From an optimization exercise on the open Yosys and OpenROAD flow, aimed at small area and a short achievable clock period; shortcuts taken in it are not production practice. Where RTL was checked, it was by simulation tests only, not by an equivalence proof against the original. Some runs may be left out. An edit can pass the tests and still lose a function that they never use. Only the layout flow was run in runs 1, 2 and 15 to 18; the RTL was not checked for function there.

### Met1 routing, run 1

(2 px per um) Supply wires on this layer in grey.
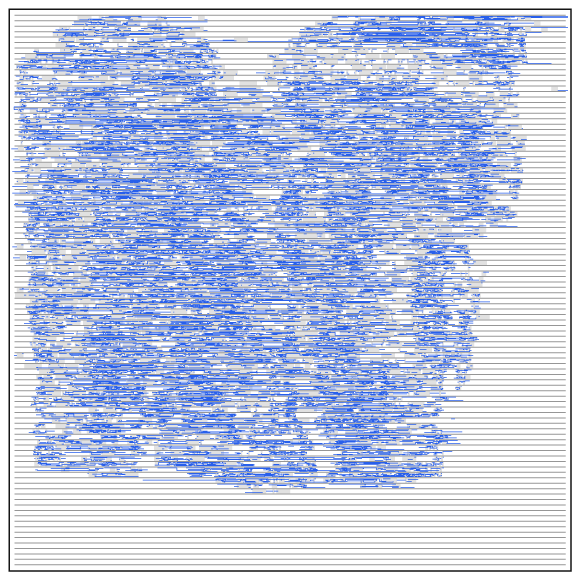
### Where the registers sit, run 1

(1.5 px per um) Other sequential cells in the stronger grey, the rest of the logic in the fainter grey.
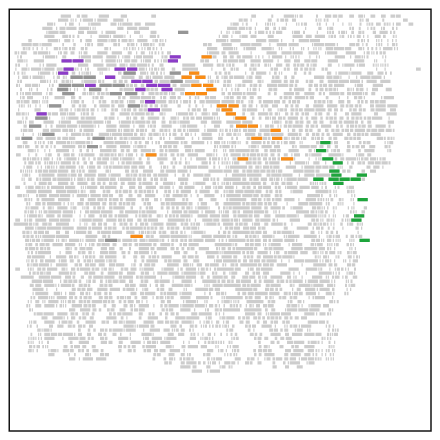
### Sizing map, run 1

(1.5 px per um)
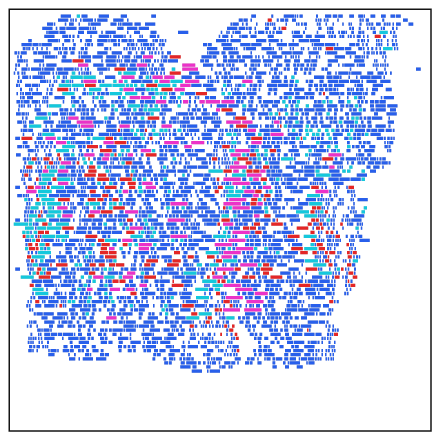
==> flow/design.v, too long to show whole: its modules and the start of the top module <==
// module Sqrt2: 3732 lines
module Sqrt2 (In, Out, clk, reset);
  // ...
==> flow/flow/run.sh <==
#!/bin/bash
# Layout flow: the standard ORFS flow (standard.sh) unchanged, except that
# the resizer's setup repair (floorplan, CTS and global-route stages) aims for
# a setup-slack margin of 22 ns, so that the design is sized for speed. The
# clock period and all constraints stay the design's own.
set -o pipefail
bash standard.sh SETUP_SLACK_MARGIN=22 finish > standard.log 2>&1
==> flow/standard.sh <==
#!/bin/bash
# synth_recipe.tcl (not shown) runs the flow's synth.tcl, then flattens the netlist and writes it again
# the make line also repeats each setting of config.mk as NAME=value (left out here)
make -C /OpenROAD-flow-scripts/flow DESIGN_CONFIG=/design/flow/config.mk WORK_HOME=/design/flow/orfs CLKGATE_MAP_FILE= SYNTH_SCRIPT=/design/flow/synth_recipe.tcl "${@:-finish}"
==> flow/config.mk <==
export PLATFORM = sky130hd
export DESIGN_NAME = Sqrt2
export DESIGN_NICKNAME = Sqrt2
export VERILOG_FILES = /design/flow/design.v
export SDC_FILE = /design/flow/constraint.sdc
export NUM_CORES = 4
export LEC_CHECK = 0
export ABC_AREA = 1
export CAP_MARGIN = 20
export CORE_MARGIN = 2
export CORE_UTILIZATION = 40
export SLEW_MARGIN = 20
==> flow/constraint.sdc <==
create_clock -name core_clock -period 35.0 [get_ports {clk}]
set_input_delay 7.0000 -clock core_clock [delete_from_list [all_inputs] [get_ports {clk}]]
set_output_delay 7.0000 -clock core_clock [all_outputs]
set_load 0.01 [all_outputs]
==> run summary, run 1 <==
most common cell after layout, fill and taps aside=inv_1; Seq cells post-synth=82; Relative slew margins=34.09%; asr flop ratio synth=0%; Core ar.=75700 um2; area of the multi-input gates=26660 um2; adder-cell share of the synthesized area=39.67%; CP Cell Sequence=clkinvlp_4 -> buf_4 -> o22ai_1 -> xor2_1 -> fa_1 -> fa_1 -> inv_1 -> fa_1 -> fa_1 -> ha_1 -> a21oi_1 -> nor2_1 -> a211oi_2 -> o21ai_4 -> a21o_1 -> a21oi_2 -> o21ai_0 -> a21oi_1 -> clkdlybuf4s50_1; final hold slack=0.4410 ns; CP max stage delay=0.60 ns; critical setup path kind=register to output pin; synth cell count leaders=687 x inv_1, 537 x xor2_1, 488 x o22ai_1; met3 routed WL=11480 um; Layout Skew=0.02941 ns; CTS tree=yes; main area contributors after synthesis=fa_1 29%, xor2_1 15%, ha_1 11%; Compound-Gate Fraction of Synth Area=17.33%; ant diodes=1; first-pass GRT wire length=167700 um; Initial Util=40.29%; min Tclk post-route=12.85 ns; Layout fillers=7129; met1 usage=35.01%; clock transition at the registers of the reported paths=0.07 ns; Crit path top cell by count=fa_1; status=finished clean; fin. max-slew vios=0; vias in the first global route=28790; Met1 Routed Length=43190 um; hold depth=0; Total Negative Setup Slacks=0 ns
-- 'Met1 routing' (at the start) --
The layer holds 39% of the routed length. The wires run mostly horizontal. The longest straight run is 55.7 um. The layer carries 43.2 mm of wire.

-- 'Where the registers sit' (at the start) --
Key: orange = `d2` [flops 23, where top centre]; green = `s1r` [flops 16, where middle right]; purple = `n4r` [flops 19]
Another 24 sequential cells are not coloured.
utilization after layout: 48.44%
Seq area share: 4.774%

-- 'Sizing map' (at the start) --
Key: blue = drive 1 or less [cells 3209, share 82%]; magenta = drive 6 and up [cells 113, share 2.9%]; cyan = drive 3 to 4 [cells 352, share 9.0%]; red = drive 2 [cells 226, share 5.8%]
final setup margin: 22.15 ns
final instance area: 36670 um2
synth-to-layout area growth: 20.23%
Signal buffers: 317

### Ports around the boundary, run 1

(1.5 px per um) Pins as bars across the die edge, other pins in grey.
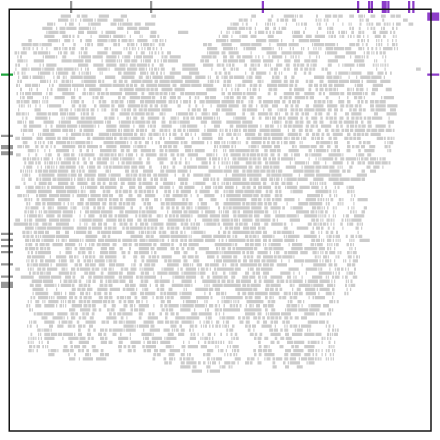

==> run 2: changes to the inputs <==
==> flow/flow/run.sh (replaced) <==
#!/bin/bash
# Layout flow: the standard ORFS flow (standard.sh) unchanged, except that
# the resizer's setup repair (floorplan, CTS and global-route stages) aims for
# a setup-slack margin of 20 ns, so that the design is sized for speed. The
# clock period and all constraints stay the design's own.
set -o pipefail
bash standard.sh SETUP_SLACK_MARGIN=20 finish > standard.log 2>&1
### Ports around the boundary, run 2

(1.5 px per um) Pins as bars across the die edge, other pins in grey.
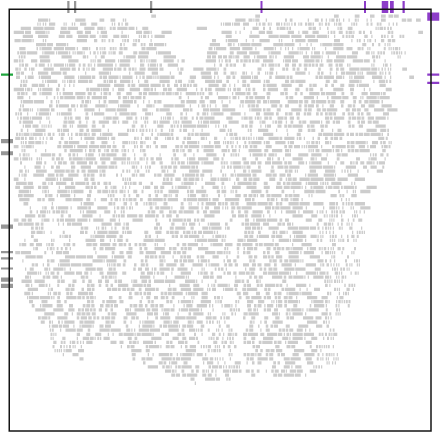
Key: green = `clk` [pins 1, direction input, edge left]; purple = `Out` [pins 15, direction output, edge 9 top, 6 right]
All pins by edge: 14 left, 12 top, 6 right.
IO buf count: 31
die height: 280.1 um
Die Wd: 280.1 um

### CTS result over the die, run 2

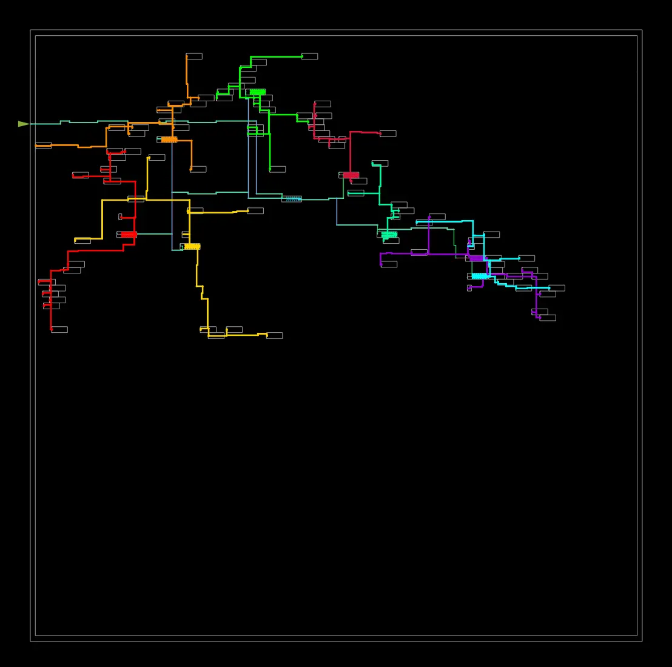
Seq cells: 82
Root Driver: clkbuf_16
H-tree depth: 3
Num CTS Buffers: 9
clock sink total: 82

==> run 2 against run 1 <==
Against the previous run: setup slack got worse by 1.5 ns; clock skew shrank 0.0075 ns; synthesized area stayed put; cell count fell by 4.7%.
==> run summary, run 2 <==
postcts setup bufs=0; utilization after layout=42.31% (-6.1 points); ant diodes=0 (-1); final instance area=32030 um2 (-13%); Compound-Gate Fraction of Synth Area=17.33% (unchanged); wire per inst=21.22 um; row cnt=101; Reg area=1653 um2; Total Negative Setup Slacks=0 ns (unchanged); clock transition at the registers of the reported paths=0.08 ns (about the same); main area contributors after synthesis=fa_1 29%, xor2_1 15%, ha_1 11%; Layout Skew=0.02196 ns (-0.007455 ns); status=finished clean; Layout fillers=7629 (+7.0%); first-pass GRT wire length=156600 um (-6.6%); Relative slew margins=42.29% (+8.2 points); CP max stage delay=0.52 ns (-0.08 ns); most common cell after layout, fill and taps aside=inv_1; Met1 Routed Length=41530 um (-3.8%); min Tclk post-route=14.40 ns (+1.549 ns); final setup margin=20.60 ns (-1.549 ns); fin. max-slew vios=0 (unchanged); Crit path top cell by count=fa_1; area of the multi-input gates=25240 um2 (-5.3%); CTS tree=yes; Core ar.=75700 um2 (unchanged); synth cell count leaders=687 x inv_1, 537 x xor2_1, 488 x o22ai_1; vias in the first global route=27210 (-5.5%); Non-Filler Instances=4652; met3 routed WL=7193 um (-37%); final hold slack=0.4549 ns (+0.01386 ns); synth-to-layout area growth=5.030%; asr flop ratio synth=0% (unchanged); hold depth=0 (unchanged); Inverters=713; adder-cell share of the synthesized area=39.67% (unchanged); fmax=69.43 MHz
### Met1 routing, run 2

(2 px per um) Supply wires on this layer in grey.
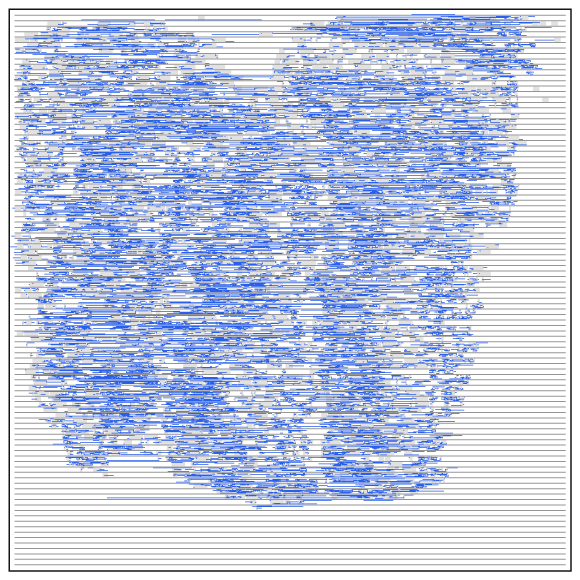
4119 nets have wire on it. The layer carries 41.5 mm of wire.
DR vias: 26600
Routed WL: 98710 um
met1 usage: 33.48%

### Where the registers sit, run 2

(1.5 px per um) Other sequential cells in the stronger grey, the rest of the logic in the fainter grey.
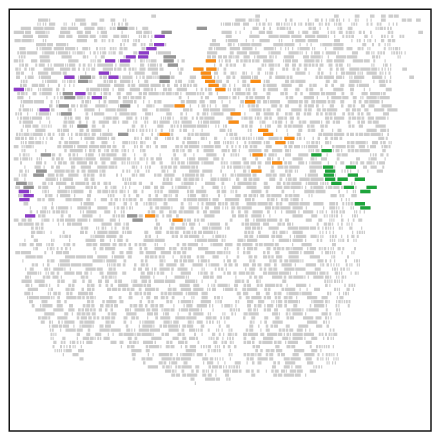

--- run 3: outline of the changes from run 2 ---
flow/design.v: 3732 -> 5518 lines; modules unchanged: 0
  Sqrt2: edited, 3732 -> 5518 lines
### Where the registers sit, run 3

(1.5 px per um) Other sequential cells in the stronger grey, the rest of the logic in the fainter grey.
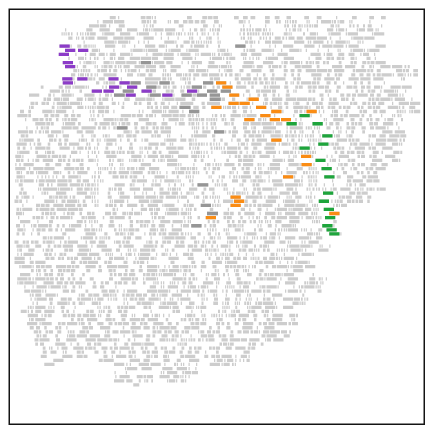
Key: orange = `d2` [flops 23, where top centre]; green = `s1r` [flops 16, where middle right]; purple = `n4r` [flops 19, where upper left]
Another 24 sequential cells are not coloured.

### Met1 routing, run 3

(2 px per um) Supply wires on this layer in grey.
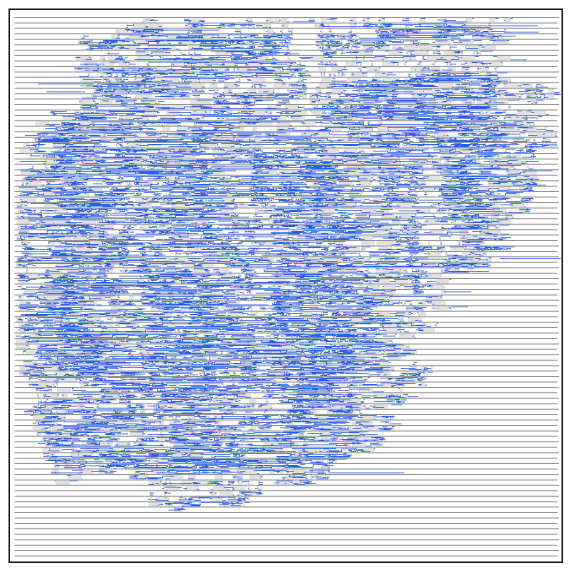
The longest straight run is 50.6 um. The layer carries 38.6 mm of wire. The layer holds 43% of the routed length. 4053 nets have wire on it.

==> run 3 against run 2 <==
Against the previous run: fmax grew 1.9%; synthesized area shrank 3.1%; highest routed layer unchanged; critical path depth grew 9; sequential share of layout area grew 0.17 points; largest cell class unchanged; die area shrank 3.1%; register-to-register slack gained 0.26 ns; flip-flop and latch count is the same; final area shrank 3.2%.
==> run summary, run 3 <==
min Tclk post-route=14.14 ns (-0.2640 ns); Core ar.=73080 um2 (-3.5%); H-tree depth=3 (unchanged); fin. max-slew vios=0 (unchanged); hold depth=1 (+1); Routed WL=90390 um (-8.4%); Die Wd=275.7 um (-1.6%); clock transition at the registers of the reported paths=0.07 ns (about the same); Relative slew margins=36.18% (-6.1 points); main area contributors after synthesis=fa_1 30%, xor2_1 14%, ha_1 11%; fmax=70.73 MHz (+1.9%); Reg area=1652 um2 (about the same); Layout Skew=0.007529 ns (-0.01443 ns); met3 routed WL=7389 um (+2.7%); Non-Filler Instances=4564 (-1.9%); CTS tree=yes; Layout fillers=7459 (-2.2%); die height=275.7 um (-1.6%); Seq cells=82 (unchanged); Post-Place Cells=4539; Compound-Gate Fraction of Synth Area=14.07% (-3.3 points); status=finished clean; row cnt=99 (-2.0%); area of the multi-input gates=24030 um2 (-4.8%); ant diodes=0 (unchanged); utilization after layout=42.43% (+0.11 points); Met1 Routed Length=38570 um (-7.1%); cell taking the most area after synthesis=fa_1; asr flop ratio synth=0% (unchanged); clock sink total=82 (unchanged); Inverters=772 (+8.3%); adder-cell share of the synthesized area=41.10% (+1.4 points); GR peak layer=met2; Total Negative Setup Slacks=0 ns (unchanged); first-pass GRT wire length=144300 um (-7.8%); postcts setup bufs=0 (unchanged); CP max stage delay=0.53 ns (about the same); Root Driver=clkbuf_16; vias in the first global route=25330 (-6.9%)
### Sizing map, run 3

(1.5 px per um)
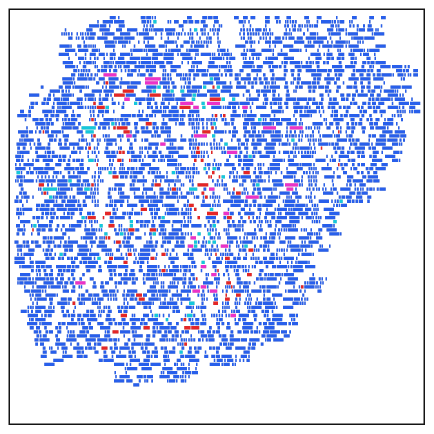
Key: cyan = drive 3 to 4 [cells 67, share 1.9%]; red = drive 2 [cells 97, share 2.7%]; blue = drive 1 or less [cells 3412, share 95%]; magenta = drive 6 and up [cells 29, share 0.80%]
Signal buffers: 98
synth-to-layout area growth: 4.973%
final instance area: 31010 um2
final setup margin: 20.86 ns

### CTS result over the die, run 3

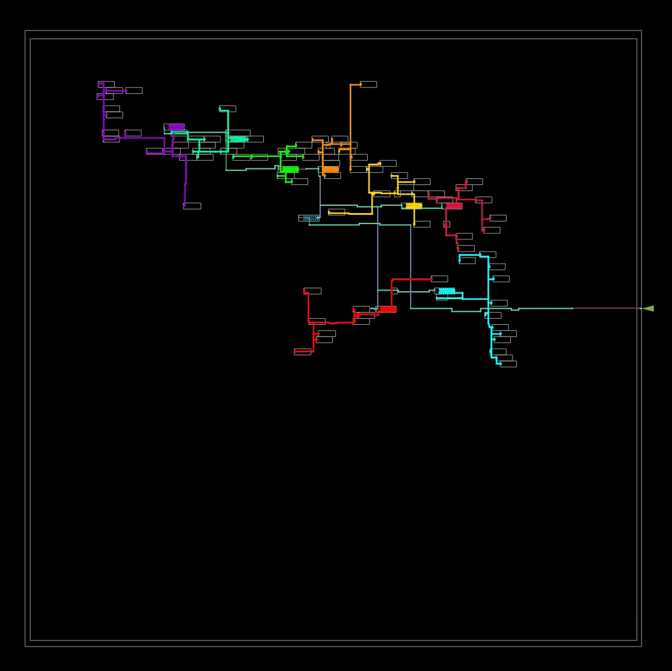

==> run 4: changes to the inputs <==
==> flow/flow/run.sh (replaced) <==
#!/bin/bash
# Layout flow: the standard ORFS flow (standard.sh) unchanged, except that
# the resizer's setup repair (floorplan, CTS and global-route stages) aims for
# a setup-slack margin of 22 ns, so that the design is sized for speed. The
# clock period and all constraints stay the design's own.
set -o pipefail
bash standard.sh SETUP_SLACK_MARGIN=22 finish > standard.log 2>&1
### CTS result over the die, run 4

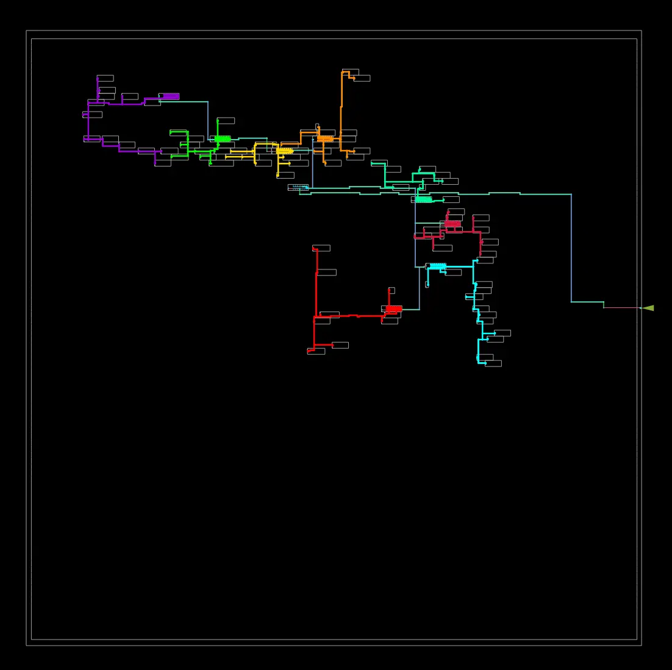

### Ports around the boundary, run 4

(1.5 px per um) Pins as bars across the die edge, other pins in grey.
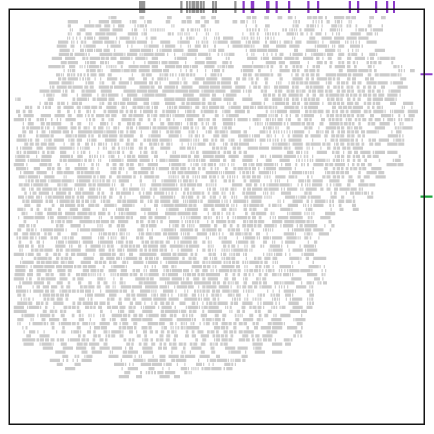
Key: green = `clk` [pins 1, direction input, edge right]; purple = `Out` [pins 15, direction output, edge 14 top, 1 right]

==> run 4 against run 3 <==
Against the previous run: clock-buffer cell count up 1; synthesized area unchanged; flip-flop and latch count unchanged; register-to-register slack better by 1.6 ns; utilization up 5.3 points; first-iteration DRC count up 22%; global-route usage up 0.15 points; via count up 5.8%; critical path depth down 44.
==> run summary, run 4 <==
status=finished clean; met1 usage=32.80%; GR peak layer=met2; met3 routed WL=8785 um (+19%); row cnt=99 (unchanged); cell taking the most area after synthesis=fa_1; Non-Filler Instances=4809 (+5.4%); final instance area=34910 um2 (+13%); die height=275.7 um (unchanged); multi-input combinational area share=71.74%; Reg area=1692 um2 (+2.4%); ant diodes=0 (unchanged); hold depth=0 (-1); clock sink total=82 (unchanged); area of the multi-input gates=25050 um2 (+4.2%); CTS tree=yes; dpl ws=20.19 ns; Total Negative Setup Slacks=0 ns (unchanged); adder-cell share of the synthesized area=41.10% (unchanged); critical setup path kind=register to output pin; utilization after layout=47.77% (+5.3 points); Layout Skew=0.008478 ns (+0.0009491 ns); mux cell area share after synthesis=0.03389%; synth-to-layout area growth=18.19%; clock buffer depth=2; fmax=78.74 MHz (+11%); Routed WL=95870 um (+6.1%); Post-Place Cells=4537 (-0.044%); CP max stage delay=0.57 ns (+0.04 ns); first-pass GRT wire length=144500 um (+0.15%); num ports=32; WP buf/inv=5; postcts setup bufs=34 (+34); main area contributors after synthesis=fa_1 30%, xor2_1 14%, ha_1 11%; clock transition at the registers of the reported paths=0.06 ns (about the same); Die Wd=275.7 um (unchanged); IO buf count=31; min Tclk post-route=12.70 ns (-1.437 ns); fin. max-slew vios=0 (unchanged); vias in the first global route=25300 (-0.13%); Root Driver=clkbuf_16; nets=4566; H-tree depth=3 (unchanged); Seq cells post-synth=82; Inverters=773 (+0.13%); Layout fillers=7070 (-5.2%); final setup margin=22.30 ns (+1.437 ns); CP Cell Sequence=inv_2 -> xor2_1 -> fa_1 -> fa_1 -> inv_1 -> fa_1 -> fa_1 -> ha_1 -> a21oi_1 -> nor2_1 -> a211oi_2 -> buf_4 -> o221ai_2 -> inv_1 -> a21oi_1 -> o21ai_0 -> nand2_1 -> nor2_1 -> clkdlybuf4s50_1; post-route antenna net violation count=0; Met1 Routed Length=39020 um (+1.2%); Signal buffers=342 (+250%); Compound-Gate Fraction of Synth Area=14.07% (unchanged); synth cell count leaders=738 x inv_1, 484 x nand2_1, 478 x xor2_1
### Sizing map, run 4

(1.5 px per um)
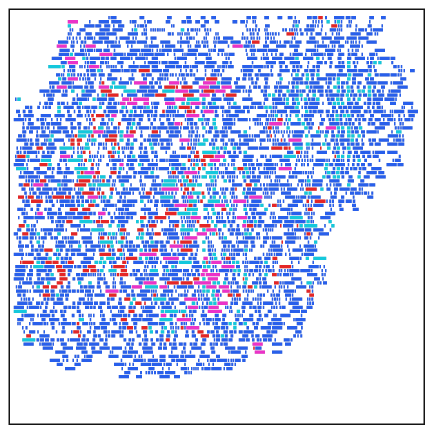
Key: red = drive 2 [cells 201, share 5.2%]; blue = drive 1 or less [cells 3194, share 83%]; magenta = drive 6 and up [cells 89, share 2.3%]; cyan = drive 3 to 4 [cells 366, share 9.5%]

### Met1 routing, run 4

(2 px per um) Supply wires on this layer in grey.
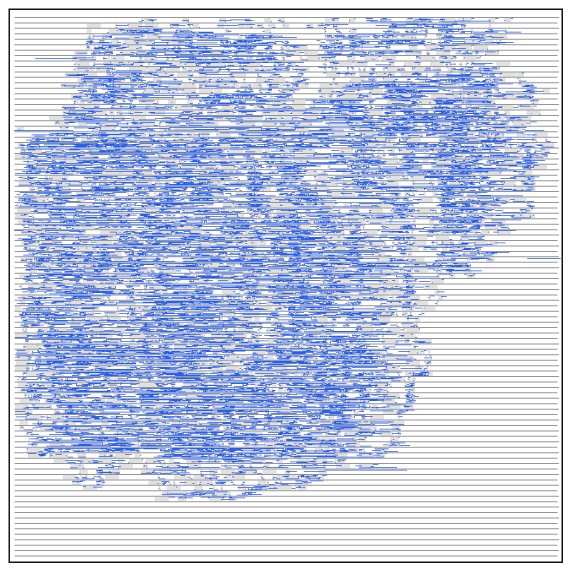

==> run 5: changes to the inputs <==
==> flow/flow/run.sh (replaced) <==
#!/bin/bash
# Layout flow: the standard ORFS flow (standard.sh) unchanged, except that
# the resizer's setup repair (floorplan, CTS and global-route stages) aims for
# a setup-slack margin of 21 ns, so that the design is sized for speed. The
# clock period and all constraints stay the design's own.
set -o pipefail
bash standard.sh SETUP_SLACK_MARGIN=21 finish > standard.log 2>&1
--- a/flow/config.mk
+++ b/flow/config.mk
@@ -8,5 +8,5 @@
 export ABC_AREA = 1
 export CAP_MARGIN = 20
 export CORE_MARGIN = 2
-export CORE_UTILIZATION = 40
+export CORE_UTILIZATION = 60
 export SLEW_MARGIN = 20
### Met1 routing, run 5

(2 px per um) Supply wires on this layer in grey.
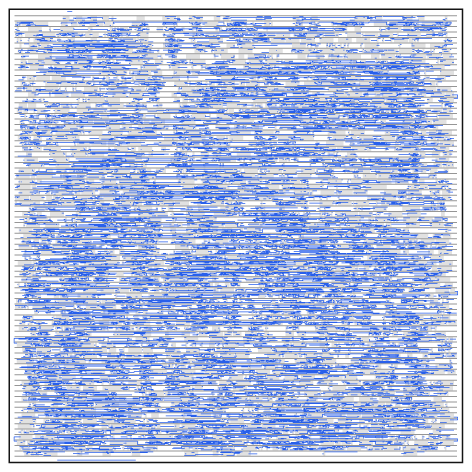
The layer carries 37.2 mm of wire. The wires run mostly horizontal. The longest straight run is 62.3 um. 4098 nets have wire on it.

### Where the registers sit, run 5

(1.5 px per um) Other sequential cells in the stronger grey, the rest of the logic in the fainter grey.
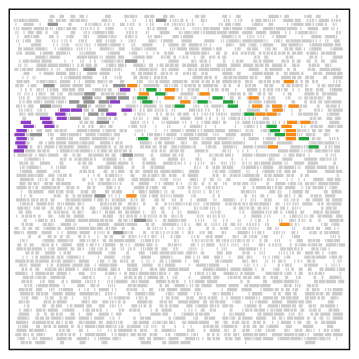
Key: green = `s1r` [flops 16]; purple = `n4r` [flops 19]; orange = `d2` [flops 23]

==> run 5 against run 4 <==
Against the previous run: final area decreased by 9.9%; critical path depth up 45; routed wire length fell by 0.58%; clock skew grew 0.010 ns; utilization rose by 17 points; register-to-register slack worse by 0.93 ns; critical path type is now register to register; highest routed layer unchanged.
==> run summary, run 5 <==
status=finished clean; die height=225.9 um (-18%); Inverters=775 (+0.26%); final instance area=31460 um2 (-9.9%); dpl ws=19.51 ns (-0.6865 ns); met1 usage=49.60% (+17 points); Total Negative Setup Slacks=0 ns (unchanged); multi-input combinational area share=76.93% (+5.2 points); IO buf count=31 (unchanged); synth cell count leaders=738 x inv_1, 484 x nand2_1, 478 x xor2_1; min Tclk post-route=13.48 ns (+0.7772 ns); CTS tree=yes; critical setup path kind=register to register; fmax=74.20 MHz (-5.8%); clock sink total=82 (unchanged); Die Wd=225.9 um (-18%); utilization after layout=64.53% (+17 points); row cnt=81 (-18%); Compound-Gate Fraction of Synth Area=14.07% (unchanged); Layout fillers=4327 (-39%); first-pass GRT wire length=148100 um (+2.5%); adder-cell share of the synthesized area=41.10% (unchanged); post-route antenna net violation count=0 (unchanged); num ports=32 (unchanged); CP max stage delay=0.62 ns (+0.05 ns); vias in the first global route=26740 (+5.7%); area of the multi-input gates=24200 um2 (-3.4%); synth-to-layout area growth=6.489%; Root Driver=clkbuf_16; clock transition at the registers of the reported paths=0.08 ns (+0.02 ns); met3 routed WL=9310 um (+6.0%); WP buf/inv=10 (+5); GR peak layer=met2; Met1 Routed Length=37170 um (-4.7%); Layout Skew=0.01890 ns (+0.01042 ns); cell taking the most area after synthesis=fa_1; Signal buffers=133 (-61%); Seq cells post-synth=82 (unchanged)
### CTS result over the die, run 5

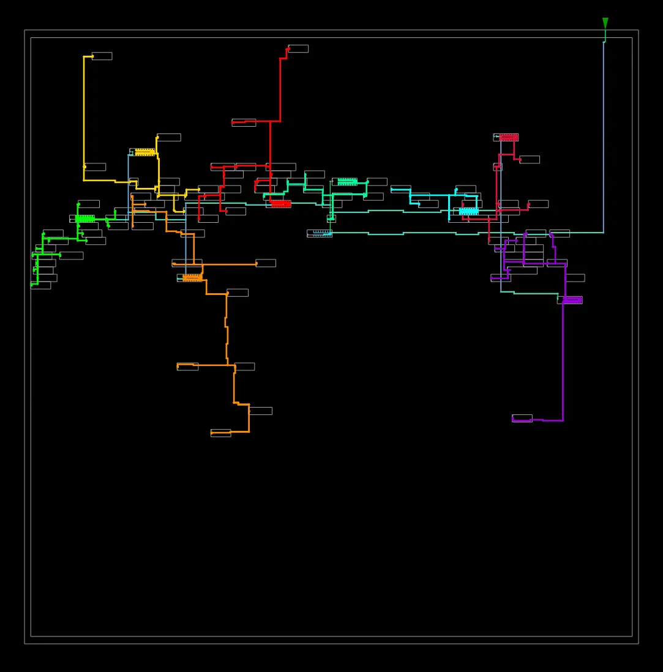

### Sizing map, run 5

(2 px per um)
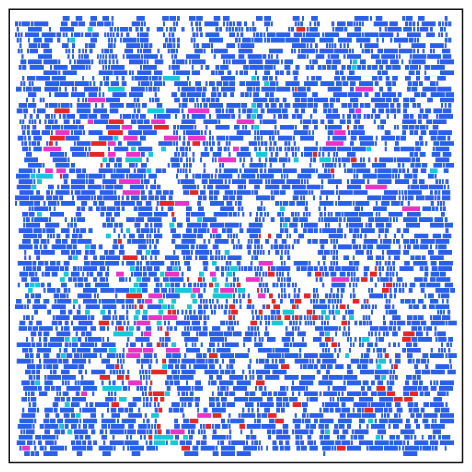

==> run 6: changes to the inputs <==
--- a/flow/config.mk
+++ b/flow/config.mk
@@ -8,5 +8,5 @@
 export ABC_AREA = 1
 export CAP_MARGIN = 20
 export CORE_MARGIN = 2
-export CORE_UTILIZATION = 60
+export CORE_UTILIZATION = 40
 export SLEW_MARGIN = 20
### Sizing map, run 6

(1.5 px per um)
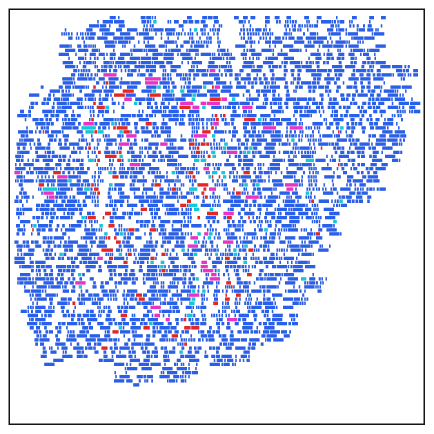
Key: blue = drive 1 or less [cells 3384, share 93%]; magenta = drive 6 and up [cells 48, share 1.3%]; cyan = drive 3 to 4 [cells 89, share 2.5%]; red = drive 2 [cells 106, share 2.9%]

### Where the registers sit, run 6

(1.5 px per um) Other sequential cells in the stronger grey, the rest of the logic in the fainter grey.
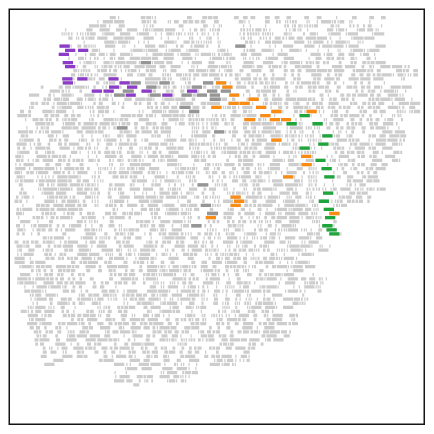
Key: green = `s1r` [flops 16, where middle right]; purple = `n4r` [flops 19, where upper left]; orange = `d2` [flops 23, where top centre]
Another 24 sequential cells are not coloured.

==> run 6 against run 5 <==
Against the previous run: synthesized cell count did not move; flip-flop and latch count did not move; largest cell class unchanged; first-iteration DRC count fell by 26%; sequential share of layout area fell by 0.085 points; non-clock buffer count fell by 13; via count fell by 5.1%; clock-buffer cell count rose by 1; fmax fell by 0.74%.
==> run summary, run 6 <==
CTS tree=yes; Layout Skew=0.005219 ns (-0.01368 ns); die height=275.7 um (+22%); CP max stage delay=0.68 ns (+0.06 ns); WP buf/inv=3 (-7); synth cell count leaders=738 x inv_1, 484 x nand2_1, 478 x xor2_1; critical setup path kind=register to output pin; cell taking the most area after synthesis=fa_1; final worst path period share=38.79%; Root Driver=clkbuf_16; GR peak layer=met2; row cnt=99 (+22%); final instance area=31540 um2 (+0.26%); DR pass1 iterations=23; synth-to-layout area growth=6.765%; dpl ws=20.05 ns (+0.5403 ns); Core ar.=73080 um2; Met1 Routed Length=38130 um (+2.6%); adder-cell share of the synthesized area=41.10% (unchanged); Compound-Gate Fraction of Synth Area=14.07% (unchanged); num ports=32 (unchanged); placed cell areas=30500 um2; utilization after layout=43.15% (-21 points); final setup margin=21.42 ns; Yosys top cell area share=30.09%; Signal buffers=120 (-9.8%); area of the multi-input gates=24170 um2 (about the same); vias in the first global route=25370 (-5.1%); status=finished clean; Inverters=772 (-0.39%); min Tclk post-route=13.58 ns (+0.1001 ns); initial detailed-routing violation count=2069; multi-input combinational area share=76.66% (-0.27 points); fmax=73.65 MHz (-0.74%); Die Wd=275.7 um (+22%); post-route antenna net violation count=0 (unchanged); Seq cells post-synth=82 (unchanged); clock sink total=82 (unchanged); IO buf count=31 (unchanged); most frequent cells in the layout=732 x inv_1, 478 x xor2_1, 469 x nand2_1; clk tree area frac=0.9681%; first-pass GRT wire length=144300 um (-2.6%); Total Negative Setup Slacks=0 ns (unchanged); Layout fillers=7439 (+72%); Cells after Synth=3719; non-clock buffer share of cell area=3.948%; met3 routed WL=7974 um (-14%); clock transition at the registers of the reported paths=0.07 ns (about the same)
### Ports around the boundary, run 6

(1.5 px per um) Pins as bars across the die edge, other pins in grey.
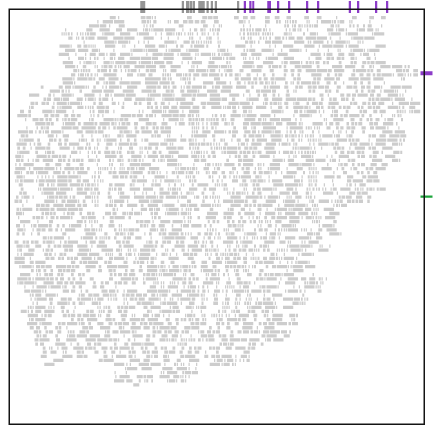
Key: green = `clk` [pins 1, direction input, edge right]; purple = `Out` [pins 15, direction output, edge 13 top, 2 right]
All pins by edge: 29 top, 3 right.

### CTS result over the die, run 6

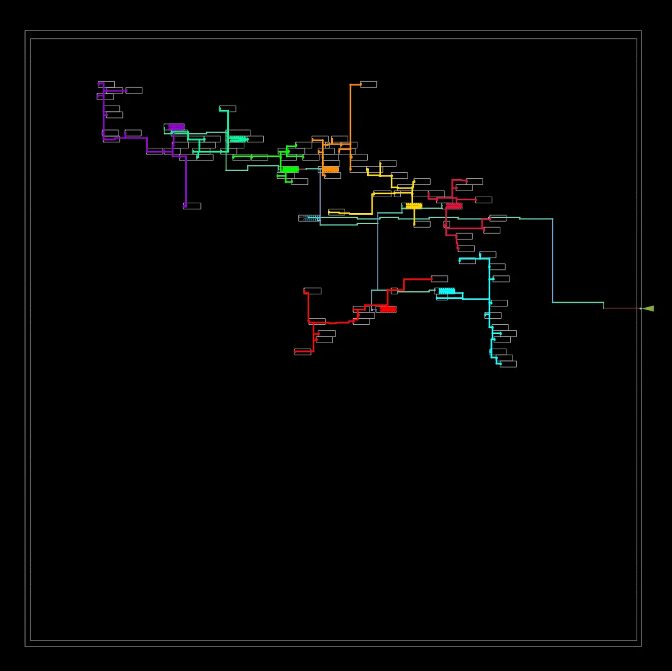

==> run 7: changes to the inputs <==
==> flow/flow/run.sh (replaced) <==
#!/bin/bash
# Layout flow: the standard ORFS flow (standard.sh), with two changes:
#  1. after the standard synthesis, flow/invpush.py re-polarises full-adder
#     cells (FA(~a,~b,~c) = ~FA(a,b,c)) and swaps xor2/xnor2 cells so that
#     fewer inverters are needed; the function and all registers (names,
#     count, cell types) are unchanged;
#  2. the resizer's setup repair aims for a setup-slack margin of 21 ns, so
#     that the design is sized for speed.
# The clock period and all constraints stay the design's own.
set -euo pipefail
R="$PWD/orfs/results/$FLOW_PLATFORM/Sqrt2/base"
bash standard.sh SETUP_SLACK_MARGIN=21 synth > synth.log 2>&1
cp "$R/1_2_yosys.v" 1_2_yosys_standard.v
python3 flow/invpush.py 1_2_yosys_standard.v "$R/1_2_yosys.v" > invpush.log 2>&1
rm -f "$R/1_synth.odb" "$R/1_synth.sdc"
bash standard.sh SETUP_SLACK_MARGIN=21 finish > standard.log 2>&1
==> flow/flow/invpush.py (new file) <==
#!/usr/bin/env python3
"""Re-polarise full adders in a Yosys gate-level netlist to remove inverters.

FA(~a, ~b, ~c) = (~cout, ~sum), so a full-adder cell may be "flipped": fed
with the complements of its inputs, its outputs then carry the complements
of the original values. The script chooses flips that minimise the number of
inverters needed, then rewires: every signal is taken from its root (the net
at the start of its inverter chain) and one inverter per root is kept for
the loads that need the complement. Function is unchanged.
usage: invpush.py in.v out.v
"""
import re, sys

src = open(sys.argv[1]).read()
cell_re = re.compile(r'^  (sky130_fd_sc_hd__\w+) (\S+)\s+\((.*?)\n  \);\n', re.S | re.M)
pin_re = re.compile(r'\.(\w+)\((.*?)\)(?:,|\s*$)', re.S | re.M)

cells = []
for m in cell_re.finditer(src):
    typ, name, body = m.group(1), m.group(2), m.group(3)
    pins = [(p, n.strip()) for p, n in pin_re.findall(body)]
    cells.append({'typ': typ, 'name': name, 'pins': pins, 'span': m.span()})

OUTPINS = {'X', 'Y', 'Q', 'SUM', 'COUT', 'HI', 'LO', 'Q_N'}
is_inv = lambda c: re.match(r'sky130_fd_sc_hd__(clk)?inv(lp)?_\d+$', c['typ']) is not None
is_fa = lambda c: re.match(r'sky130_fd_sc_hd__fa_\d+$', c['typ']) is not None

hdr = src[:cells[0]['span'][0]]
ports = set()
for m in re.finditer(r'^\s*output\s+(\[(\d+):(\d+)\]\s+)?(\S+);', hdr, re.M):
    if m.group(1):
        for i in range(int(m.group(3)), int(m.group(2)) + 1): ports.add(f"{m.group(4)}[{i}]")
    else: ports.add(m.group(4))
tail = src[cells[-1]['span'][1]:]
assigned = set(re.findall(r'assign\s+(.*?)\s*=\s*(.*?);', tail))
keep_nets = set(ports)
for l, r in assigned: keep_nets.add(l.strip()); keep_nets.add(r.strip())

drv = {}
for ci, c in enumerate(cells):
    for p, n in c['pins']:
        if p in OUTPINS and n: drv[n] = (ci, p)

# removable inverters: output not a kept net
rem_inv = set(ci for ci, c in enumerate(cells) if is_inv(c)
              and dict(c['pins'])['Y'] not in keep_nets)

def root(n):
    """follow removable inverters back: returns (root_net, parity)"""
    par = 0
    while n in drv and drv[n][0] in rem_inv:
        n = dict(cells[drv[n][0]]['pins'])['A']; par ^= 1
    return n, par

is_x = lambda c: re.match(r'sky130_fd_sc_hd__x(n)?or2_\d+$', c['typ']) is not None
fas = [ci for ci, c in enumerate(cells) if is_fa(c) or is_x(c)]
fa_index = {ci: k for k, ci in enumerate(fas)}
flip = [0] * len(fas)

# load pins (excluding removable inverters): (cell, pin, root, parity)
loads = []
for ci, c in enumerate(cells):
    if ci in rem_inv: continue
    for pi, (p, n) in enumerate(c['pins']):
        if p in OUTPINS or not n or n.startswith("1'"): continue
        r, par = root(n)
        loads.append((ci, pi, r, par))
# output port nets driven by removable inverter chains are kept (not in rem_inv)
by_root = {}
for li, (ci, pi, r, par) in enumerate(loads): by_root.setdefault(r, []).append(li)

def phi_drv(r):
    if r in drv and drv[r][0] in fa_index: return flip[fa_index[drv[r][0]]]
    return 0
def phi_load(ci):
    return flip[fa_index[ci]] if ci in fa_index and is_fa(cells[ci]) else 0
def need(r):
    pd = phi_drv(r)
    return any((loads[li][3] ^ phi_load(loads[li][0]) ^ pd) for li in by_root.get(r, []))
def cost(): return sum(1 for r in by_root if need(r))

# roots touched by each FA
touch = {}
for ci in fas:
    rs = set()
    for p, n in cells[ci]['pins']:
        if not n or n.startswith("1'"): continue
        if p in OUTPINS: rs.add(n)
        elif is_fa(cells[ci]): rs.add(root(n)[0])
    touch[ci] = rs

before = cost()
improved = True; it = 0
while improved and it < 50:
    improved = False; it += 1
    for ci in fas:
        rs = touch[ci]
        c0 = sum(need(r) for r in rs)
        flip[fa_index[ci]] ^= 1
        c1 = sum(need(r) for r in rs)
        if c1 < c0: improved = True
        else: flip[fa_index[ci]] ^= 1
after = cost()
print(f"inverters (roots needing complement): {before} -> {after}; flipped {sum(flip)} of {len(fas)} FAs; removable inverters {len(rem_inv)}", file=sys.stderr)

esc = lambda n: n + " " if n.startswith("\\") else n
# rewrite
newpins = {}
inv_needed = {}
for li, (ci, pi, r, par) in enumerate(loads):
    pol = par ^ phi_load(ci) ^ phi_drv(r)
    net = r
    if pol:
        if r not in inv_needed: inv_needed[r] = f"_invp{len(inv_needed)}_"
        net = inv_needed[r]
    newpins[(ci, pi)] = net

out = []; pos = 0
wires = []
for ci, c in enumerate(cells):
    s, e = c['span']
    out.append(src[pos:s]); pos = e
    if ci in rem_inv: continue
    pins = []
    xsw = ci in fa_index and is_x(c) and flip[fa_index[ci]]
    for pi, (p, n) in enumerate(c['pins']):
        if xsw and p in ('X', 'Y'): p = 'Y' if p == 'X' else 'X'
        pins.append(f"    .{p}({esc(newpins.get((ci, pi), n))})")
    typ = c['typ']
    if ci in fa_index and is_x(c) and flip[fa_index[ci]]:
        typ = typ.replace('xnor2', 'XOR2') if 'xnor2' in typ else typ.replace('xor2', 'xnor2')
        typ = typ.replace('XOR2', 'xor2')
    out.append(f"  {typ} {esc(c['name'])} (\n" + ",\n".join(pins) + "\n  );\n")
for k, (r, w) in enumerate(inv_needed.items()):
    out.append(f"  sky130_fd_sc_hd__inv_1 _invpc{k}_ (\n    .A({esc(r)}),\n    .Y({w})\n  );\n")
    wires.append(f"  wire {w};\n")
out.append(src[pos:])
txt = "".join(out)
# declare new wires after the module header's last wire declaration
i = txt.index(cells[0]['typ'] if False else "  sky130_fd_sc_hd__")
txt = txt[:i] + "".join(wires) + txt[i:]
open(sys.argv[2], "w").write(txt)
### CTS result over the die, run 7

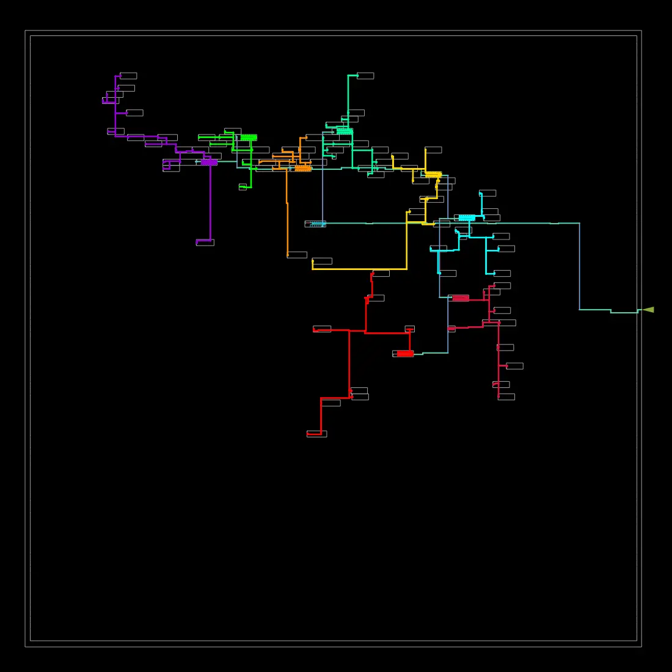

### Sizing map, run 7

(1.5 px per um)
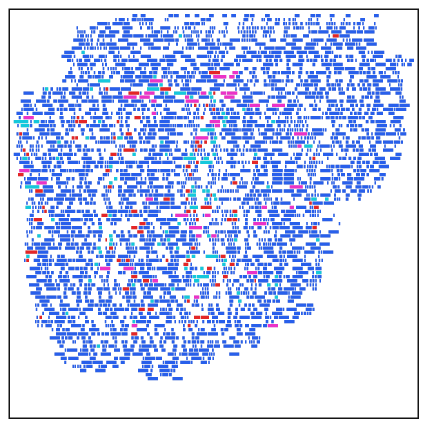
Key: cyan = drive 3 to 4 [cells 105, share 3.1%]; blue = drive 1 or less [cells 3158, share 93%]; magenta = drive 6 and up [cells 42, share 1.2%]; red = drive 2 [cells 87, share 2.6%]
final instance area: 30600 um2
final setup margin: 21.65 ns
Signal buffers: 122
synth-to-layout area growth: 6.822%

### Met1 routing, run 7

(2 px per um) Supply wires on this layer in grey.
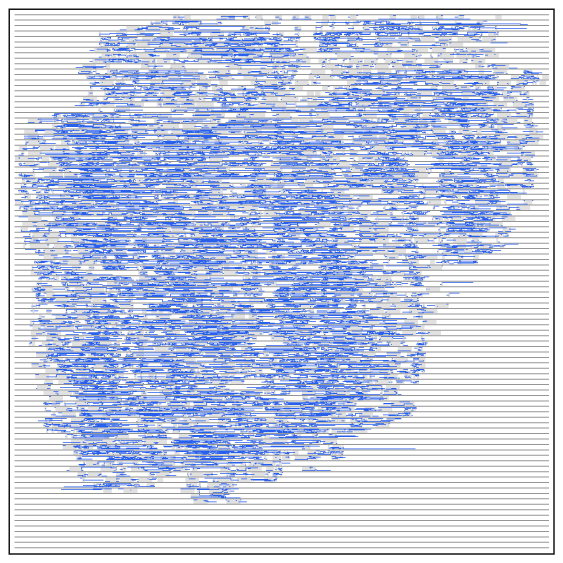
The longest straight run is 60.7 um. The layer holds 42% of the routed length.

==> run 7 against run 6 <==
Against the previous run: flip-flop and latch count is the same; global-route usage shrank 0.42 points; setup slack gained 0.23 ns; critical path depth is the same; worst hold slack lost 0.068 ns; synthesized area shrank 3.0%; first-iteration DRC count grew 26%; clock skew grew 0.0077 ns; critical path type unchanged.
==> run summary, run 7 <==
status=finished clean; Cells after Synth=3482 (-6.4%); critical setup path kind=register to output pin; Core ar.=71240 um2 (-2.5%); num ports=32 (unchanged); clk tree area frac=0.9322% (-0.036 points); met3 routed WL=6894 um (-14%); Inverters=535 (-31%); final worst path period share=38.14% (-0.65 points); IO buf count=31 (unchanged); cts hold-fix bufs=0; utilization after layout=42.96% (-0.19 points); vias in the first global route=24320 (-4.2%); Die Wd=271.6 um (-1.5%); first-pass GRT wire length=138600 um (-3.9%); CTS tree=yes; post-route antenna net violation count=0 (unchanged); CP max stage delay=0.80 ns (+0.12 ns); Met1 Routed Length=37380 um (-2.0%); placed cell areas=29530 um2 (-3.2%); clock transition at the registers of the reported paths=0.08 ns (about the same); DR pass1 iterations=6 (-74%); Total Negative Setup Slacks=0 ns (unchanged); dpl ws=19.68 ns (-0.3647 ns); multi-input combinational area share=78.94% (+2.3 points); clock sink total=82 (unchanged); fmax=74.90 MHz (+1.7%)
### Ports around the boundary, run 7

(1.5 px per um) Pins as bars across the die edge, other pins in grey.
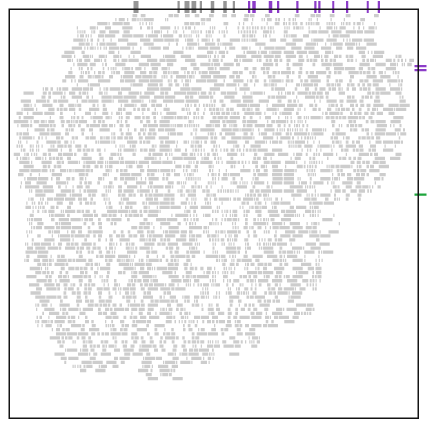

==> run 8: changes to the inputs <==
--- a/flow/flow/run.sh
+++ b/flow/flow/run.sh
@@ -2,7 +2,9 @@
 # Layout flow: the standard ORFS flow (standard.sh), with two changes:
 #  1. after the standard synthesis, flow/invpush.py re-polarises full-adder
 #     cells (FA(~a,~b,~c) = ~FA(a,b,c)) and swaps xor2/xnor2 cells so that
-#     fewer inverters are needed; the function and all registers (names,
+#     fewer inverters are needed, and orders each full adder's inputs by
+#     estimated arrival (latest on CIN, its fastest pin); the function and
+#     all registers (names,
 #     count, cell types) are unchanged;
 #  2. the resizer's setup repair aims for a setup-slack margin of 21 ns, so
 #     that the design is sized for speed.
--- a/flow/flow/invpush.py
+++ b/flow/flow/invpush.py
@@ -100,6 +100,25 @@
         c1 = sum(need(r) for r in rs)
         if c1 < c0: improved = True
         else: flip[fa_index[ci]] ^= 1
+# simulated annealing (deterministic seed), keep the best assignment
+import random, math
+rng = random.Random(1)
+cur = cost(); best = cur; best_flip = list(flip)
+T0 = 1.0; N = 300000
+for k in range(N):
+    T = T0 * (1 - k / N) + 0.02
+    ci = fas[rng.randrange(len(fas))]
+    rs = touch[ci]
+    c0 = sum(need(r) for r in rs)
+    flip[fa_index[ci]] ^= 1
+    c1 = sum(need(r) for r in rs)
+    d = c1 - c0
+    if d <= 0 or rng.random() < math.exp(-d / T):
+        cur += d
+        if cur < best: best = cur; best_flip = list(flip)
+    else:
+        flip[fa_index[ci]] ^= 1
+flip[:] = best_flip
 after = cost()
 print(f"inverters (roots needing complement): {before} -> {after}; flipped {sum(flip)} of {len(fas)} FAs; removable inverters {len(rem_inv)}", file=sys.stderr)
 
@@ -114,6 +133,50 @@
         if r not in inv_needed: inv_needed[r] = f"_invp{len(inv_needed)}_"
         net = inv_needed[r]
     newpins[(ci, pi)] = net
+
+# timing-aware pin order for full adders: estimate arrival times (unit-ish
+# delays, flip-flops and ports at 0) and give the latest input to CIN, the
+# fastest pin, and the earliest to A
+DLY = lambda t: 0.45 if '__fa_' in t else (0.3 if '__ha_' in t else 0.15)
+ndrv = {}
+for ci, c in enumerate(cells):
+    if ci in rem_inv: continue
+    for p, n in c['pins']:
+        if p in OUTPINS and n: ndrv[n] = ci
+for k, w in enumerate(inv_needed.values()): pass
+arr = {}
+import sys as _s
+_s.setrecursionlimit(100000)
+def arrival(n):
+    if n in arr: return arr[n]
+    arr[n] = 0.0
+    ci = ndrv.get(n)
+    if ci is None or 'df' in cells[ci]['typ']: return 0.0
+    c = cells[ci]; t = 0.0
+    for pi, (p, m) in enumerate(c['pins']):
+        if p in OUTPINS or not m or m.startswith("1'"): continue
+        mm = newpins.get((ci, pi), m)
+        if mm in inv_needed.values():
+            root_ = [r for r, w in inv_needed.items() if w == mm][0]
+            t = max(t, arrival(root_) + 0.1)
+        else:
+            t = max(t, arrival(mm))
+    arr[n] = t + DLY(c['typ'])
+    return arr[n]
+inv_root = {w: r for r, w in inv_needed.items()}
+def arr_net(m):
+    if m in inv_root: return arrival(inv_root[m]) + 0.1
+    return arrival(m)
+nperm = 0
+for ci in fas:
+    c = cells[ci]
+    if not is_fa(c): continue
+    idx = {p: pi for pi, (p, n) in enumerate(c['pins'])}
+    ins = [newpins.get((ci, idx[p]), dict(c['pins'])[p]) for p in ('A', 'B', 'CIN')]
+    srt = sorted(ins, key=arr_net)
+    if srt != ins: nperm += 1
+    for p, n in zip(('A', 'B', 'CIN'), srt): newpins[(ci, idx[p])] = n
+print(f"full adders with permuted inputs: {nperm}", file=sys.stderr)
 
 out = []; pos = 0
 wires = []
### Ports around the boundary, run 8

(1.5 px per um) Pins as bars across the die edge, other pins in grey.
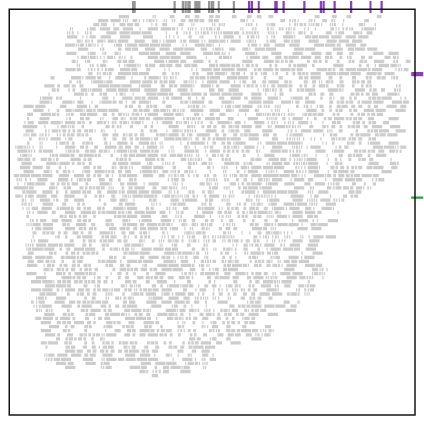
Key: purple = `Out` [pins 15, direction output, edge 13 top, 2 right]; green = `clk` [pins 1, direction input, edge right]
All pins by edge: 29 top, 3 right.
Die Wd: 269.6 um
die height: 269.6 um

### Met1 routing, run 8

(2 px per um) Supply wires on this layer in grey.
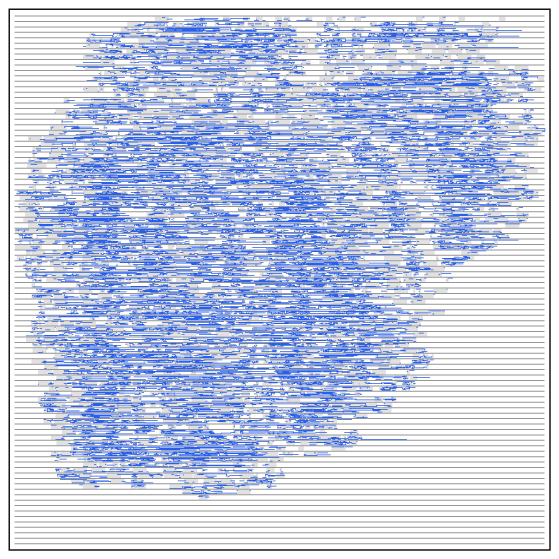
The layer carries 37.2 mm of wire. The wires run mostly horizontal. 3668 nets have wire on it. The longest straight run is 56.6 um.
DR vias: 24060
Routed WL: 88000 um
met1 usage: 33.25%

==> run 8 against run 7 <==
Against the previous run: register-to-register slack better by 0.05 ns; synthesized cell count shrank 3.4%; synthesized area fell by 1.5%; final area decreased by 1.6%.
==> run summary, run 8 <==
Crit path top cell by count=fa_1; Layout Skew=0.01312 ns; met3 routed WL=7286 um (+5.7%); Cells after Synth=3365 (-3.4%); clock transition at the registers of the reported paths=0.06 ns (-0.02 ns); CTS tree=yes; Worst Setup Start Kind=register; cts hold-fix bufs=0 (unchanged); DR pass1 iterations=8 (+2); utilization after layout=43.07% (+0.11 points); fmax=73.82 MHz (-1.5%); num ports=32 (unchanged); synth-to-layout area growth=6.737% (about the same); first-pass GRT wire length=140800 um (+1.5%); syn_nets=4086; Signal buffers=125 (+2.5%); vias in the first global route=24640 (+1.3%); clock sink total=82 (unchanged); critical path depth=15; drt via density=5.698; status=finished clean; dpl ws=20.25 ns (+0.5676 ns); Total Negative Setup Slacks=0 ns (unchanged); IO buf count=31 (unchanged); clk tree area frac=0.9848% (+0.053 points); Core ar.=69910 um2 (-1.9%); final setup margin=21.45 ns (-0.1968 ns); final worst path period share=38.71% (+0.56 points); Worst R2R Path Depth=58; placed cell areas=29090 um2 (-1.5%); crit path max fanout=10; multi-input combinational area share=80.29% (+1.4 points); Worst setup EP type=output pin
### CTS result over the die, run 8

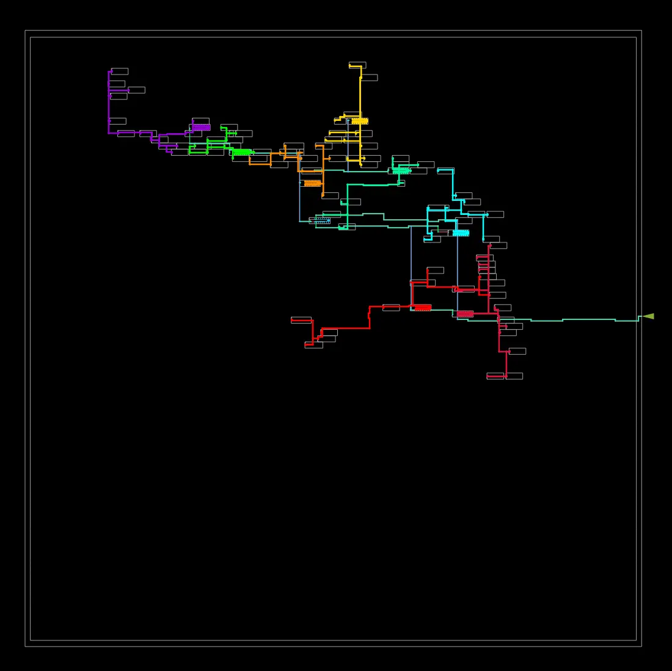

==> run 9: changes to the inputs <==
--- a/flow/flow/invpush.py
+++ b/flow/flow/invpush.py
@@ -1,12 +1,17 @@
 #!/usr/bin/env python3
-"""Re-polarise full adders in a Yosys gate-level netlist to remove inverters.
+"""Post-synthesis netlist clean-up: re-polarise full adders to remove
+inverters, and order full-adder inputs by estimated arrival.
 
 FA(~a, ~b, ~c) = (~cout, ~sum), so a full-adder cell may be "flipped": fed
 with the complements of its inputs, its outputs then carry the complements
-of the original values. The script chooses flips that minimise the number of
-inverters needed, then rewires: every signal is taken from its root (the net
-at the start of its inverter chain) and one inverter per root is kept for
-the loads that need the complement. Function is unchanged.
+of the original values; an xor2 cell may likewise become an xnor2 (and back)
+to complement its output. The script chooses flips that minimise the number
+of inverters needed (greedy passes, then simulated annealing with a fixed
+seed), then rewires: every signal is taken from its root (the net at the
+start of its inverter chain) and one inverter per root is kept for the loads
+that need the complement. Finally each full adder's three (symmetric) inputs
+are ordered by an estimated arrival time so that the latest one uses CIN,
+the fastest pin. The function is unchanged; flip-flops are not touched.
 usage: invpush.py in.v out.v
 """
 import re, sys
### Sizing map, run 9

(2 px per um)
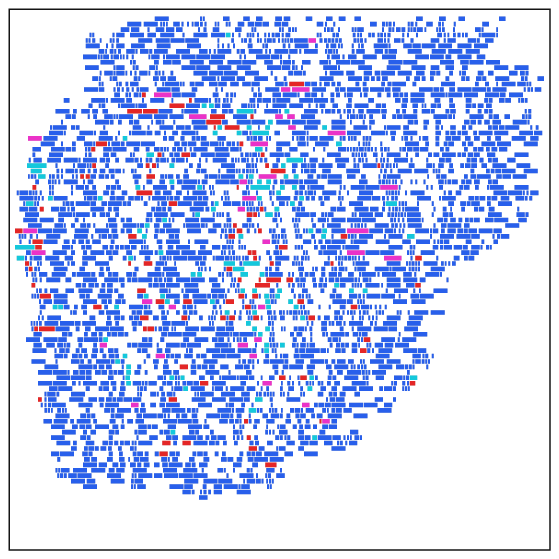
Key: blue = drive 1 or less [cells 3033, share 92%]; red = drive 2 [cells 100, share 3.0%]; cyan = drive 3 to 4 [cells 114, share 3.5%]; magenta = drive 6 and up [cells 34, share 1.0%]
Signal buffers: 125
synth-to-layout area growth: 6.737%
final instance area: 30110 um2

==> run 9 against run 8 <==
Against the previous run: utilization unchanged; setup slack is the same; synthesized cell count unchanged; first-iteration DRC count unchanged; fmax stayed put; die area unchanged; sequential share of layout area stayed put; register-to-register slack is essentially flat; critical endpoint unchanged; largest cell class unchanged.
==> run summary, run 9 <==
Ys Warns=1; drt via density=5.698 (unchanged); final worst path period share=38.71% (unchanged); Cells after Synth=3365 (unchanged); dpl ws=20.25 ns (unchanged); met3 routed WL=7286 um (unchanged); clock transition at the registers of the reported paths=0.06 ns (about the same); Worst Setup Start Kind=register; cts hold-fix bufs=0 (unchanged); Layout Skew=0.01312 ns (unchanged); DR vias=24060 (unchanged); fmax=73.82 MHz (unchanged); Routed WL=88000 um (unchanged); DR pass1 iterations=8 (unchanged); first-pass GRT wire length=140800 um (unchanged); status=finished clean; Worst setup EP type=output pin; IO buf count=31 (unchanged); die height=269.6 um (unchanged); met1 usage=33.25% (unchanged); Die Wd=269.6 um (unchanged); Worst R2R Path Depth=58 (unchanged); Total Negative Setup Slacks=0 ns (unchanged); syn_nets=4086 (unchanged); CTS tree=yes; vias in the first global route=24640 (unchanged); multi-input combinational area share=80.29% (unchanged); placed cell areas=29090 um2 (unchanged); crit path max fanout=10 (unchanged); clock sink total=82 (unchanged); clk tree area frac=0.9848% (unchanged); utilization after layout=43.07% (unchanged); Core ar.=69910 um2 (unchanged); num ports=32 (unchanged); final setup margin=21.45 ns (unchanged)
### Where the registers sit, run 9

(1.5 px per um) Other sequential cells in the stronger grey, the rest of the logic in the fainter grey.
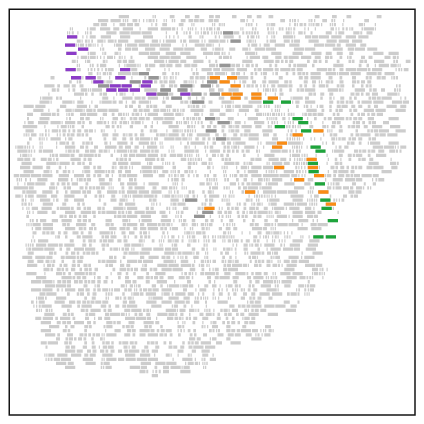
Key: green = `s1r` [flops 16]; purple = `n4r` [flops 19, where upper left]; orange = `d2` [flops 23]
Reg area: 1669 um2

==> run 10: changes to the inputs <==
--- a/flow/flow/run.sh
+++ b/flow/flow/run.sh
@@ -6,13 +6,13 @@
 #     estimated arrival (latest on CIN, its fastest pin); the function and
 #     all registers (names,
 #     count, cell types) are unchanged;
-#  2. the resizer's setup repair aims for a setup-slack margin of 21 ns, so
+#  2. the resizer's setup repair aims for a setup-slack margin of 20.5 ns, so
 #     that the design is sized for speed.
 # The clock period and all constraints stay the design's own.
 set -euo pipefail
 R="$PWD/orfs/results/$FLOW_PLATFORM/Sqrt2/base"
-bash standard.sh SETUP_SLACK_MARGIN=21 synth > synth.log 2>&1
+bash standard.sh SETUP_SLACK_MARGIN=20.5 synth > synth.log 2>&1
 cp "$R/1_2_yosys.v" 1_2_yosys_standard.v
 python3 flow/invpush.py 1_2_yosys_standard.v "$R/1_2_yosys.v" > invpush.log 2>&1
 rm -f "$R/1_synth.odb" "$R/1_synth.sdc"
-bash standard.sh SETUP_SLACK_MARGIN=21 finish > standard.log 2>&1
+bash standard.sh SETUP_SLACK_MARGIN=20.5 finish > standard.log 2>&1
### Met1 routing, run 10

(2 px per um) Supply wires on this layer in grey.
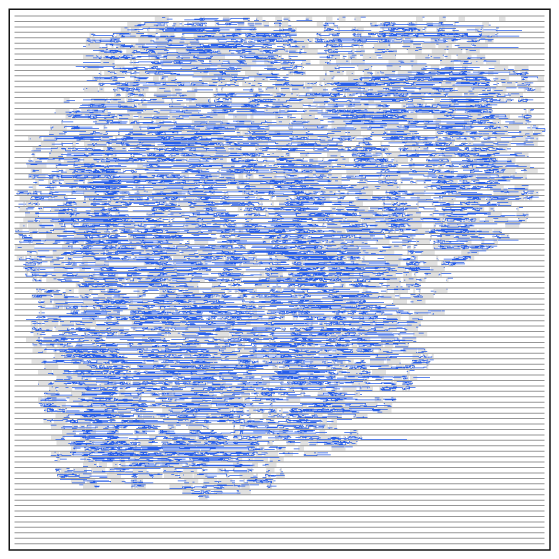
3655 nets have wire on it. The longest straight run is 80.5 um. The layer carries 37.1 mm of wire. The wires run mostly horizontal.

### Where the registers sit, run 10

(1.5 px per um) Other sequential cells in the stronger grey, the rest of the logic in the fainter grey.
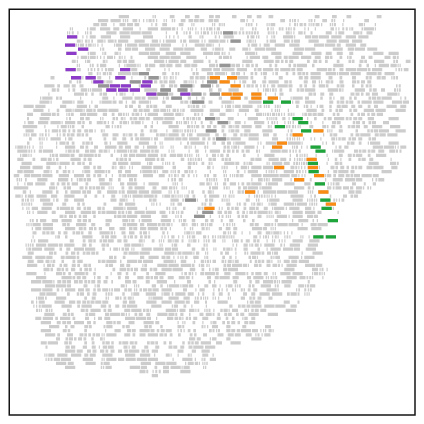
Key: green = `s1r` [flops 16]; purple = `n4r` [flops 19, where upper left]; orange = `d2` [flops 23]
Reg area: 1663 um2
utilization after layout: 42.64%
Seq area share: 5.578%

==> run 10 against run 9 <==
Against the previous run: clock-buffer cell count unchanged; clock skew rose by 0.0024 ns; synthesized cell count is the same; first-iteration DRC count is 1.0% higher; register-to-register slack worse by 0.47 ns; synthesized area unchanged; critical endpoint is now s1r[11]; cell count down 0.40%; routed wire length decreased by 0.31%.
==> run summary, run 10 <==
syn_nets=4086 (unchanged); Die Wd=269.6 um (unchanged); Worst Setup Start Kind=register; status=finished clean; multi-input combinational area share=80.76% (+0.46 points); crit path max fanout=29 (+19); Ys Warns=1 (unchanged); die height=269.6 um (unchanged); most common cell after layout, fill and taps aside=nand2_1; cts hold-fix bufs=0 (unchanged); dpl ws=20.25 ns (unchanged); final setup margin=21.24 ns (-0.2086 ns); vias in the first global route=24640 (unchanged); postcts setup bufs=5; final worst path period share=39.30% (+0.60 points); Worst R2R Path Depth=50 (-14%); H-tree depth=3; met3 routed WL=7508 um (+3.0%); Total Negative Setup Slacks=0 ns (unchanged); wire per inst=20.86 um; Cells after Synth=3365 (unchanged); Multi-In Gates=2637; Layout Skew=0.01550 ns (+0.002375 ns); fmax=72.70 MHz (-1.5%); Routed WL=87730 um (-0.31%); placed cell areas=29090 um2 (unchanged); Worst setup EP type=register; GR peak layer=met2; DR pass1 iterations=6 (-2); IO buf count=31 (unchanged); final instance area=29810 um2 (-1.0%); clk tree area frac=0.9948% (+0.0099 points); synth-to-layout area growth=5.673%; Signal buffers=110 (-12%); clock transition at the registers of the reported paths=0.06 ns (about the same); Core ar.=69910 um2 (unchanged); drt via density=5.694 (about the same); first-pass GRT wire length=140700 um (about the same); clock sink total=82 (unchanged); met1 usage=33.22% (about the same); CTS tree=yes; Layout fillers=7101; DR vias=23940 (-0.47%)
### Ports around the boundary, run 10

(1.5 px per um) Pins as bars across the die edge, other pins in grey.
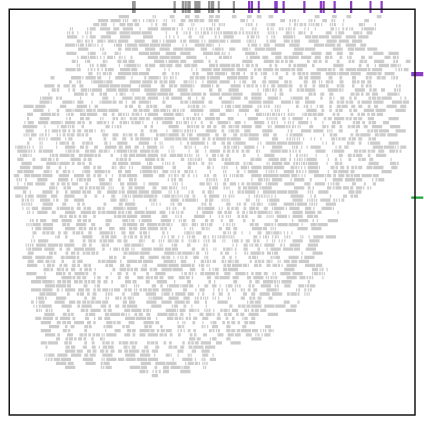
Key: purple = `Out` [pins 15, direction output, edge 13 top, 2 right]; green = `clk` [pins 1, direction input, edge right]
All pins by edge: 29 top, 3 right.

### CTS result over the die, run 10

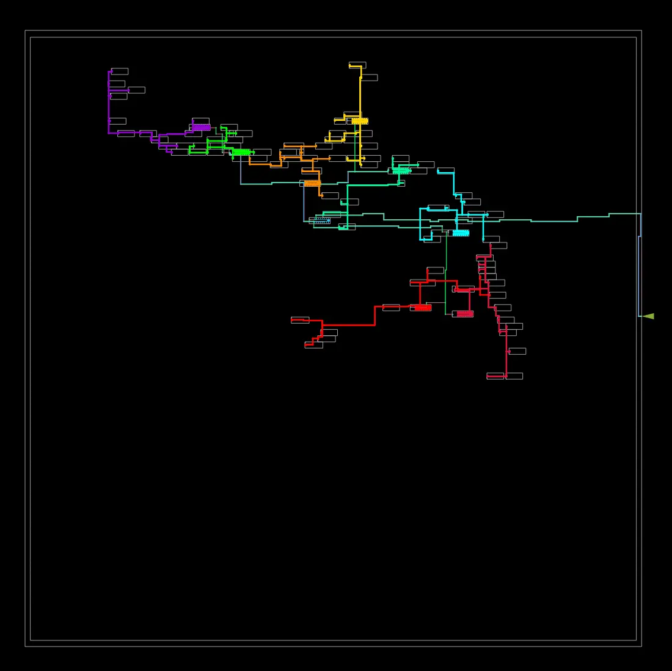

==> run 11: changes to the inputs <==
--- a/flow/flow/run.sh
+++ b/flow/flow/run.sh
@@ -6,13 +6,13 @@
 #     estimated arrival (latest on CIN, its fastest pin); the function and
 #     all registers (names,
 #     count, cell types) are unchanged;
-#  2. the resizer's setup repair aims for a setup-slack margin of 20.5 ns, so
+#  2. the resizer's setup repair aims for a setup-slack margin of 21.5 ns, so
 #     that the design is sized for speed.
 # The clock period and all constraints stay the design's own.
 set -euo pipefail
 R="$PWD/orfs/results/$FLOW_PLATFORM/Sqrt2/base"
-bash standard.sh SETUP_SLACK_MARGIN=20.5 synth > synth.log 2>&1
+bash standard.sh SETUP_SLACK_MARGIN=21.5 synth > synth.log 2>&1
 cp "$R/1_2_yosys.v" 1_2_yosys_standard.v
 python3 flow/invpush.py 1_2_yosys_standard.v "$R/1_2_yosys.v" > invpush.log 2>&1
 rm -f "$R/1_synth.odb" "$R/1_synth.sdc"
-bash standard.sh SETUP_SLACK_MARGIN=20.5 finish > standard.log 2>&1
+bash standard.sh SETUP_SLACK_MARGIN=21.5 finish > standard.log 2>&1
### CTS result over the die, run 11

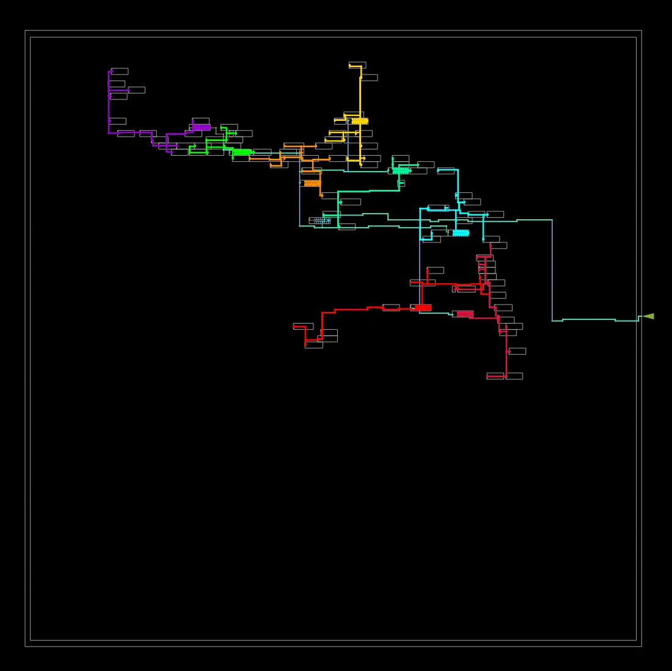

### Ports around the boundary, run 11

(1.5 px per um) Pins as bars across the die edge, other pins in grey.
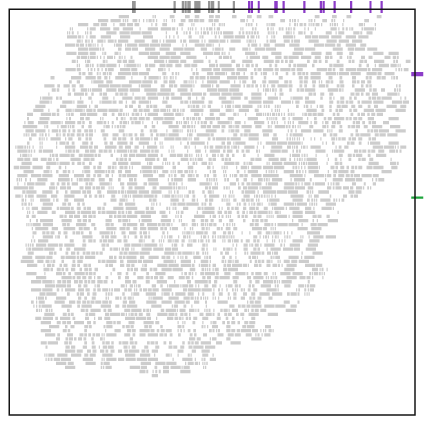
Key: purple = `Out` [pins 15, direction output, edge 13 top, 2 right]; green = `clk` [pins 1, direction input, edge right]
All pins by edge: 29 top, 3 right.

==> run 11 against run 10 <==
Against the previous run: first-iteration DRC count rose by 0.26%; setup slack better by 0.68 ns; clock skew is 0.00085 ns lower; critical endpoint is now Out[13].
==> run summary, run 11 <==
status=finished clean; Cells after Synth=3365 (unchanged); GR peak layer=met2; met1 usage=33.17% (-0.051 points); IO buf count=31 (unchanged); die height=269.6 um (unchanged); Die Wd=269.6 um (unchanged); clock sink total=82 (unchanged); vias in the first global route=24820 (+0.71%); synth-to-layout area growth=10.01%; dpl ws=20.25 ns (unchanged); placed cell areas=29090 um2 (unchanged); final worst path period share=37.36% (-1.9 points); Worst R2R Path Depth=60 (+20%); DR vias=24420 (+2.0%); final setup margin=21.92 ns (+0.6803 ns); fmax=76.48 MHz (+5.2%); met3 routed WL=7832 um (+4.3%); final instance area=31030 um2 (+4.1%); clock transition at the registers of the reported paths=0.06 ns (about the same); most common cell after layout, fill and taps aside=nand2_1; first-pass GRT wire length=141800 um (+0.78%); Worst setup EP type=output pin
### Where the registers sit, run 11

(1.5 px per um) Other sequential cells in the stronger grey, the rest of the logic in the fainter grey.
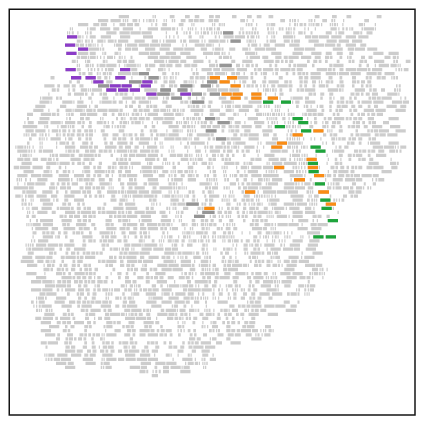
Key: purple = `n4r` [flops 19, where upper left]; orange = `d2` [flops 23]; green = `s1r` [flops 16]
Another 24 sequential cells are not coloured.
utilization after layout: 44.39%
Reg area: 1684 um2

### Met1 routing, run 11

(2 px per um) Supply wires on this layer in grey.
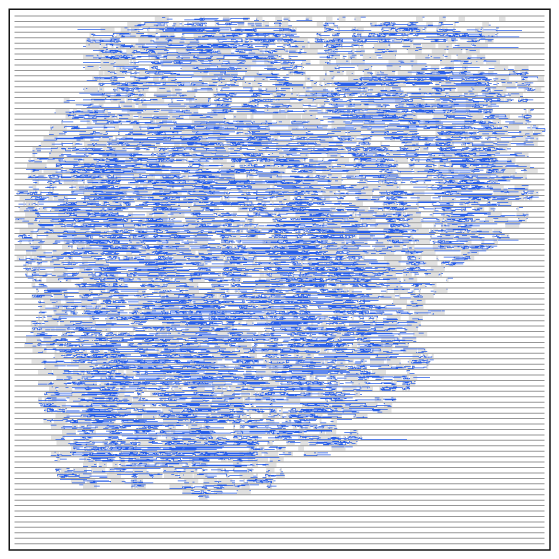

==> run 12: changes to the inputs <==
--- a/flow/config.mk
+++ b/flow/config.mk
@@ -10,3 +10,4 @@
 export CORE_MARGIN = 2
 export CORE_UTILIZATION = 40
 export SLEW_MARGIN = 20
+export TNS_END_PERCENT = 50
### Met1 routing, run 12

(2 px per um) Supply wires on this layer in grey.
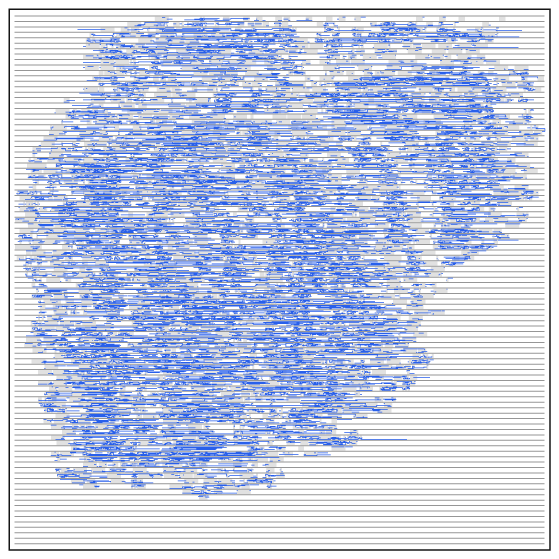
3709 nets have wire on it. The layer holds 42% of the routed length. The layer carries 37.3 mm of wire.

### CTS result over the die, run 12

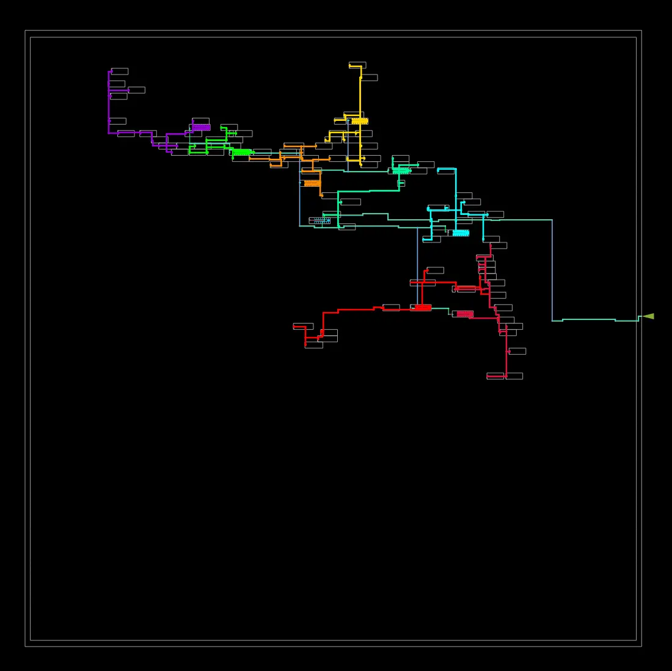

==> run 12 against run 11 <==
Against the previous run: still clean on timing, DRC and antenna; clock-buffer cell count unchanged; setup slack better by 0.021 ns; register-to-register slack about the same; global-route usage hardly changed; flip-flop and latch count stayed put.
==> run summary, run 12 <==
status=finished clean; first-pass GRT wire length=141600 um (about the same); CTS tree=yes; CP max stage delay=0.82 ns; nets=4046; most frequent cells in the layout=467 x nand2_1, 438 x fa_1, 431 x o22ai_1; fmax=76.60 MHz (+0.16%); most common cell after layout, fill and taps aside=nand2_1; final worst path period share=37.30% (-0.061 points); Ys Warns=1; IO buf count=31 (unchanged); synth-to-layout area growth=10.04% (about the same); met1 usage=33.18% (about the same); Total Negative Setup Slacks=0 ns; clock sink total=82 (unchanged); max_cap viols=0; multi-input combinational area share=78.65%; dpl ws=20.25 ns (unchanged); die height=269.6 um (unchanged); placed cell areas=29090 um2 (unchanged); Non-Filler Instances=4270; Reg area=1684 um2 (unchanged); final instance area=31040 um2 (about the same); final setup margin=21.95 ns (+0.02150 ns); utilization after layout=44.40% (about the same); vias in the first global route=24780 (-0.12%); clock transition at the registers of the reported paths=0.07 ns (about the same); Worst setup EP type=output pin; fin. max-slew vios=0; Root Driver=clkbuf_16; GR peak layer=met2; Cells after Synth=3365 (unchanged); Die Wd=269.6 um (unchanged); Clock Buffer Count=11; DR vias=24380 (-0.19%); Seq area share=5.425%; largest net degree at the start of global routing=48; Relative slew margins=37.54%; tapcells inserted=940; Worst R2R Path Depth=62 (+3.3%); met3 routed WL=7708 um (-1.6%)
### Where the registers sit, run 12

(1.5 px per um) Other sequential cells in the stronger grey, the rest of the logic in the fainter grey.
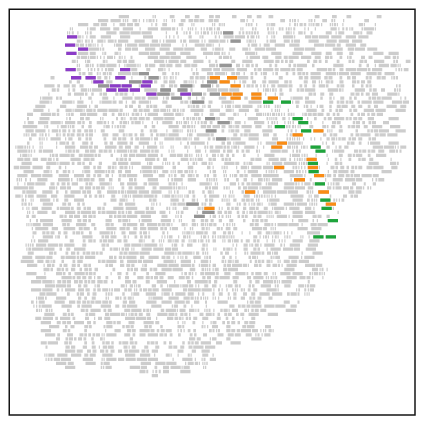
Key: green = `s1r` [flops 16]; purple = `n4r` [flops 19, where upper left]; orange = `d2` [flops 23]

==> run 13: changes to the inputs <==
--- a/flow/config.mk
+++ b/flow/config.mk
@@ -10,4 +10,4 @@
 export CORE_MARGIN = 2
 export CORE_UTILIZATION = 40
 export SLEW_MARGIN = 20
-export TNS_END_PERCENT = 50
+export TNS_END_PERCENT = 20
### Ports around the boundary, run 13

(1.5 px per um) Pins as bars across the die edge, other pins in grey.
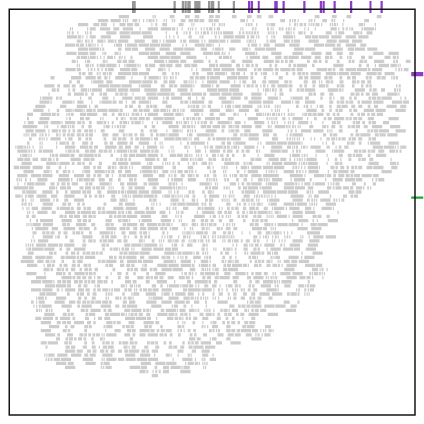
Key: purple = `Out` [pins 15, direction output, edge 13 top, 2 right]; green = `clk` [pins 1, direction input, edge right]
All pins by edge: 29 top, 3 right.

==> run 13 against run 12 <==
Against the previous run: still clean; die area unchanged; utilization did not move; register-to-register slack about the same; worst hold slack unchanged; global-route usage is the same; setup slack unchanged; synthesized area unchanged; via count did not move; final area is the same; clock-buffer cell count stayed put; non-clock buffer count stayed put; critical path type unchanged; highest routed layer unchanged.
==> run summary, run 13 <==
Worst setup EP type=output pin; Cells after Synth=3365 (unchanged); die height=269.6 um (unchanged); Reg area=1684 um2 (unchanged); GR peak layer=met2; non-clock buffer share of cell area=5.647%; first-pass GRT wire length=141600 um (unchanged); most common cell after layout, fill and taps aside=nand2_1; fin. max-slew vios=0 (unchanged); Non-Filler Instances=4270 (unchanged); Worst R2R Path Depth=62 (unchanged); hold depth=0; max_cap viols=0 (unchanged); most frequent cells in the layout=467 x nand2_1, 438 x fa_1, 431 x o22ai_1; Relative slew margins=37.54% (unchanged); status=finished clean; Root Driver=clkbuf_16; CP max stage delay=0.82 ns (about the same); vias in the first global route=24780 (unchanged); Seq area share=5.425% (unchanged); clock sink total=82 (unchanged); utilization after layout=44.40% (unchanged); Total Negative Setup Slacks=0 ns (unchanged); met1 usage=33.18% (unchanged); fmax=76.60 MHz (unchanged); placed cell areas=29090 um2 (unchanged); Final setup viols=0; Clock Buffer Count=11 (unchanged); largest net degree at the start of global routing=48 (unchanged); CTS tree=yes; Ys Warns=1 (unchanged); IO buf count=31 (unchanged); Die Wd=269.6 um (unchanged); DR vias=24380 (unchanged); clock transition at the registers of the reported paths=0.07 ns (about the same); final worst path period share=37.30% (unchanged); dpl ws=20.25 ns (unchanged); met3 routed WL=7708 um (unchanged); WP buf/inv=2
### Sizing map, run 13

(2 px per um)
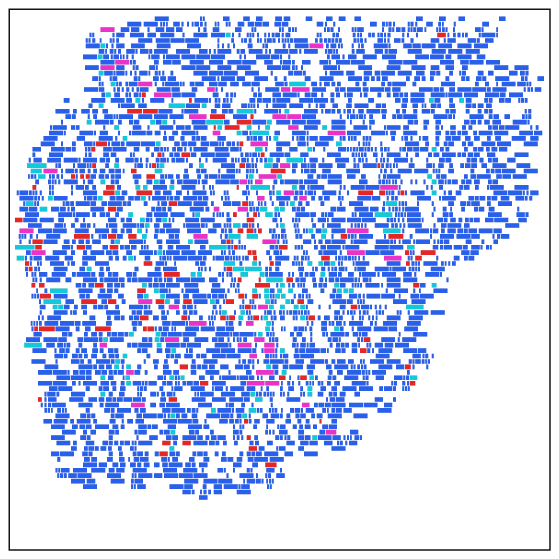
Key: blue = drive 1 or less [cells 2978, share 89%]; red = drive 2 [cells 120, share 3.6%]; magenta = drive 6 and up [cells 53, share 1.6%]; cyan = drive 3 to 4 [cells 179, share 5.4%]
final setup margin: 21.95 ns
synth-to-layout area growth: 10.04%
final instance area: 31040 um2
Signal buffers: 174

==> run 14: changes to the inputs <==
--- a/flow/config.mk
+++ b/flow/config.mk
@@ -9,5 +9,5 @@
 export CAP_MARGIN = 20
 export CORE_MARGIN = 2
 export CORE_UTILIZATION = 40
+export PLACE_DENSITY = 0.7
 export SLEW_MARGIN = 20
-export TNS_END_PERCENT = 20
### Where the registers sit, run 14

(1.5 px per um) Other sequential cells in the stronger grey, the rest of the logic in the fainter grey.
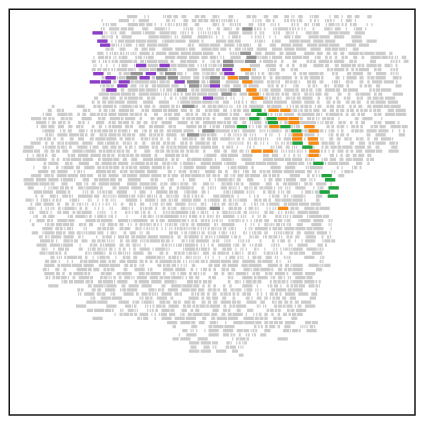
Key: purple = `n4r` [flops 19]; green = `s1r` [flops 16]; orange = `d2` [flops 23]
Another 24 sequential cells are not coloured.

### Sizing map, run 14

(2 px per um)
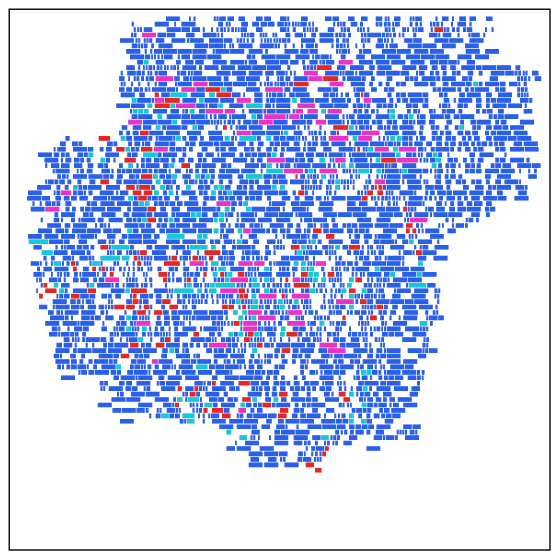
Key: cyan = drive 3 to 4 [cells 199, share 5.9%]; red = drive 2 [cells 129, share 3.8%]; magenta = drive 6 and up [cells 65, share 1.9%]; blue = drive 1 or less [cells 2974, share 88%]
final setup margin: 21.91 ns
synth-to-layout area growth: 12.18%
Signal buffers: 208

### CTS result over the die, run 14

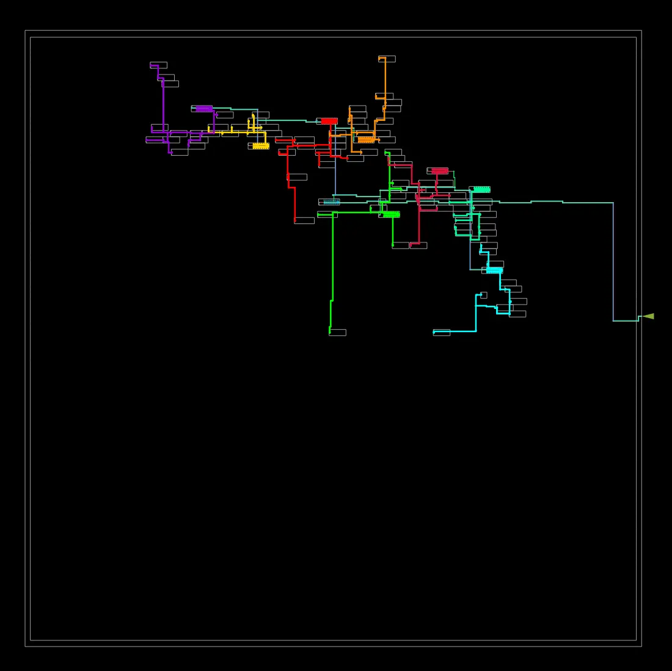

==> run 14 against run 13 <==
Against the previous run: still clean; clock skew down 0.00057 ns; worst hold slack lost 0.0041 ns; global-route usage fell by 0.61 points; routed wire length grew 1.8%; critical endpoint unchanged; largest cell class unchanged; highest routed layer unchanged.
==> run summary, run 14 <==
status=finished clean; final worst path period share=37.39% (+0.090 points); CP max stage delay=0.69 ns (-0.13 ns); Final setup viols=0 (unchanged); met3 routed WL=11060 um (+43%); most common cell after layout, fill and taps aside=nand2_1; CTS tree=yes; dpl ws=20.22 ns (-0.02660 ns); routed wl met2=40140 um; Die Wd=269.6 um (unchanged); non-clock buffer share of cell area=7.105% (+1.5 points); fin. max-slew vios=0 (unchanged); most frequent cells in the layout=469 x nand2_1, 440 x fa_1, 424 x o22ai_1; vias in the first global route=25040 (+1.0%); DR vias=25350 (+4.0%); first-pass GRT wire length=138800 um (-2.0%); Seq area share=5.282% (-0.14 points); Relative slew margins=37.90% (+0.36 points); hold depth=0 (unchanged); Worst R2R Path Depth=58 (-6.5%); DP Wirelength=61320 um; GR peak layer=met2; Total Negative Setup Slacks=0 ns (unchanged); clock sink total=82 (unchanged); Non-Filler Instances=4308 (+0.89%); met1 usage=31.02% (-2.2 points); clock transition at the registers of the reported paths=0.06 ns (about the same); final instance area=31650 um2 (+2.0%); Clock Buffer Count=10 (-1); largest net degree at the start of global routing=49 (+2.1%); Ys Warns=1 (unchanged); crit path max fanout=11; placed cell areas=29060 um2 (-0.10%); IO buf count=31 (unchanged); die height=269.6 um (unchanged); clock buffer depth=2
### Met1 routing, run 14

(2 px per um) Supply wires on this layer in grey.
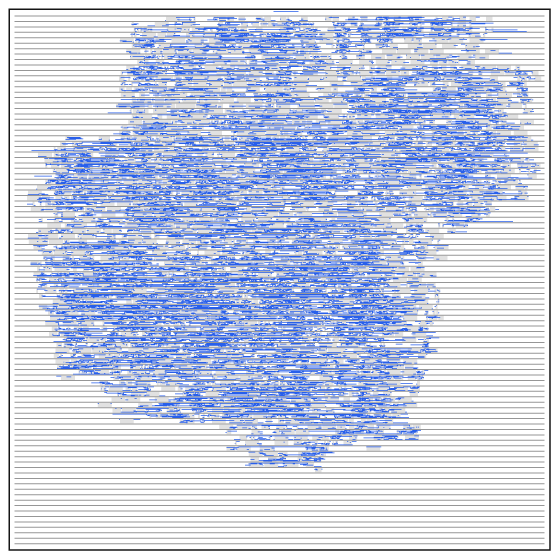

==> run 15: changes to the inputs <==
--- a/flow/design.v
+++ b/flow/design.v
@@ -635,7 +635,7 @@
   wire sa_P3_29;
   assign sa_P3_29 = sa_P2_29 & sa_P2_23;
   wire sa_G4_16;
-  assign sa_G4_16 = sa_g16 | (sa_t16 & sa_G3_15);
+  assign sa_G4_16 = (sa_g16 | (sa_t16 & sa_g15)) | (sa_t16 & sa_t15 & sa_G3_14);
   wire sa_G4_17;
   assign sa_G4_17 = sa_G0_17 | (sa_P0_17 & sa_G3_15);
   wire sa_G4_18;
@@ -1949,7 +1949,7 @@
   wire sb_P3_31;
   assign sb_P3_31 = sb_P2_31 & sb_P2_23;
   wire sb_G4_16;
-  assign sb_G4_16 = sb_g16 | (sb_t16 & sb_G3_15);
+  assign sb_G4_16 = (sb_g16 | (sb_t16 & sb_g15)) | (sb_t16 & sb_t15 & sb_G3_14);
   wire sb_G4_17;
   assign sb_G4_17 = sb_G0_17 | (sb_P0_17 & sb_G3_15);
   wire sb_G4_18;
@@ -1981,7 +1981,7 @@
   wire sb_G4_31;
   assign sb_G4_31 = sb_G3_31 | (sb_P3_31 & sb_G3_15);
   wire sb_G5_32;
-  assign sb_G5_32 = sb_g32 | (sb_t32 & sb_G4_31);
+  assign sb_G5_32 = (sb_g32 | (sb_t32 & sb_g31)) | (sb_t32 & sb_t31 & sb_G4_30);
   wire sb_G5_33;
   assign sb_G5_33 = sb_G0_33 | (sb_P0_33 & sb_G4_31);
   assign sb_z = {(sb_t33 ^ sb_G5_32), (sb_t32 ^ sb_G4_31), (sb_t31 ^ sb_G4_30), (sb_t30 ^ sb_G4_29), (sb_t29 ^ sb_G4_28), (sb_t28 ^ sb_G4_27), (sb_t27 ^ sb_G4_26), (sb_t26 ^ sb_G4_25), (sb_t25 ^ sb_G4_24), (sb_t24 ^ sb_G4_23), (sb_t23 ^ sb_G4_22), (sb_t22 ^ sb_G4_21), (sb_t21 ^ sb_G4_20), (sb_t20 ^ sb_G4_19), (sb_t19 ^ sb_G4_18), (sb_t18 ^ sb_G4_17), (sb_t17 ^ sb_G4_16), (sb_t16 ^ sb_G3_15), (sb_t15 ^ sb_G3_14), (sb_t14 ^ sb_G3_13), (sb_t13 ^ sb_G3_12), (sb_t12 ^ sb_G3_11), (sb_t11 ^ sb_G3_10), (sb_t10 ^ sb_G3_9), (sb_t9 ^ sb_G3_8), (sb_t8 ^ sb_G2_7), (sb_t7 ^ sb_G2_6), (sb_t6 ^ sb_G2_5), (sb_t5 ^ sb_G2_4), (sb_t4 ^ sb_G1_3), (sb_t3 ^ sb_G1_2), (sb_t2 ^ sb_G0_1), (sb_t1 ^ sb_g0), sb_t0};
@@ -3225,7 +3225,7 @@
   wire sc_P3_30;
   assign sc_P3_30 = sc_P2_30 & sc_P2_23;
   wire sc_G4_16;
-  assign sc_G4_16 = sc_g16 | (sc_t16 & sc_G3_15);
+  assign sc_G4_16 = (sc_g16 | (sc_t16 & sc_g15)) | (sc_t16 & sc_t15 & sc_G3_14);
   wire sc_G4_17;
   assign sc_G4_17 = sc_G0_17 | (sc_P0_17 & sc_G3_15);
   wire sc_G4_18;
@@ -4387,7 +4387,7 @@
   wire sd_P3_29;
   assign sd_P3_29 = sd_P2_29 & sd_P2_23;
   wire sd_G4_16;
-  assign sd_G4_16 = sd_g16 | (sd_t16 & sd_G3_15);
+  assign sd_G4_16 = (sd_g16 | (sd_t16 & sd_g15)) | (sd_t16 & sd_t15 & sd_G3_14);
   wire sd_G4_17;
   assign sd_G4_17 = sd_G0_17 | (sd_P0_17 & sd_G3_15);
   wire sd_G4_18;
@@ -5481,7 +5481,7 @@
   wire se_P3_28;
   assign se_P3_28 = se_P2_28 & se_P2_23;
   wire se_G4_16;
-  assign se_G4_16 = se_g16 | (se_t16 & se_G3_15);
+  assign se_G4_16 = (se_g16 | (se_t16 & se_g15)) | (se_t16 & se_t15 & se_G3_14);
   wire se_G4_17;
   assign se_G4_17 = se_G0_17 | (se_P0_17 & se_G3_15);
   wire se_G4_18;
--- a/flow/flow/run.sh
+++ b/flow/flow/run.sh
@@ -6,13 +6,13 @@
 #     estimated arrival (latest on CIN, its fastest pin); the function and
 #     all registers (names,
 #     count, cell types) are unchanged;
-#  2. the resizer's setup repair aims for a setup-slack margin of 21.5 ns, so
+#  2. the resizer's setup repair aims for a setup-slack margin of 21 ns, so
 #     that the design is sized for speed.
 # The clock period and all constraints stay the design's own.
 set -euo pipefail
 R="$PWD/orfs/results/$FLOW_PLATFORM/Sqrt2/base"
-bash standard.sh SETUP_SLACK_MARGIN=21.5 synth > synth.log 2>&1
+bash standard.sh SETUP_SLACK_MARGIN=21 synth > synth.log 2>&1
 cp "$R/1_2_yosys.v" 1_2_yosys_standard.v
 python3 flow/invpush.py 1_2_yosys_standard.v "$R/1_2_yosys.v" > invpush.log 2>&1
 rm -f "$R/1_synth.odb" "$R/1_synth.sdc"
-bash standard.sh SETUP_SLACK_MARGIN=21.5 finish > standard.log 2>&1
+bash standard.sh SETUP_SLACK_MARGIN=21 finish > standard.log 2>&1
--- a/flow/config.mk
+++ b/flow/config.mk
@@ -9,5 +9,4 @@
 export CAP_MARGIN = 20
 export CORE_MARGIN = 2
 export CORE_UTILIZATION = 40
-export PLACE_DENSITY = 0.7
 export SLEW_MARGIN = 20
### Met1 routing, run 15

(2 px per um) Supply wires on this layer in grey.
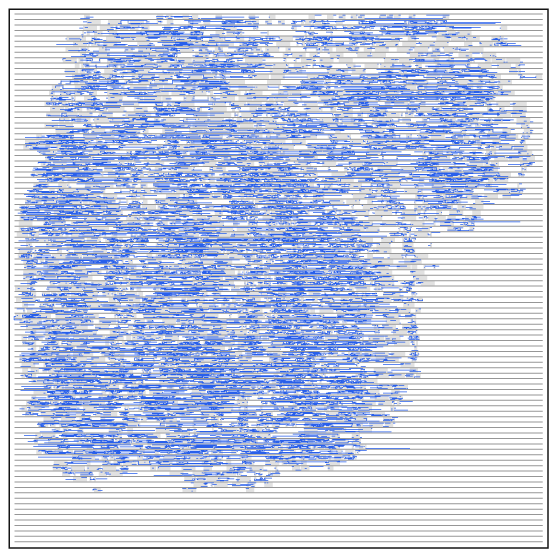
3880 nets have wire on it. The wires run mostly horizontal. The longest straight run is 42.3 um.

### Sizing map, run 15

(2 px per um)
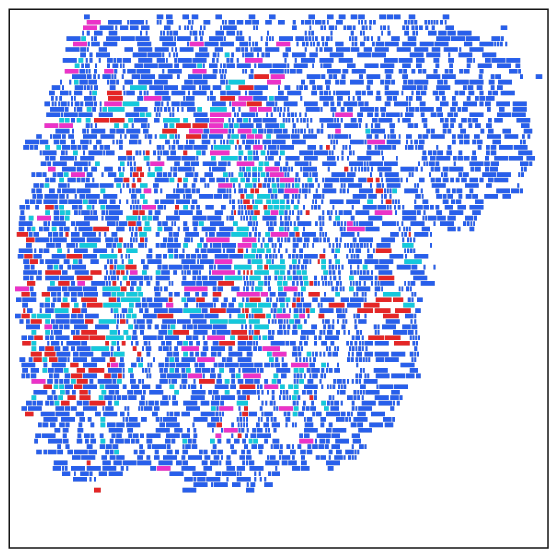
Key: blue = drive 1 or less [cells 2958, share 84%]; cyan = drive 3 to 4 [cells 301, share 8.6%]; magenta = drive 6 and up [cells 82, share 2.3%]; red = drive 2 [cells 165, share 4.7%]
Signal buffers: 292
final instance area: 32970 um2
final setup margin: 21.50 ns

### Where the registers sit, run 15

(1.5 px per um) Other sequential cells in the stronger grey, the rest of the logic in the fainter grey.
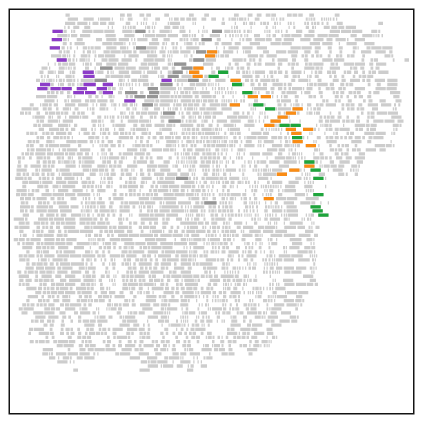
Key: orange = `d2` [flops 23]; purple = `n4r` [flops 19, where upper left]; green = `s1r` [flops 16]

==> run 15 against run 14 <==
Against the previous run: cell count up 3.2%; routed wire length rose by 5.0%; via count increased by 1.6%; fmax fell by 3.1%; final area rose by 4.2%; non-clock buffer count rose by 84; register-to-register slack got worse by 0.55 ns; synthesized cell count increased by 1.7%; die area fell by 0.70%; first-iteration DRC count is 12% lower; synthesized area is 0.71% lower; highest routed layer unchanged.
==> run summary, run 15 <==
die height=268.6 um (-0.35%); Die Wd=268.6 um (-0.35%); met3 routed WL=9636 um (-13%); Total Negative Setup Slacks=0 ns (unchanged); GR peak layer=met2; dpl ws=19.36 ns (-0.8575 ns); Non-Filler Instances=4446 (+3.2%); Critical-path top delay cell=fa_1; status=finished clean; non-clock buffer share of cell area=9.340% (+2.2 points); Ys Warns=1 (unchanged); Worst R2R Path Depth=68 (+17%); min Tclk post-route=13.50 ns; CTS tree=yes; IO buf count=31 (unchanged); vias in the first global route=24450 (-2.3%); hold depth=0 (unchanged); synth-to-layout area growth=17.71%; Cells after Synth=3421; Relative slew margins=41.85% (+3.9 points); final worst path period share=38.58% (+1.2 points); met1 usage=34.42% (+3.4 points); Final setup viols=0 (unchanged); largest net degree at the start of global routing=44 (-10%); clock sink total=82 (unchanged); Cell Area, Synth=28010 um2; syn_nets=4137; DR vias=25760 (+1.6%); Clock Buffer Count=10 (unchanged); first-pass GRT wire length=142500 um (+2.7%); clock transition at the registers of the reported paths=0.06 ns (about the same); drt via density=5.794; routed wl met2=42970 um (+7.0%); clock buffer depth=2 (unchanged); crit path max fanout=5 (-6); fmax=74.06 MHz; most common cell after layout, fill and taps aside=fa_1; CP max stage delay=0.57 ns (-0.12 ns); cts repair resizes=123; Seq area share=5.139% (-0.14 points); placed cell areas=29020 um2 (-0.14%); fin. max-slew vios=0 (unchanged)
### Ports around the boundary, run 15

(1.5 px per um) Pins as bars across the die edge, other pins in grey.
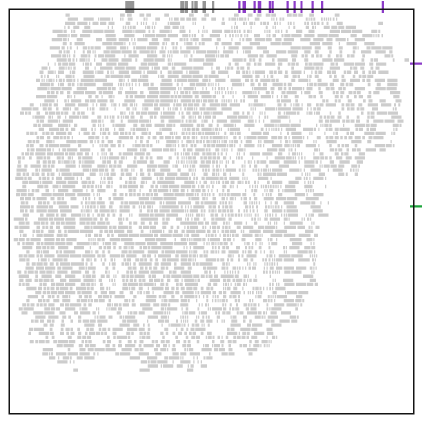

==> run 16: too many edits to list; what changed since run 15 <==
flow/design.v: 5518 -> 5546 lines; modules unchanged: 0
  Sqrt2: edited, 5518 -> 5546 lines
--- a/flow/flow/run.sh
+++ b/flow/flow/run.sh
@@ -3,7 +3,5 @@
 #  1. after the standard synthesis, flow/invpush.py re-polarises full-adder
 #     cells (FA(~a,~b,~c) = ~FA(a,b,c)) and swaps xor2/xnor2 cells so that
-#     fewer inverters are needed, and orders each full adder's inputs by
-#     estimated arrival (latest on CIN, its fastest pin); the function and
-#     all registers (names,
+#     fewer inverters are needed; the function and all registers (names,
 #     count, cell types) are unchanged;
 #  2. the resizer's setup repair aims for a setup-slack margin of 21 ns, so
--- a/flow/flow/invpush.py
+++ b/flow/flow/invpush.py
@@ -1,16 +1,11 @@
 #!/usr/bin/env python3
-"""Post-synthesis netlist clean-up: re-polarise full adders to remove
-inverters, and order full-adder inputs by estimated arrival.
+"""Re-polarise full adders in a Yosys gate-level netlist to remove inverters.
 
 FA(~a, ~b, ~c) = (~cout, ~sum), so a full-adder cell may be "flipped": fed
 with the complements of its inputs, its outputs then carry the complements
-of the original values; an xor2 cell may likewise become an xnor2 (and back)
-to complement its output. The script chooses flips that minimise the number
-of inverters needed (greedy passes, then simulated annealing with a fixed
-seed), then rewires: every signal is taken from its root (the net at the
-start of its inverter chain) and one inverter per root is kept for the loads
-that need the complement. Finally each full adder's three (symmetric) inputs
-are ordered by an estimated arrival time so that the latest one uses CIN,
-the fastest pin. The function is unchanged; flip-flops are not touched.
+of the original values. The script chooses flips that minimise the number of
+inverters needed, then rewires: every signal is taken from its root (the net
+at the start of its inverter chain) and one inverter per root is kept for
+the loads that need the complement. Function is unchanged.
 usage: invpush.py in.v out.v
 """
@@ -106,23 +101,4 @@
         if c1 < c0: improved = True
         else: flip[fa_index[ci]] ^= 1
-# simulated annealing (deterministic seed), keep the best assignment
-import random, math
-rng = random.Random(1)
-cur = cost(); best = cur; best_flip = list(flip)
-T0 = 1.0; N = 300000
-for k in range(N):
-    T = T0 * (1 - k / N) + 0.02
-    ci = fas[rng.randrange(len(fas))]
-    rs = touch[ci]
-    c0 = sum(need(r) for r in rs)
-    flip[fa_index[ci]] ^= 1
-    c1 = sum(need(r) for r in rs)
-    d = c1 - c0
-    if d <= 0 or rng.random() < math.exp(-d / T):
-        cur += d
-        if cur < best: best = cur; best_flip = list(flip)
-    else:
-        flip[fa_index[ci]] ^= 1
-flip[:] = best_flip
 after = cost()
 print(f"inverters (roots needing complement): {before} -> {after}; flipped {sum(flip)} of {len(fas)} FAs; removable inverters {len(rem_inv)}", file=sys.stderr)
@@ -139,48 +115,4 @@
         net = inv_needed[r]
     newpins[(ci, pi)] = net
-
-# timing-aware pin order for full adders: estimate arrival times (unit-ish
-# delays, flip-flops and ports at 0) and give the latest input to CIN, the
-# fastest pin, and the earliest to A
-DLY = lambda t: 0.45 if '__fa_' in t else (0.3 if '__ha_' in t else 0.15)
-ndrv = {}
-for ci, c in enumerate(cells):
-    if ci in rem_inv: continue
-    for p, n in c['pins']:
-        if p in OUTPINS and n: ndrv[n] = ci
-for k, w in enumerate(inv_needed.values()): pass
-arr = {}
-import sys as _s
-_s.setrecursionlimit(100000)
-def arrival(n):
-    if n in arr: return arr[n]
-    arr[n] = 0.0
-    ci = ndrv.get(n)
-    if ci is None or 'df' in cells[ci]['typ']: return 0.0
-    c = cells[ci]; t = 0.0
-    for pi, (p, m) in enumerate(c['pins']):
-        if p in OUTPINS or not m or m.startswith("1'"): continue
-        mm = newpins.get((ci, pi), m)
-        if mm in inv_needed.values():
-            root_ = [r for r, w in inv_needed.items() if w == mm][0]
-            t = max(t, arrival(root_) + 0.1)
-        else:
-            t = max(t, arrival(mm))
-    arr[n] = t + DLY(c['typ'])
-    return arr[n]
-inv_root = {w: r for r, w in inv_needed.items()}
-def arr_net(m):
-    if m in inv_root: return arrival(inv_root[m]) + 0.1
-    return arrival(m)
-nperm = 0
-for ci in fas:
-    c = cells[ci]
-    if not is_fa(c): continue
-    idx = {p: pi for pi, (p, n) in enumerate(c['pins'])}
-    ins = [newpins.get((ci, idx[p]), dict(c['pins'])[p]) for p in ('A', 'B', 'CIN')]
-    srt = sorted(ins, key=arr_net)
-    if srt != ins: nperm += 1
-    for p, n in zip(('A', 'B', 'CIN'), srt): newpins[(ci, idx[p])] = n
-print(f"full adders with permuted inputs: {nperm}", file=sys.stderr)
 
 out = []; pos = 0
### Ports around the boundary, run 16

(1.5 px per um) Pins as bars across the die edge, other pins in grey.
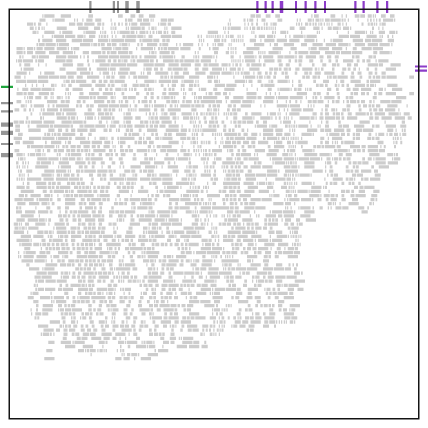
Key: purple = `Out` [pins 15, direction output, edge 13 top, 2 right]; green = `clk` [pins 1, direction input, edge left]
All pins by edge: 20 top, 10 left, 2 right.

### Sizing map, run 16

(1.5 px per um)
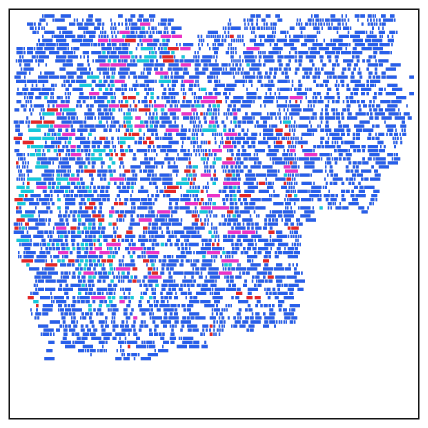
Key: cyan = drive 3 to 4 [cells 202, share 6.0%]; red = drive 2 [cells 116, share 3.4%]; magenta = drive 6 and up [cells 75, share 2.2%]; blue = drive 1 or less [cells 2997, share 88%]

==> run 16 against run 15 <==
Against the previous run: clock-buffer cell count increased by 1; die area increased by 2.5%; via count down 4.1%; worst hold slack gained 0.20 ns; routed wire length is 4.2% lower; non-clock buffer count decreased by 85; flip-flop and latch count stayed put; first-iteration DRC count about the same; cell count is 2.4% lower; utilization shrank 2.0 points; largest cell class unchanged.
==> run summary, run 16 <==
first-pass GRT wire length=140600 um (-1.4%); final instance area=32260 um2 (-2.2%); Worst R2R Path Depth=52 (-24%); Cells after Synth=3393 (-0.82%); non-clock buffer share of cell area=7.509% (-1.8 points); Final setup viols=0 (unchanged); dpl ws=19.54 ns (+0.1732 ns); Ys Warns=1 (unchanged); most common cell after layout, fill and taps aside=inv_1; clock buffer depth=2 (unchanged); met1 usage=31.76% (-2.7 points); Seq area share=5.306% (+0.17 points); Clock Buffer Count=11 (+1); DR vias=24700 (-4.1%); Critical-path top delay cell=xor2_2; Die Wd=271.9 um (+1.2%); met3 routed WL=7883 um (-18%); crit path max fanout=16 (+11); status=finished clean; placed cell areas=29560 um2 (+1.9%); Relative slew margins=19.68% (-22 points); CTS tree=yes; drt via density=5.691 (-1.8%); die height=271.9 um (+1.2%); largest net degree at the start of global routing=53 (+20%); GR peak layer=met2; final worst path period share=38.48% (-0.099 points)
### Where the registers sit, run 16

(1.5 px per um) Other sequential cells in the stronger grey, the rest of the logic in the fainter grey.
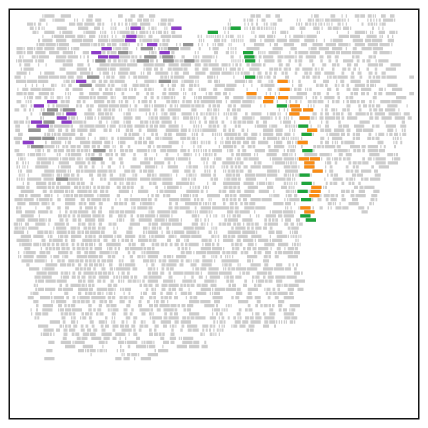
Key: orange = `d2` [flops 23]; purple = `n4r` [flops 19, where upper left]; green = `s1r` [flops 16]
Another 24 sequential cells are not coloured.

### CTS result over the die, run 16

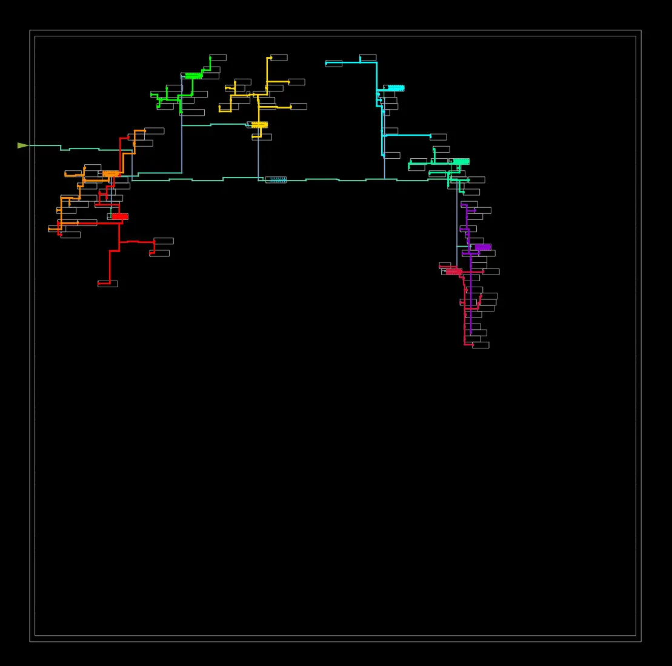

==> run 17: changes to the inputs <==
--- a/flow/flow/invpush.py
+++ b/flow/flow/invpush.py
@@ -100,6 +100,25 @@
         c1 = sum(need(r) for r in rs)
         if c1 < c0: improved = True
         else: flip[fa_index[ci]] ^= 1
+# simulated annealing (deterministic seed), keep the best assignment
+import random, math
+rng = random.Random(1)
+cur = cost(); best = cur; best_flip = list(flip)
+T0 = 1.0; N = 300000
+for k in range(N):
+    T = T0 * (1 - k / N) + 0.02
+    ci = fas[rng.randrange(len(fas))]
+    rs = touch[ci]
+    c0 = sum(need(r) for r in rs)
+    flip[fa_index[ci]] ^= 1
+    c1 = sum(need(r) for r in rs)
+    d = c1 - c0
+    if d <= 0 or rng.random() < math.exp(-d / T):
+        cur += d
+        if cur < best: best = cur; best_flip = list(flip)
+    else:
+        flip[fa_index[ci]] ^= 1
+flip[:] = best_flip
 after = cost()
 print(f"inverters (roots needing complement): {before} -> {after}; flipped {sum(flip)} of {len(fas)} FAs; removable inverters {len(rem_inv)}", file=sys.stderr)
 
### CTS result over the die, run 17

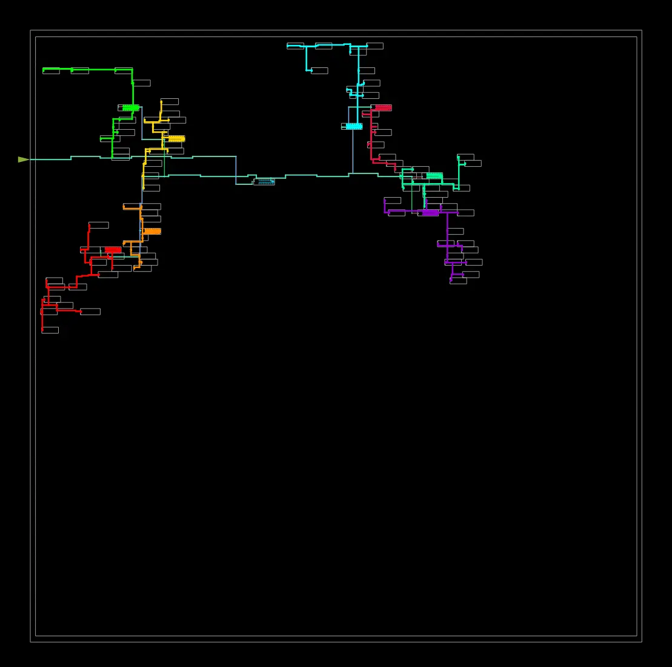

### Met1 routing, run 17

(2 px per um) Supply wires on this layer in grey.
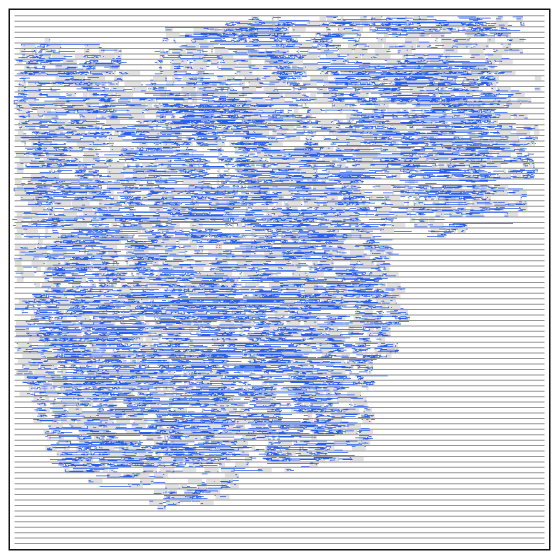
The longest straight run is 55.7 um. The wires run mostly horizontal. The layer carries 36.1 mm of wire. 3559 nets have wire on it.

==> run 17 against run 16 <==
Against the previous run: utilization down 1.0 points; highest routed layer is now met4; die area down 1.8%; non-clock buffer count down 52; critical path depth up 10; fmax up 0.14%; routed wire length down 0.78%; critical endpoint is now s1r[3]; still clean; final area down 4.1%; clock-buffer cell count down 2; first-iteration DRC count down 26%.
==> run summary, run 17 <==
Relative slew margins=40.65% (+21 points); Cells after Synth=3254 (-4.1%); CTS tree=yes; largest net degree at the start of global routing=53 (unchanged); clock buffer depth=2 (unchanged); Root Driver=clkbuf_16; Critical-path top delay cell=fa_1; drt via density=5.797 (+1.9%); worst skew pair latency=0.36 ns; final worst path period share=38.43% (-0.054 points); non-clock buffer share of cell area=5.669% (-1.8 points); placed cell areas=29010 um2 (-1.9%); dpl ws=19.66 ns (+0.1173 ns); Final setup viols=0 (unchanged); met3 routed WL=8068 um (+2.3%); first-pass GRT wire length=141300 um (+0.52%); status=finished clean; tapcells inserted=940; met1 usage=31.79% (about the same); Clock Buffer Count=9 (-2); final instance area=30940 um2 (-4.1%); Ys Warns=1 (unchanged); GR peak layer=met2; wire per inst=21.91 um; crit path max fanout=13 (-3); die height=269.5 um (-0.90%); Die Wd=269.5 um (-0.90%); most common cell after layout, fill and taps aside=o22ai_1; DR vias=23980 (-2.9%); post-route antenna net violation count=0
### Where the registers sit, run 17

(1.5 px per um) Other sequential cells in the stronger grey, the rest of the logic in the fainter grey.
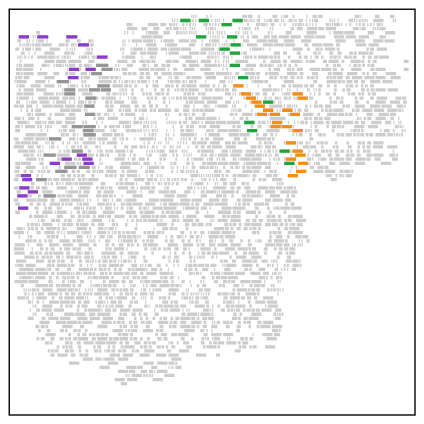
Key: green = `s1r` [flops 16, where top centre]; orange = `d2` [flops 23]; purple = `n4r` [flops 19]
Another 24 sequential cells are not coloured.
utilization after layout: 44.26%
Seq area share: 5.491%
Reg area: 1699 um2

### Sizing map, run 17

(2 px per um)
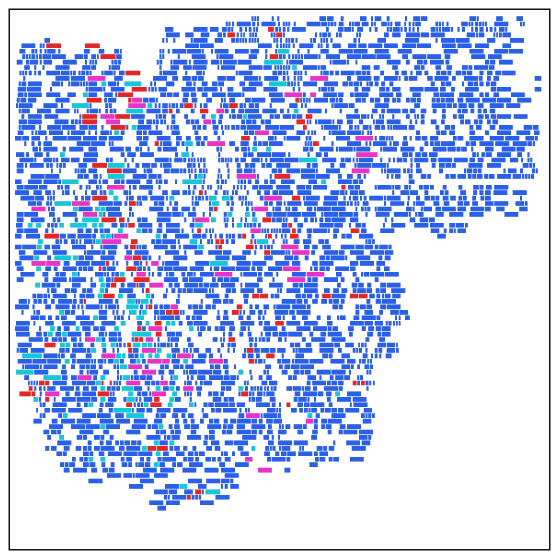

==> run 18: changes to the inputs <==
--- a/flow/flow/run.sh
+++ b/flow/flow/run.sh
@@ -2,7 +2,9 @@
 # Layout flow: the standard ORFS flow (standard.sh), with two changes:
 #  1. after the standard synthesis, flow/invpush.py re-polarises full-adder
 #     cells (FA(~a,~b,~c) = ~FA(a,b,c)) and swaps xor2/xnor2 cells so that
-#     fewer inverters are needed; the function and all registers (names,
+#     fewer inverters are needed, and orders each full adder's inputs by
+#     estimated arrival (latest on CIN, its fastest pin); the function and
+#     all registers (names,
 #     count, cell types) are unchanged;
 #  2. the resizer's setup repair aims for a setup-slack margin of 21 ns, so
 #     that the design is sized for speed.
--- a/flow/flow/invpush.py
+++ b/flow/flow/invpush.py
@@ -134,6 +134,50 @@
         net = inv_needed[r]
     newpins[(ci, pi)] = net
 
+# timing-aware pin order for full adders: estimate arrival times (unit-ish
+# delays, flip-flops and ports at 0) and give the latest input to CIN, the
+# fastest pin, and the earliest to A
+DLY = lambda t: 0.45 if '__fa_' in t else (0.3 if '__ha_' in t else 0.15)
+ndrv = {}
+for ci, c in enumerate(cells):
+    if ci in rem_inv: continue
+    for p, n in c['pins']:
+        if p in OUTPINS and n: ndrv[n] = ci
+for k, w in enumerate(inv_needed.values()): pass
+arr = {}
+import sys as _s
+_s.setrecursionlimit(100000)
+def arrival(n):
+    if n in arr: return arr[n]
+    arr[n] = 0.0
+    ci = ndrv.get(n)
+    if ci is None or 'df' in cells[ci]['typ']: return 0.0
+    c = cells[ci]; t = 0.0
+    for pi, (p, m) in enumerate(c['pins']):
+        if p in OUTPINS or not m or m.startswith("1'"): continue
+        mm = newpins.get((ci, pi), m)
+        if mm in inv_needed.values():
+            root_ = [r for r, w in inv_needed.items() if w == mm][0]
+            t = max(t, arrival(root_) + 0.1)
+        else:
+            t = max(t, arrival(mm))
+    arr[n] = t + DLY(c['typ'])
+    return arr[n]
+inv_root = {w: r for r, w in inv_needed.items()}
+def arr_net(m):
+    if m in inv_root: return arrival(inv_root[m]) + 0.1
+    return arrival(m)
+nperm = 0
+for ci in fas:
+    c = cells[ci]
+    if not is_fa(c): continue
+    idx = {p: pi for pi, (p, n) in enumerate(c['pins'])}
+    ins = [newpins.get((ci, idx[p]), dict(c['pins'])[p]) for p in ('A', 'B', 'CIN')]
+    srt = sorted(ins, key=arr_net)
+    if srt != ins: nperm += 1
+    for p, n in zip(('A', 'B', 'CIN'), srt): newpins[(ci, idx[p])] = n
+print(f"full adders with permuted inputs: {nperm}", file=sys.stderr)
+
 out = []; pos = 0
 wires = []
 for ci, c in enumerate(cells):
### Sizing map, run 18

(2 px per um)
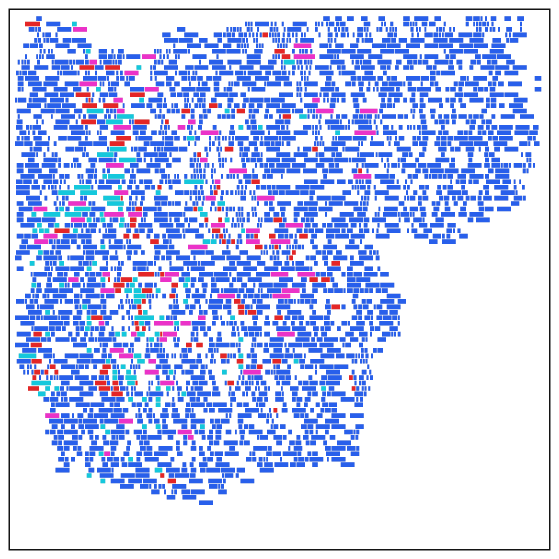
Key: blue = drive 1 or less [cells 2879, share 91%]; red = drive 2 [cells 107, share 3.4%]; cyan = drive 3 to 4 [cells 127, share 4.0%]; magenta = drive 6 and up [cells 68, share 2.1%]
final setup margin: 21.64 ns
Signal buffers: 140
final instance area: 30830 um2
synth-to-layout area growth: 9.369%

### CTS result over the die, run 18

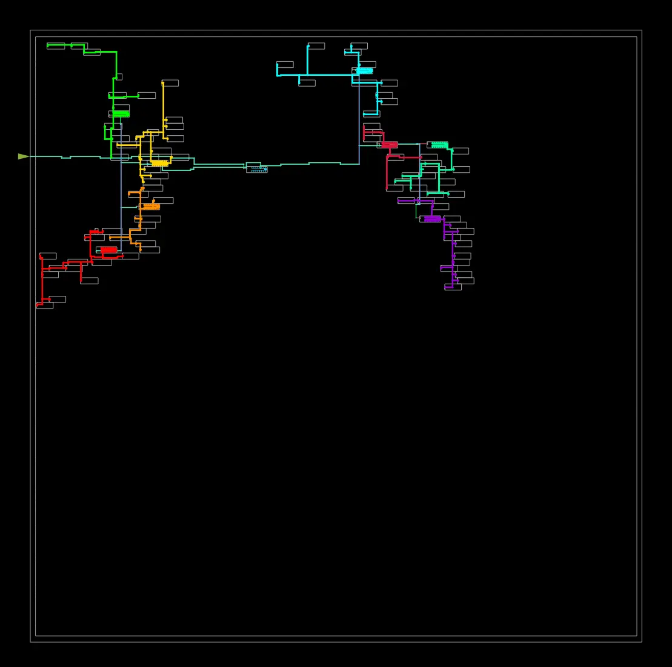

==> run 18 against run 17 <==
Against the previous run: still clean; global-route usage shrank 0.29 points; flip-flop and latch count is the same; critical path type unchanged; largest cell class unchanged; cell count shrank 0.36%; critical endpoint is now s1r[13]; clock skew shrank 0.0035 ns.
==> run summary, run 18 <==
status=finished clean; CTS tree=yes; drt via density=5.784 (-0.23%); Seq area share=5.555% (+0.064 points); Cells after Synth=3254 (unchanged); non-clock buffer share of cell area=5.486% (-0.18 points); placed cell areas=29010 um2 (unchanged); clock buffer depth=2 (unchanged); Reg area=1713 um2 (+0.81%); tapcells inserted=940 (unchanged); largest net degree at the start of global routing=53 (unchanged); wire per inst=21.98 um (+0.31%); most common cell after layout, fill and taps aside=o22ai_1; met1 usage=32.35% (+0.56 points); Critical-path top delay cell=fa_1; utilization after layout=44.11% (-0.16 points); crit path max fanout=24 (+11); dpl ws=19.91 ns (+0.2581 ns); Ys Warns=1 (unchanged); Final setup viols=0 (unchanged); Die Wd=269.5 um (unchanged); GR peak layer=met2; worst skew pair latency=0.36 ns (about the same)
### Where the registers sit, run 18

(1.5 px per um) Other sequential cells in the stronger grey, the rest of the logic in the fainter grey.
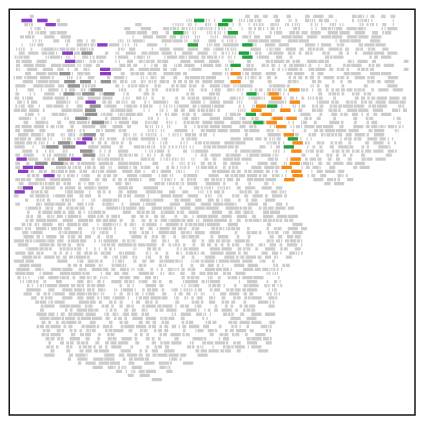
Key: purple = `n4r` [flops 19]; green = `s1r` [flops 16, where top centre]; orange = `d2` [flops 23]
Another 24 sequential cells are not coloured.


==> gallery <==
Sizing map.
shot_01.png
(2 px per um)
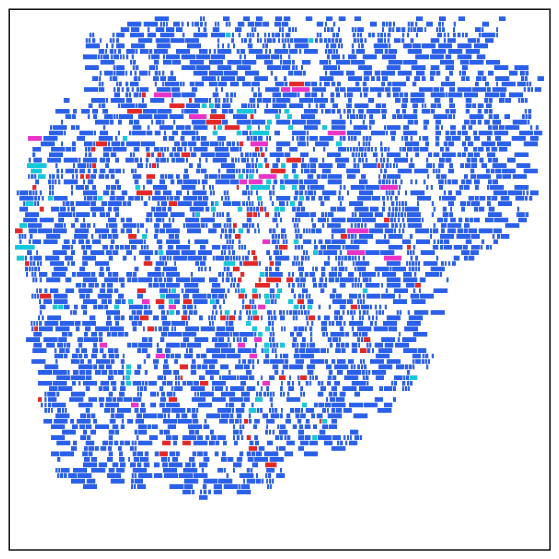
shot_02.png
(1.5 px per um)
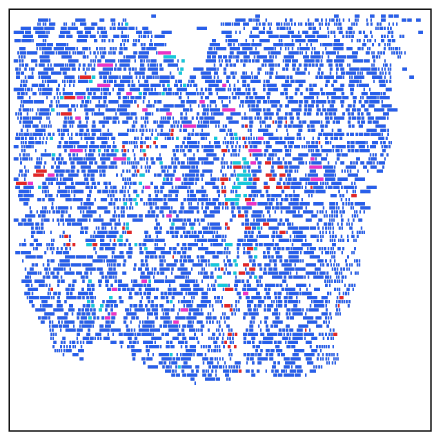
shot_02.png -> run 2
shot_01.png -> run 10

Key to shot_01.png:
Key: magenta = drive 6 and up [cells 25, share 0.77%]; cyan = drive 3 to 4 [cells 93, share 2.8%]; blue = drive 1 or less [cells 3055, share 94%]; red = drive 2 [cells 92, share 2.8%]

[static timing again, ports no longer ideal]
The results above use ideal ports. As a check the final layouts listed here were re-extracted and re-timed, cells and wires unchanged. Step 1 assumes that a clkbuf_16 drives the clock port and a buf_2 every other input. Step 2, shift: input delay + t, output delay - t, t = (earliest + latest rising clock arrival at the registers) / 2. This alone moves slack from input paths to output paths. Slacks: ideal / step 1 / step 2; pairs: ideal / step 1.
| run | t (ns) | slack for setup (ns) | worst setup path after step 2 | clock arrival spread, ns | worst slew at a driven data input, ns |
|---|---|---|---|---|---|
| run 1 | 0.426 | 22.147 / 22.090 / 22.225 | register to register | 0.030 / 0.029 | 0.09 |
| run 2 | 0.422 | 20.598 / 20.598 / 20.598 | register to register | 0.024 / 0.024 | 0.07 |
| run 3 | 0.407 | 20.862 / 20.862 / 20.862 | register to register | 0.008 / 0.009 | 0.04 |
| run 4 | 0.407 | 22.299 / 22.241 / 22.450 | register to register | 0.009 / 0.008 | 0.03 |
| run 5 | 0.422 | 21.522 / 21.493 / 21.522 | register to register | 0.019 / 0.019 | 0.05 |
| run 6 | 0.409 | 21.422 / 21.366 / 21.632 | register to register | 0.007 / 0.008 | 0.04 |
| run 7 | 0.417 | 21.649 / 21.595 / 21.662 | register to register | 0.017 / 0.016 | 0.03 |
| run 8 | 0.407 | 21.453 / 21.398 / 21.709 | register to register | 0.014 / 0.013 | 0.03 |
| run 9 | 0.407 | 21.453 / 21.398 / 21.709 | register to register | 0.014 / 0.013 | 0.03 |
| run 10 | 0.407 | 21.244 / 21.244 / 21.244 | register to register | 0.016 / 0.016 | 0.03 |
| run 11 | 0.409 | 21.924 / 21.868 / 22.021 | register to register | 0.016 / 0.016 | 0.03 |
| run 12 | 0.408 | 21.946 / 21.890 / 22.024 | register to register | 0.014 / 0.015 | 0.03 |
| run 13 | 0.408 | 21.946 / 21.890 / 22.024 | register to register | 0.014 / 0.015 | 0.03 |
| run 14 | 0.407 | 21.914 / 21.857 / 22.054 | register to register | 0.014 / 0.014 | 0.03 |
| run 15 | 0.415 | 21.497 / 21.497 / 21.497 | register to register | 0.012 / 0.012 | 0.04 |
| run 16 | 0.414 | 21.532 / 21.532 / 21.532 | register to register | 0.014 / 0.014 | 0.04 |
| run 17 | 0.398 | 21.551 / 21.551 / 21.551 | register to register | 0.011 / 0.011 | 0.03 |
| run 18 | 0.397 | 21.637 / 21.637 / 21.637 | register to register | 0.009 / 0.008 | 0.03 |
After both steps every run listed still meets setup and hold.
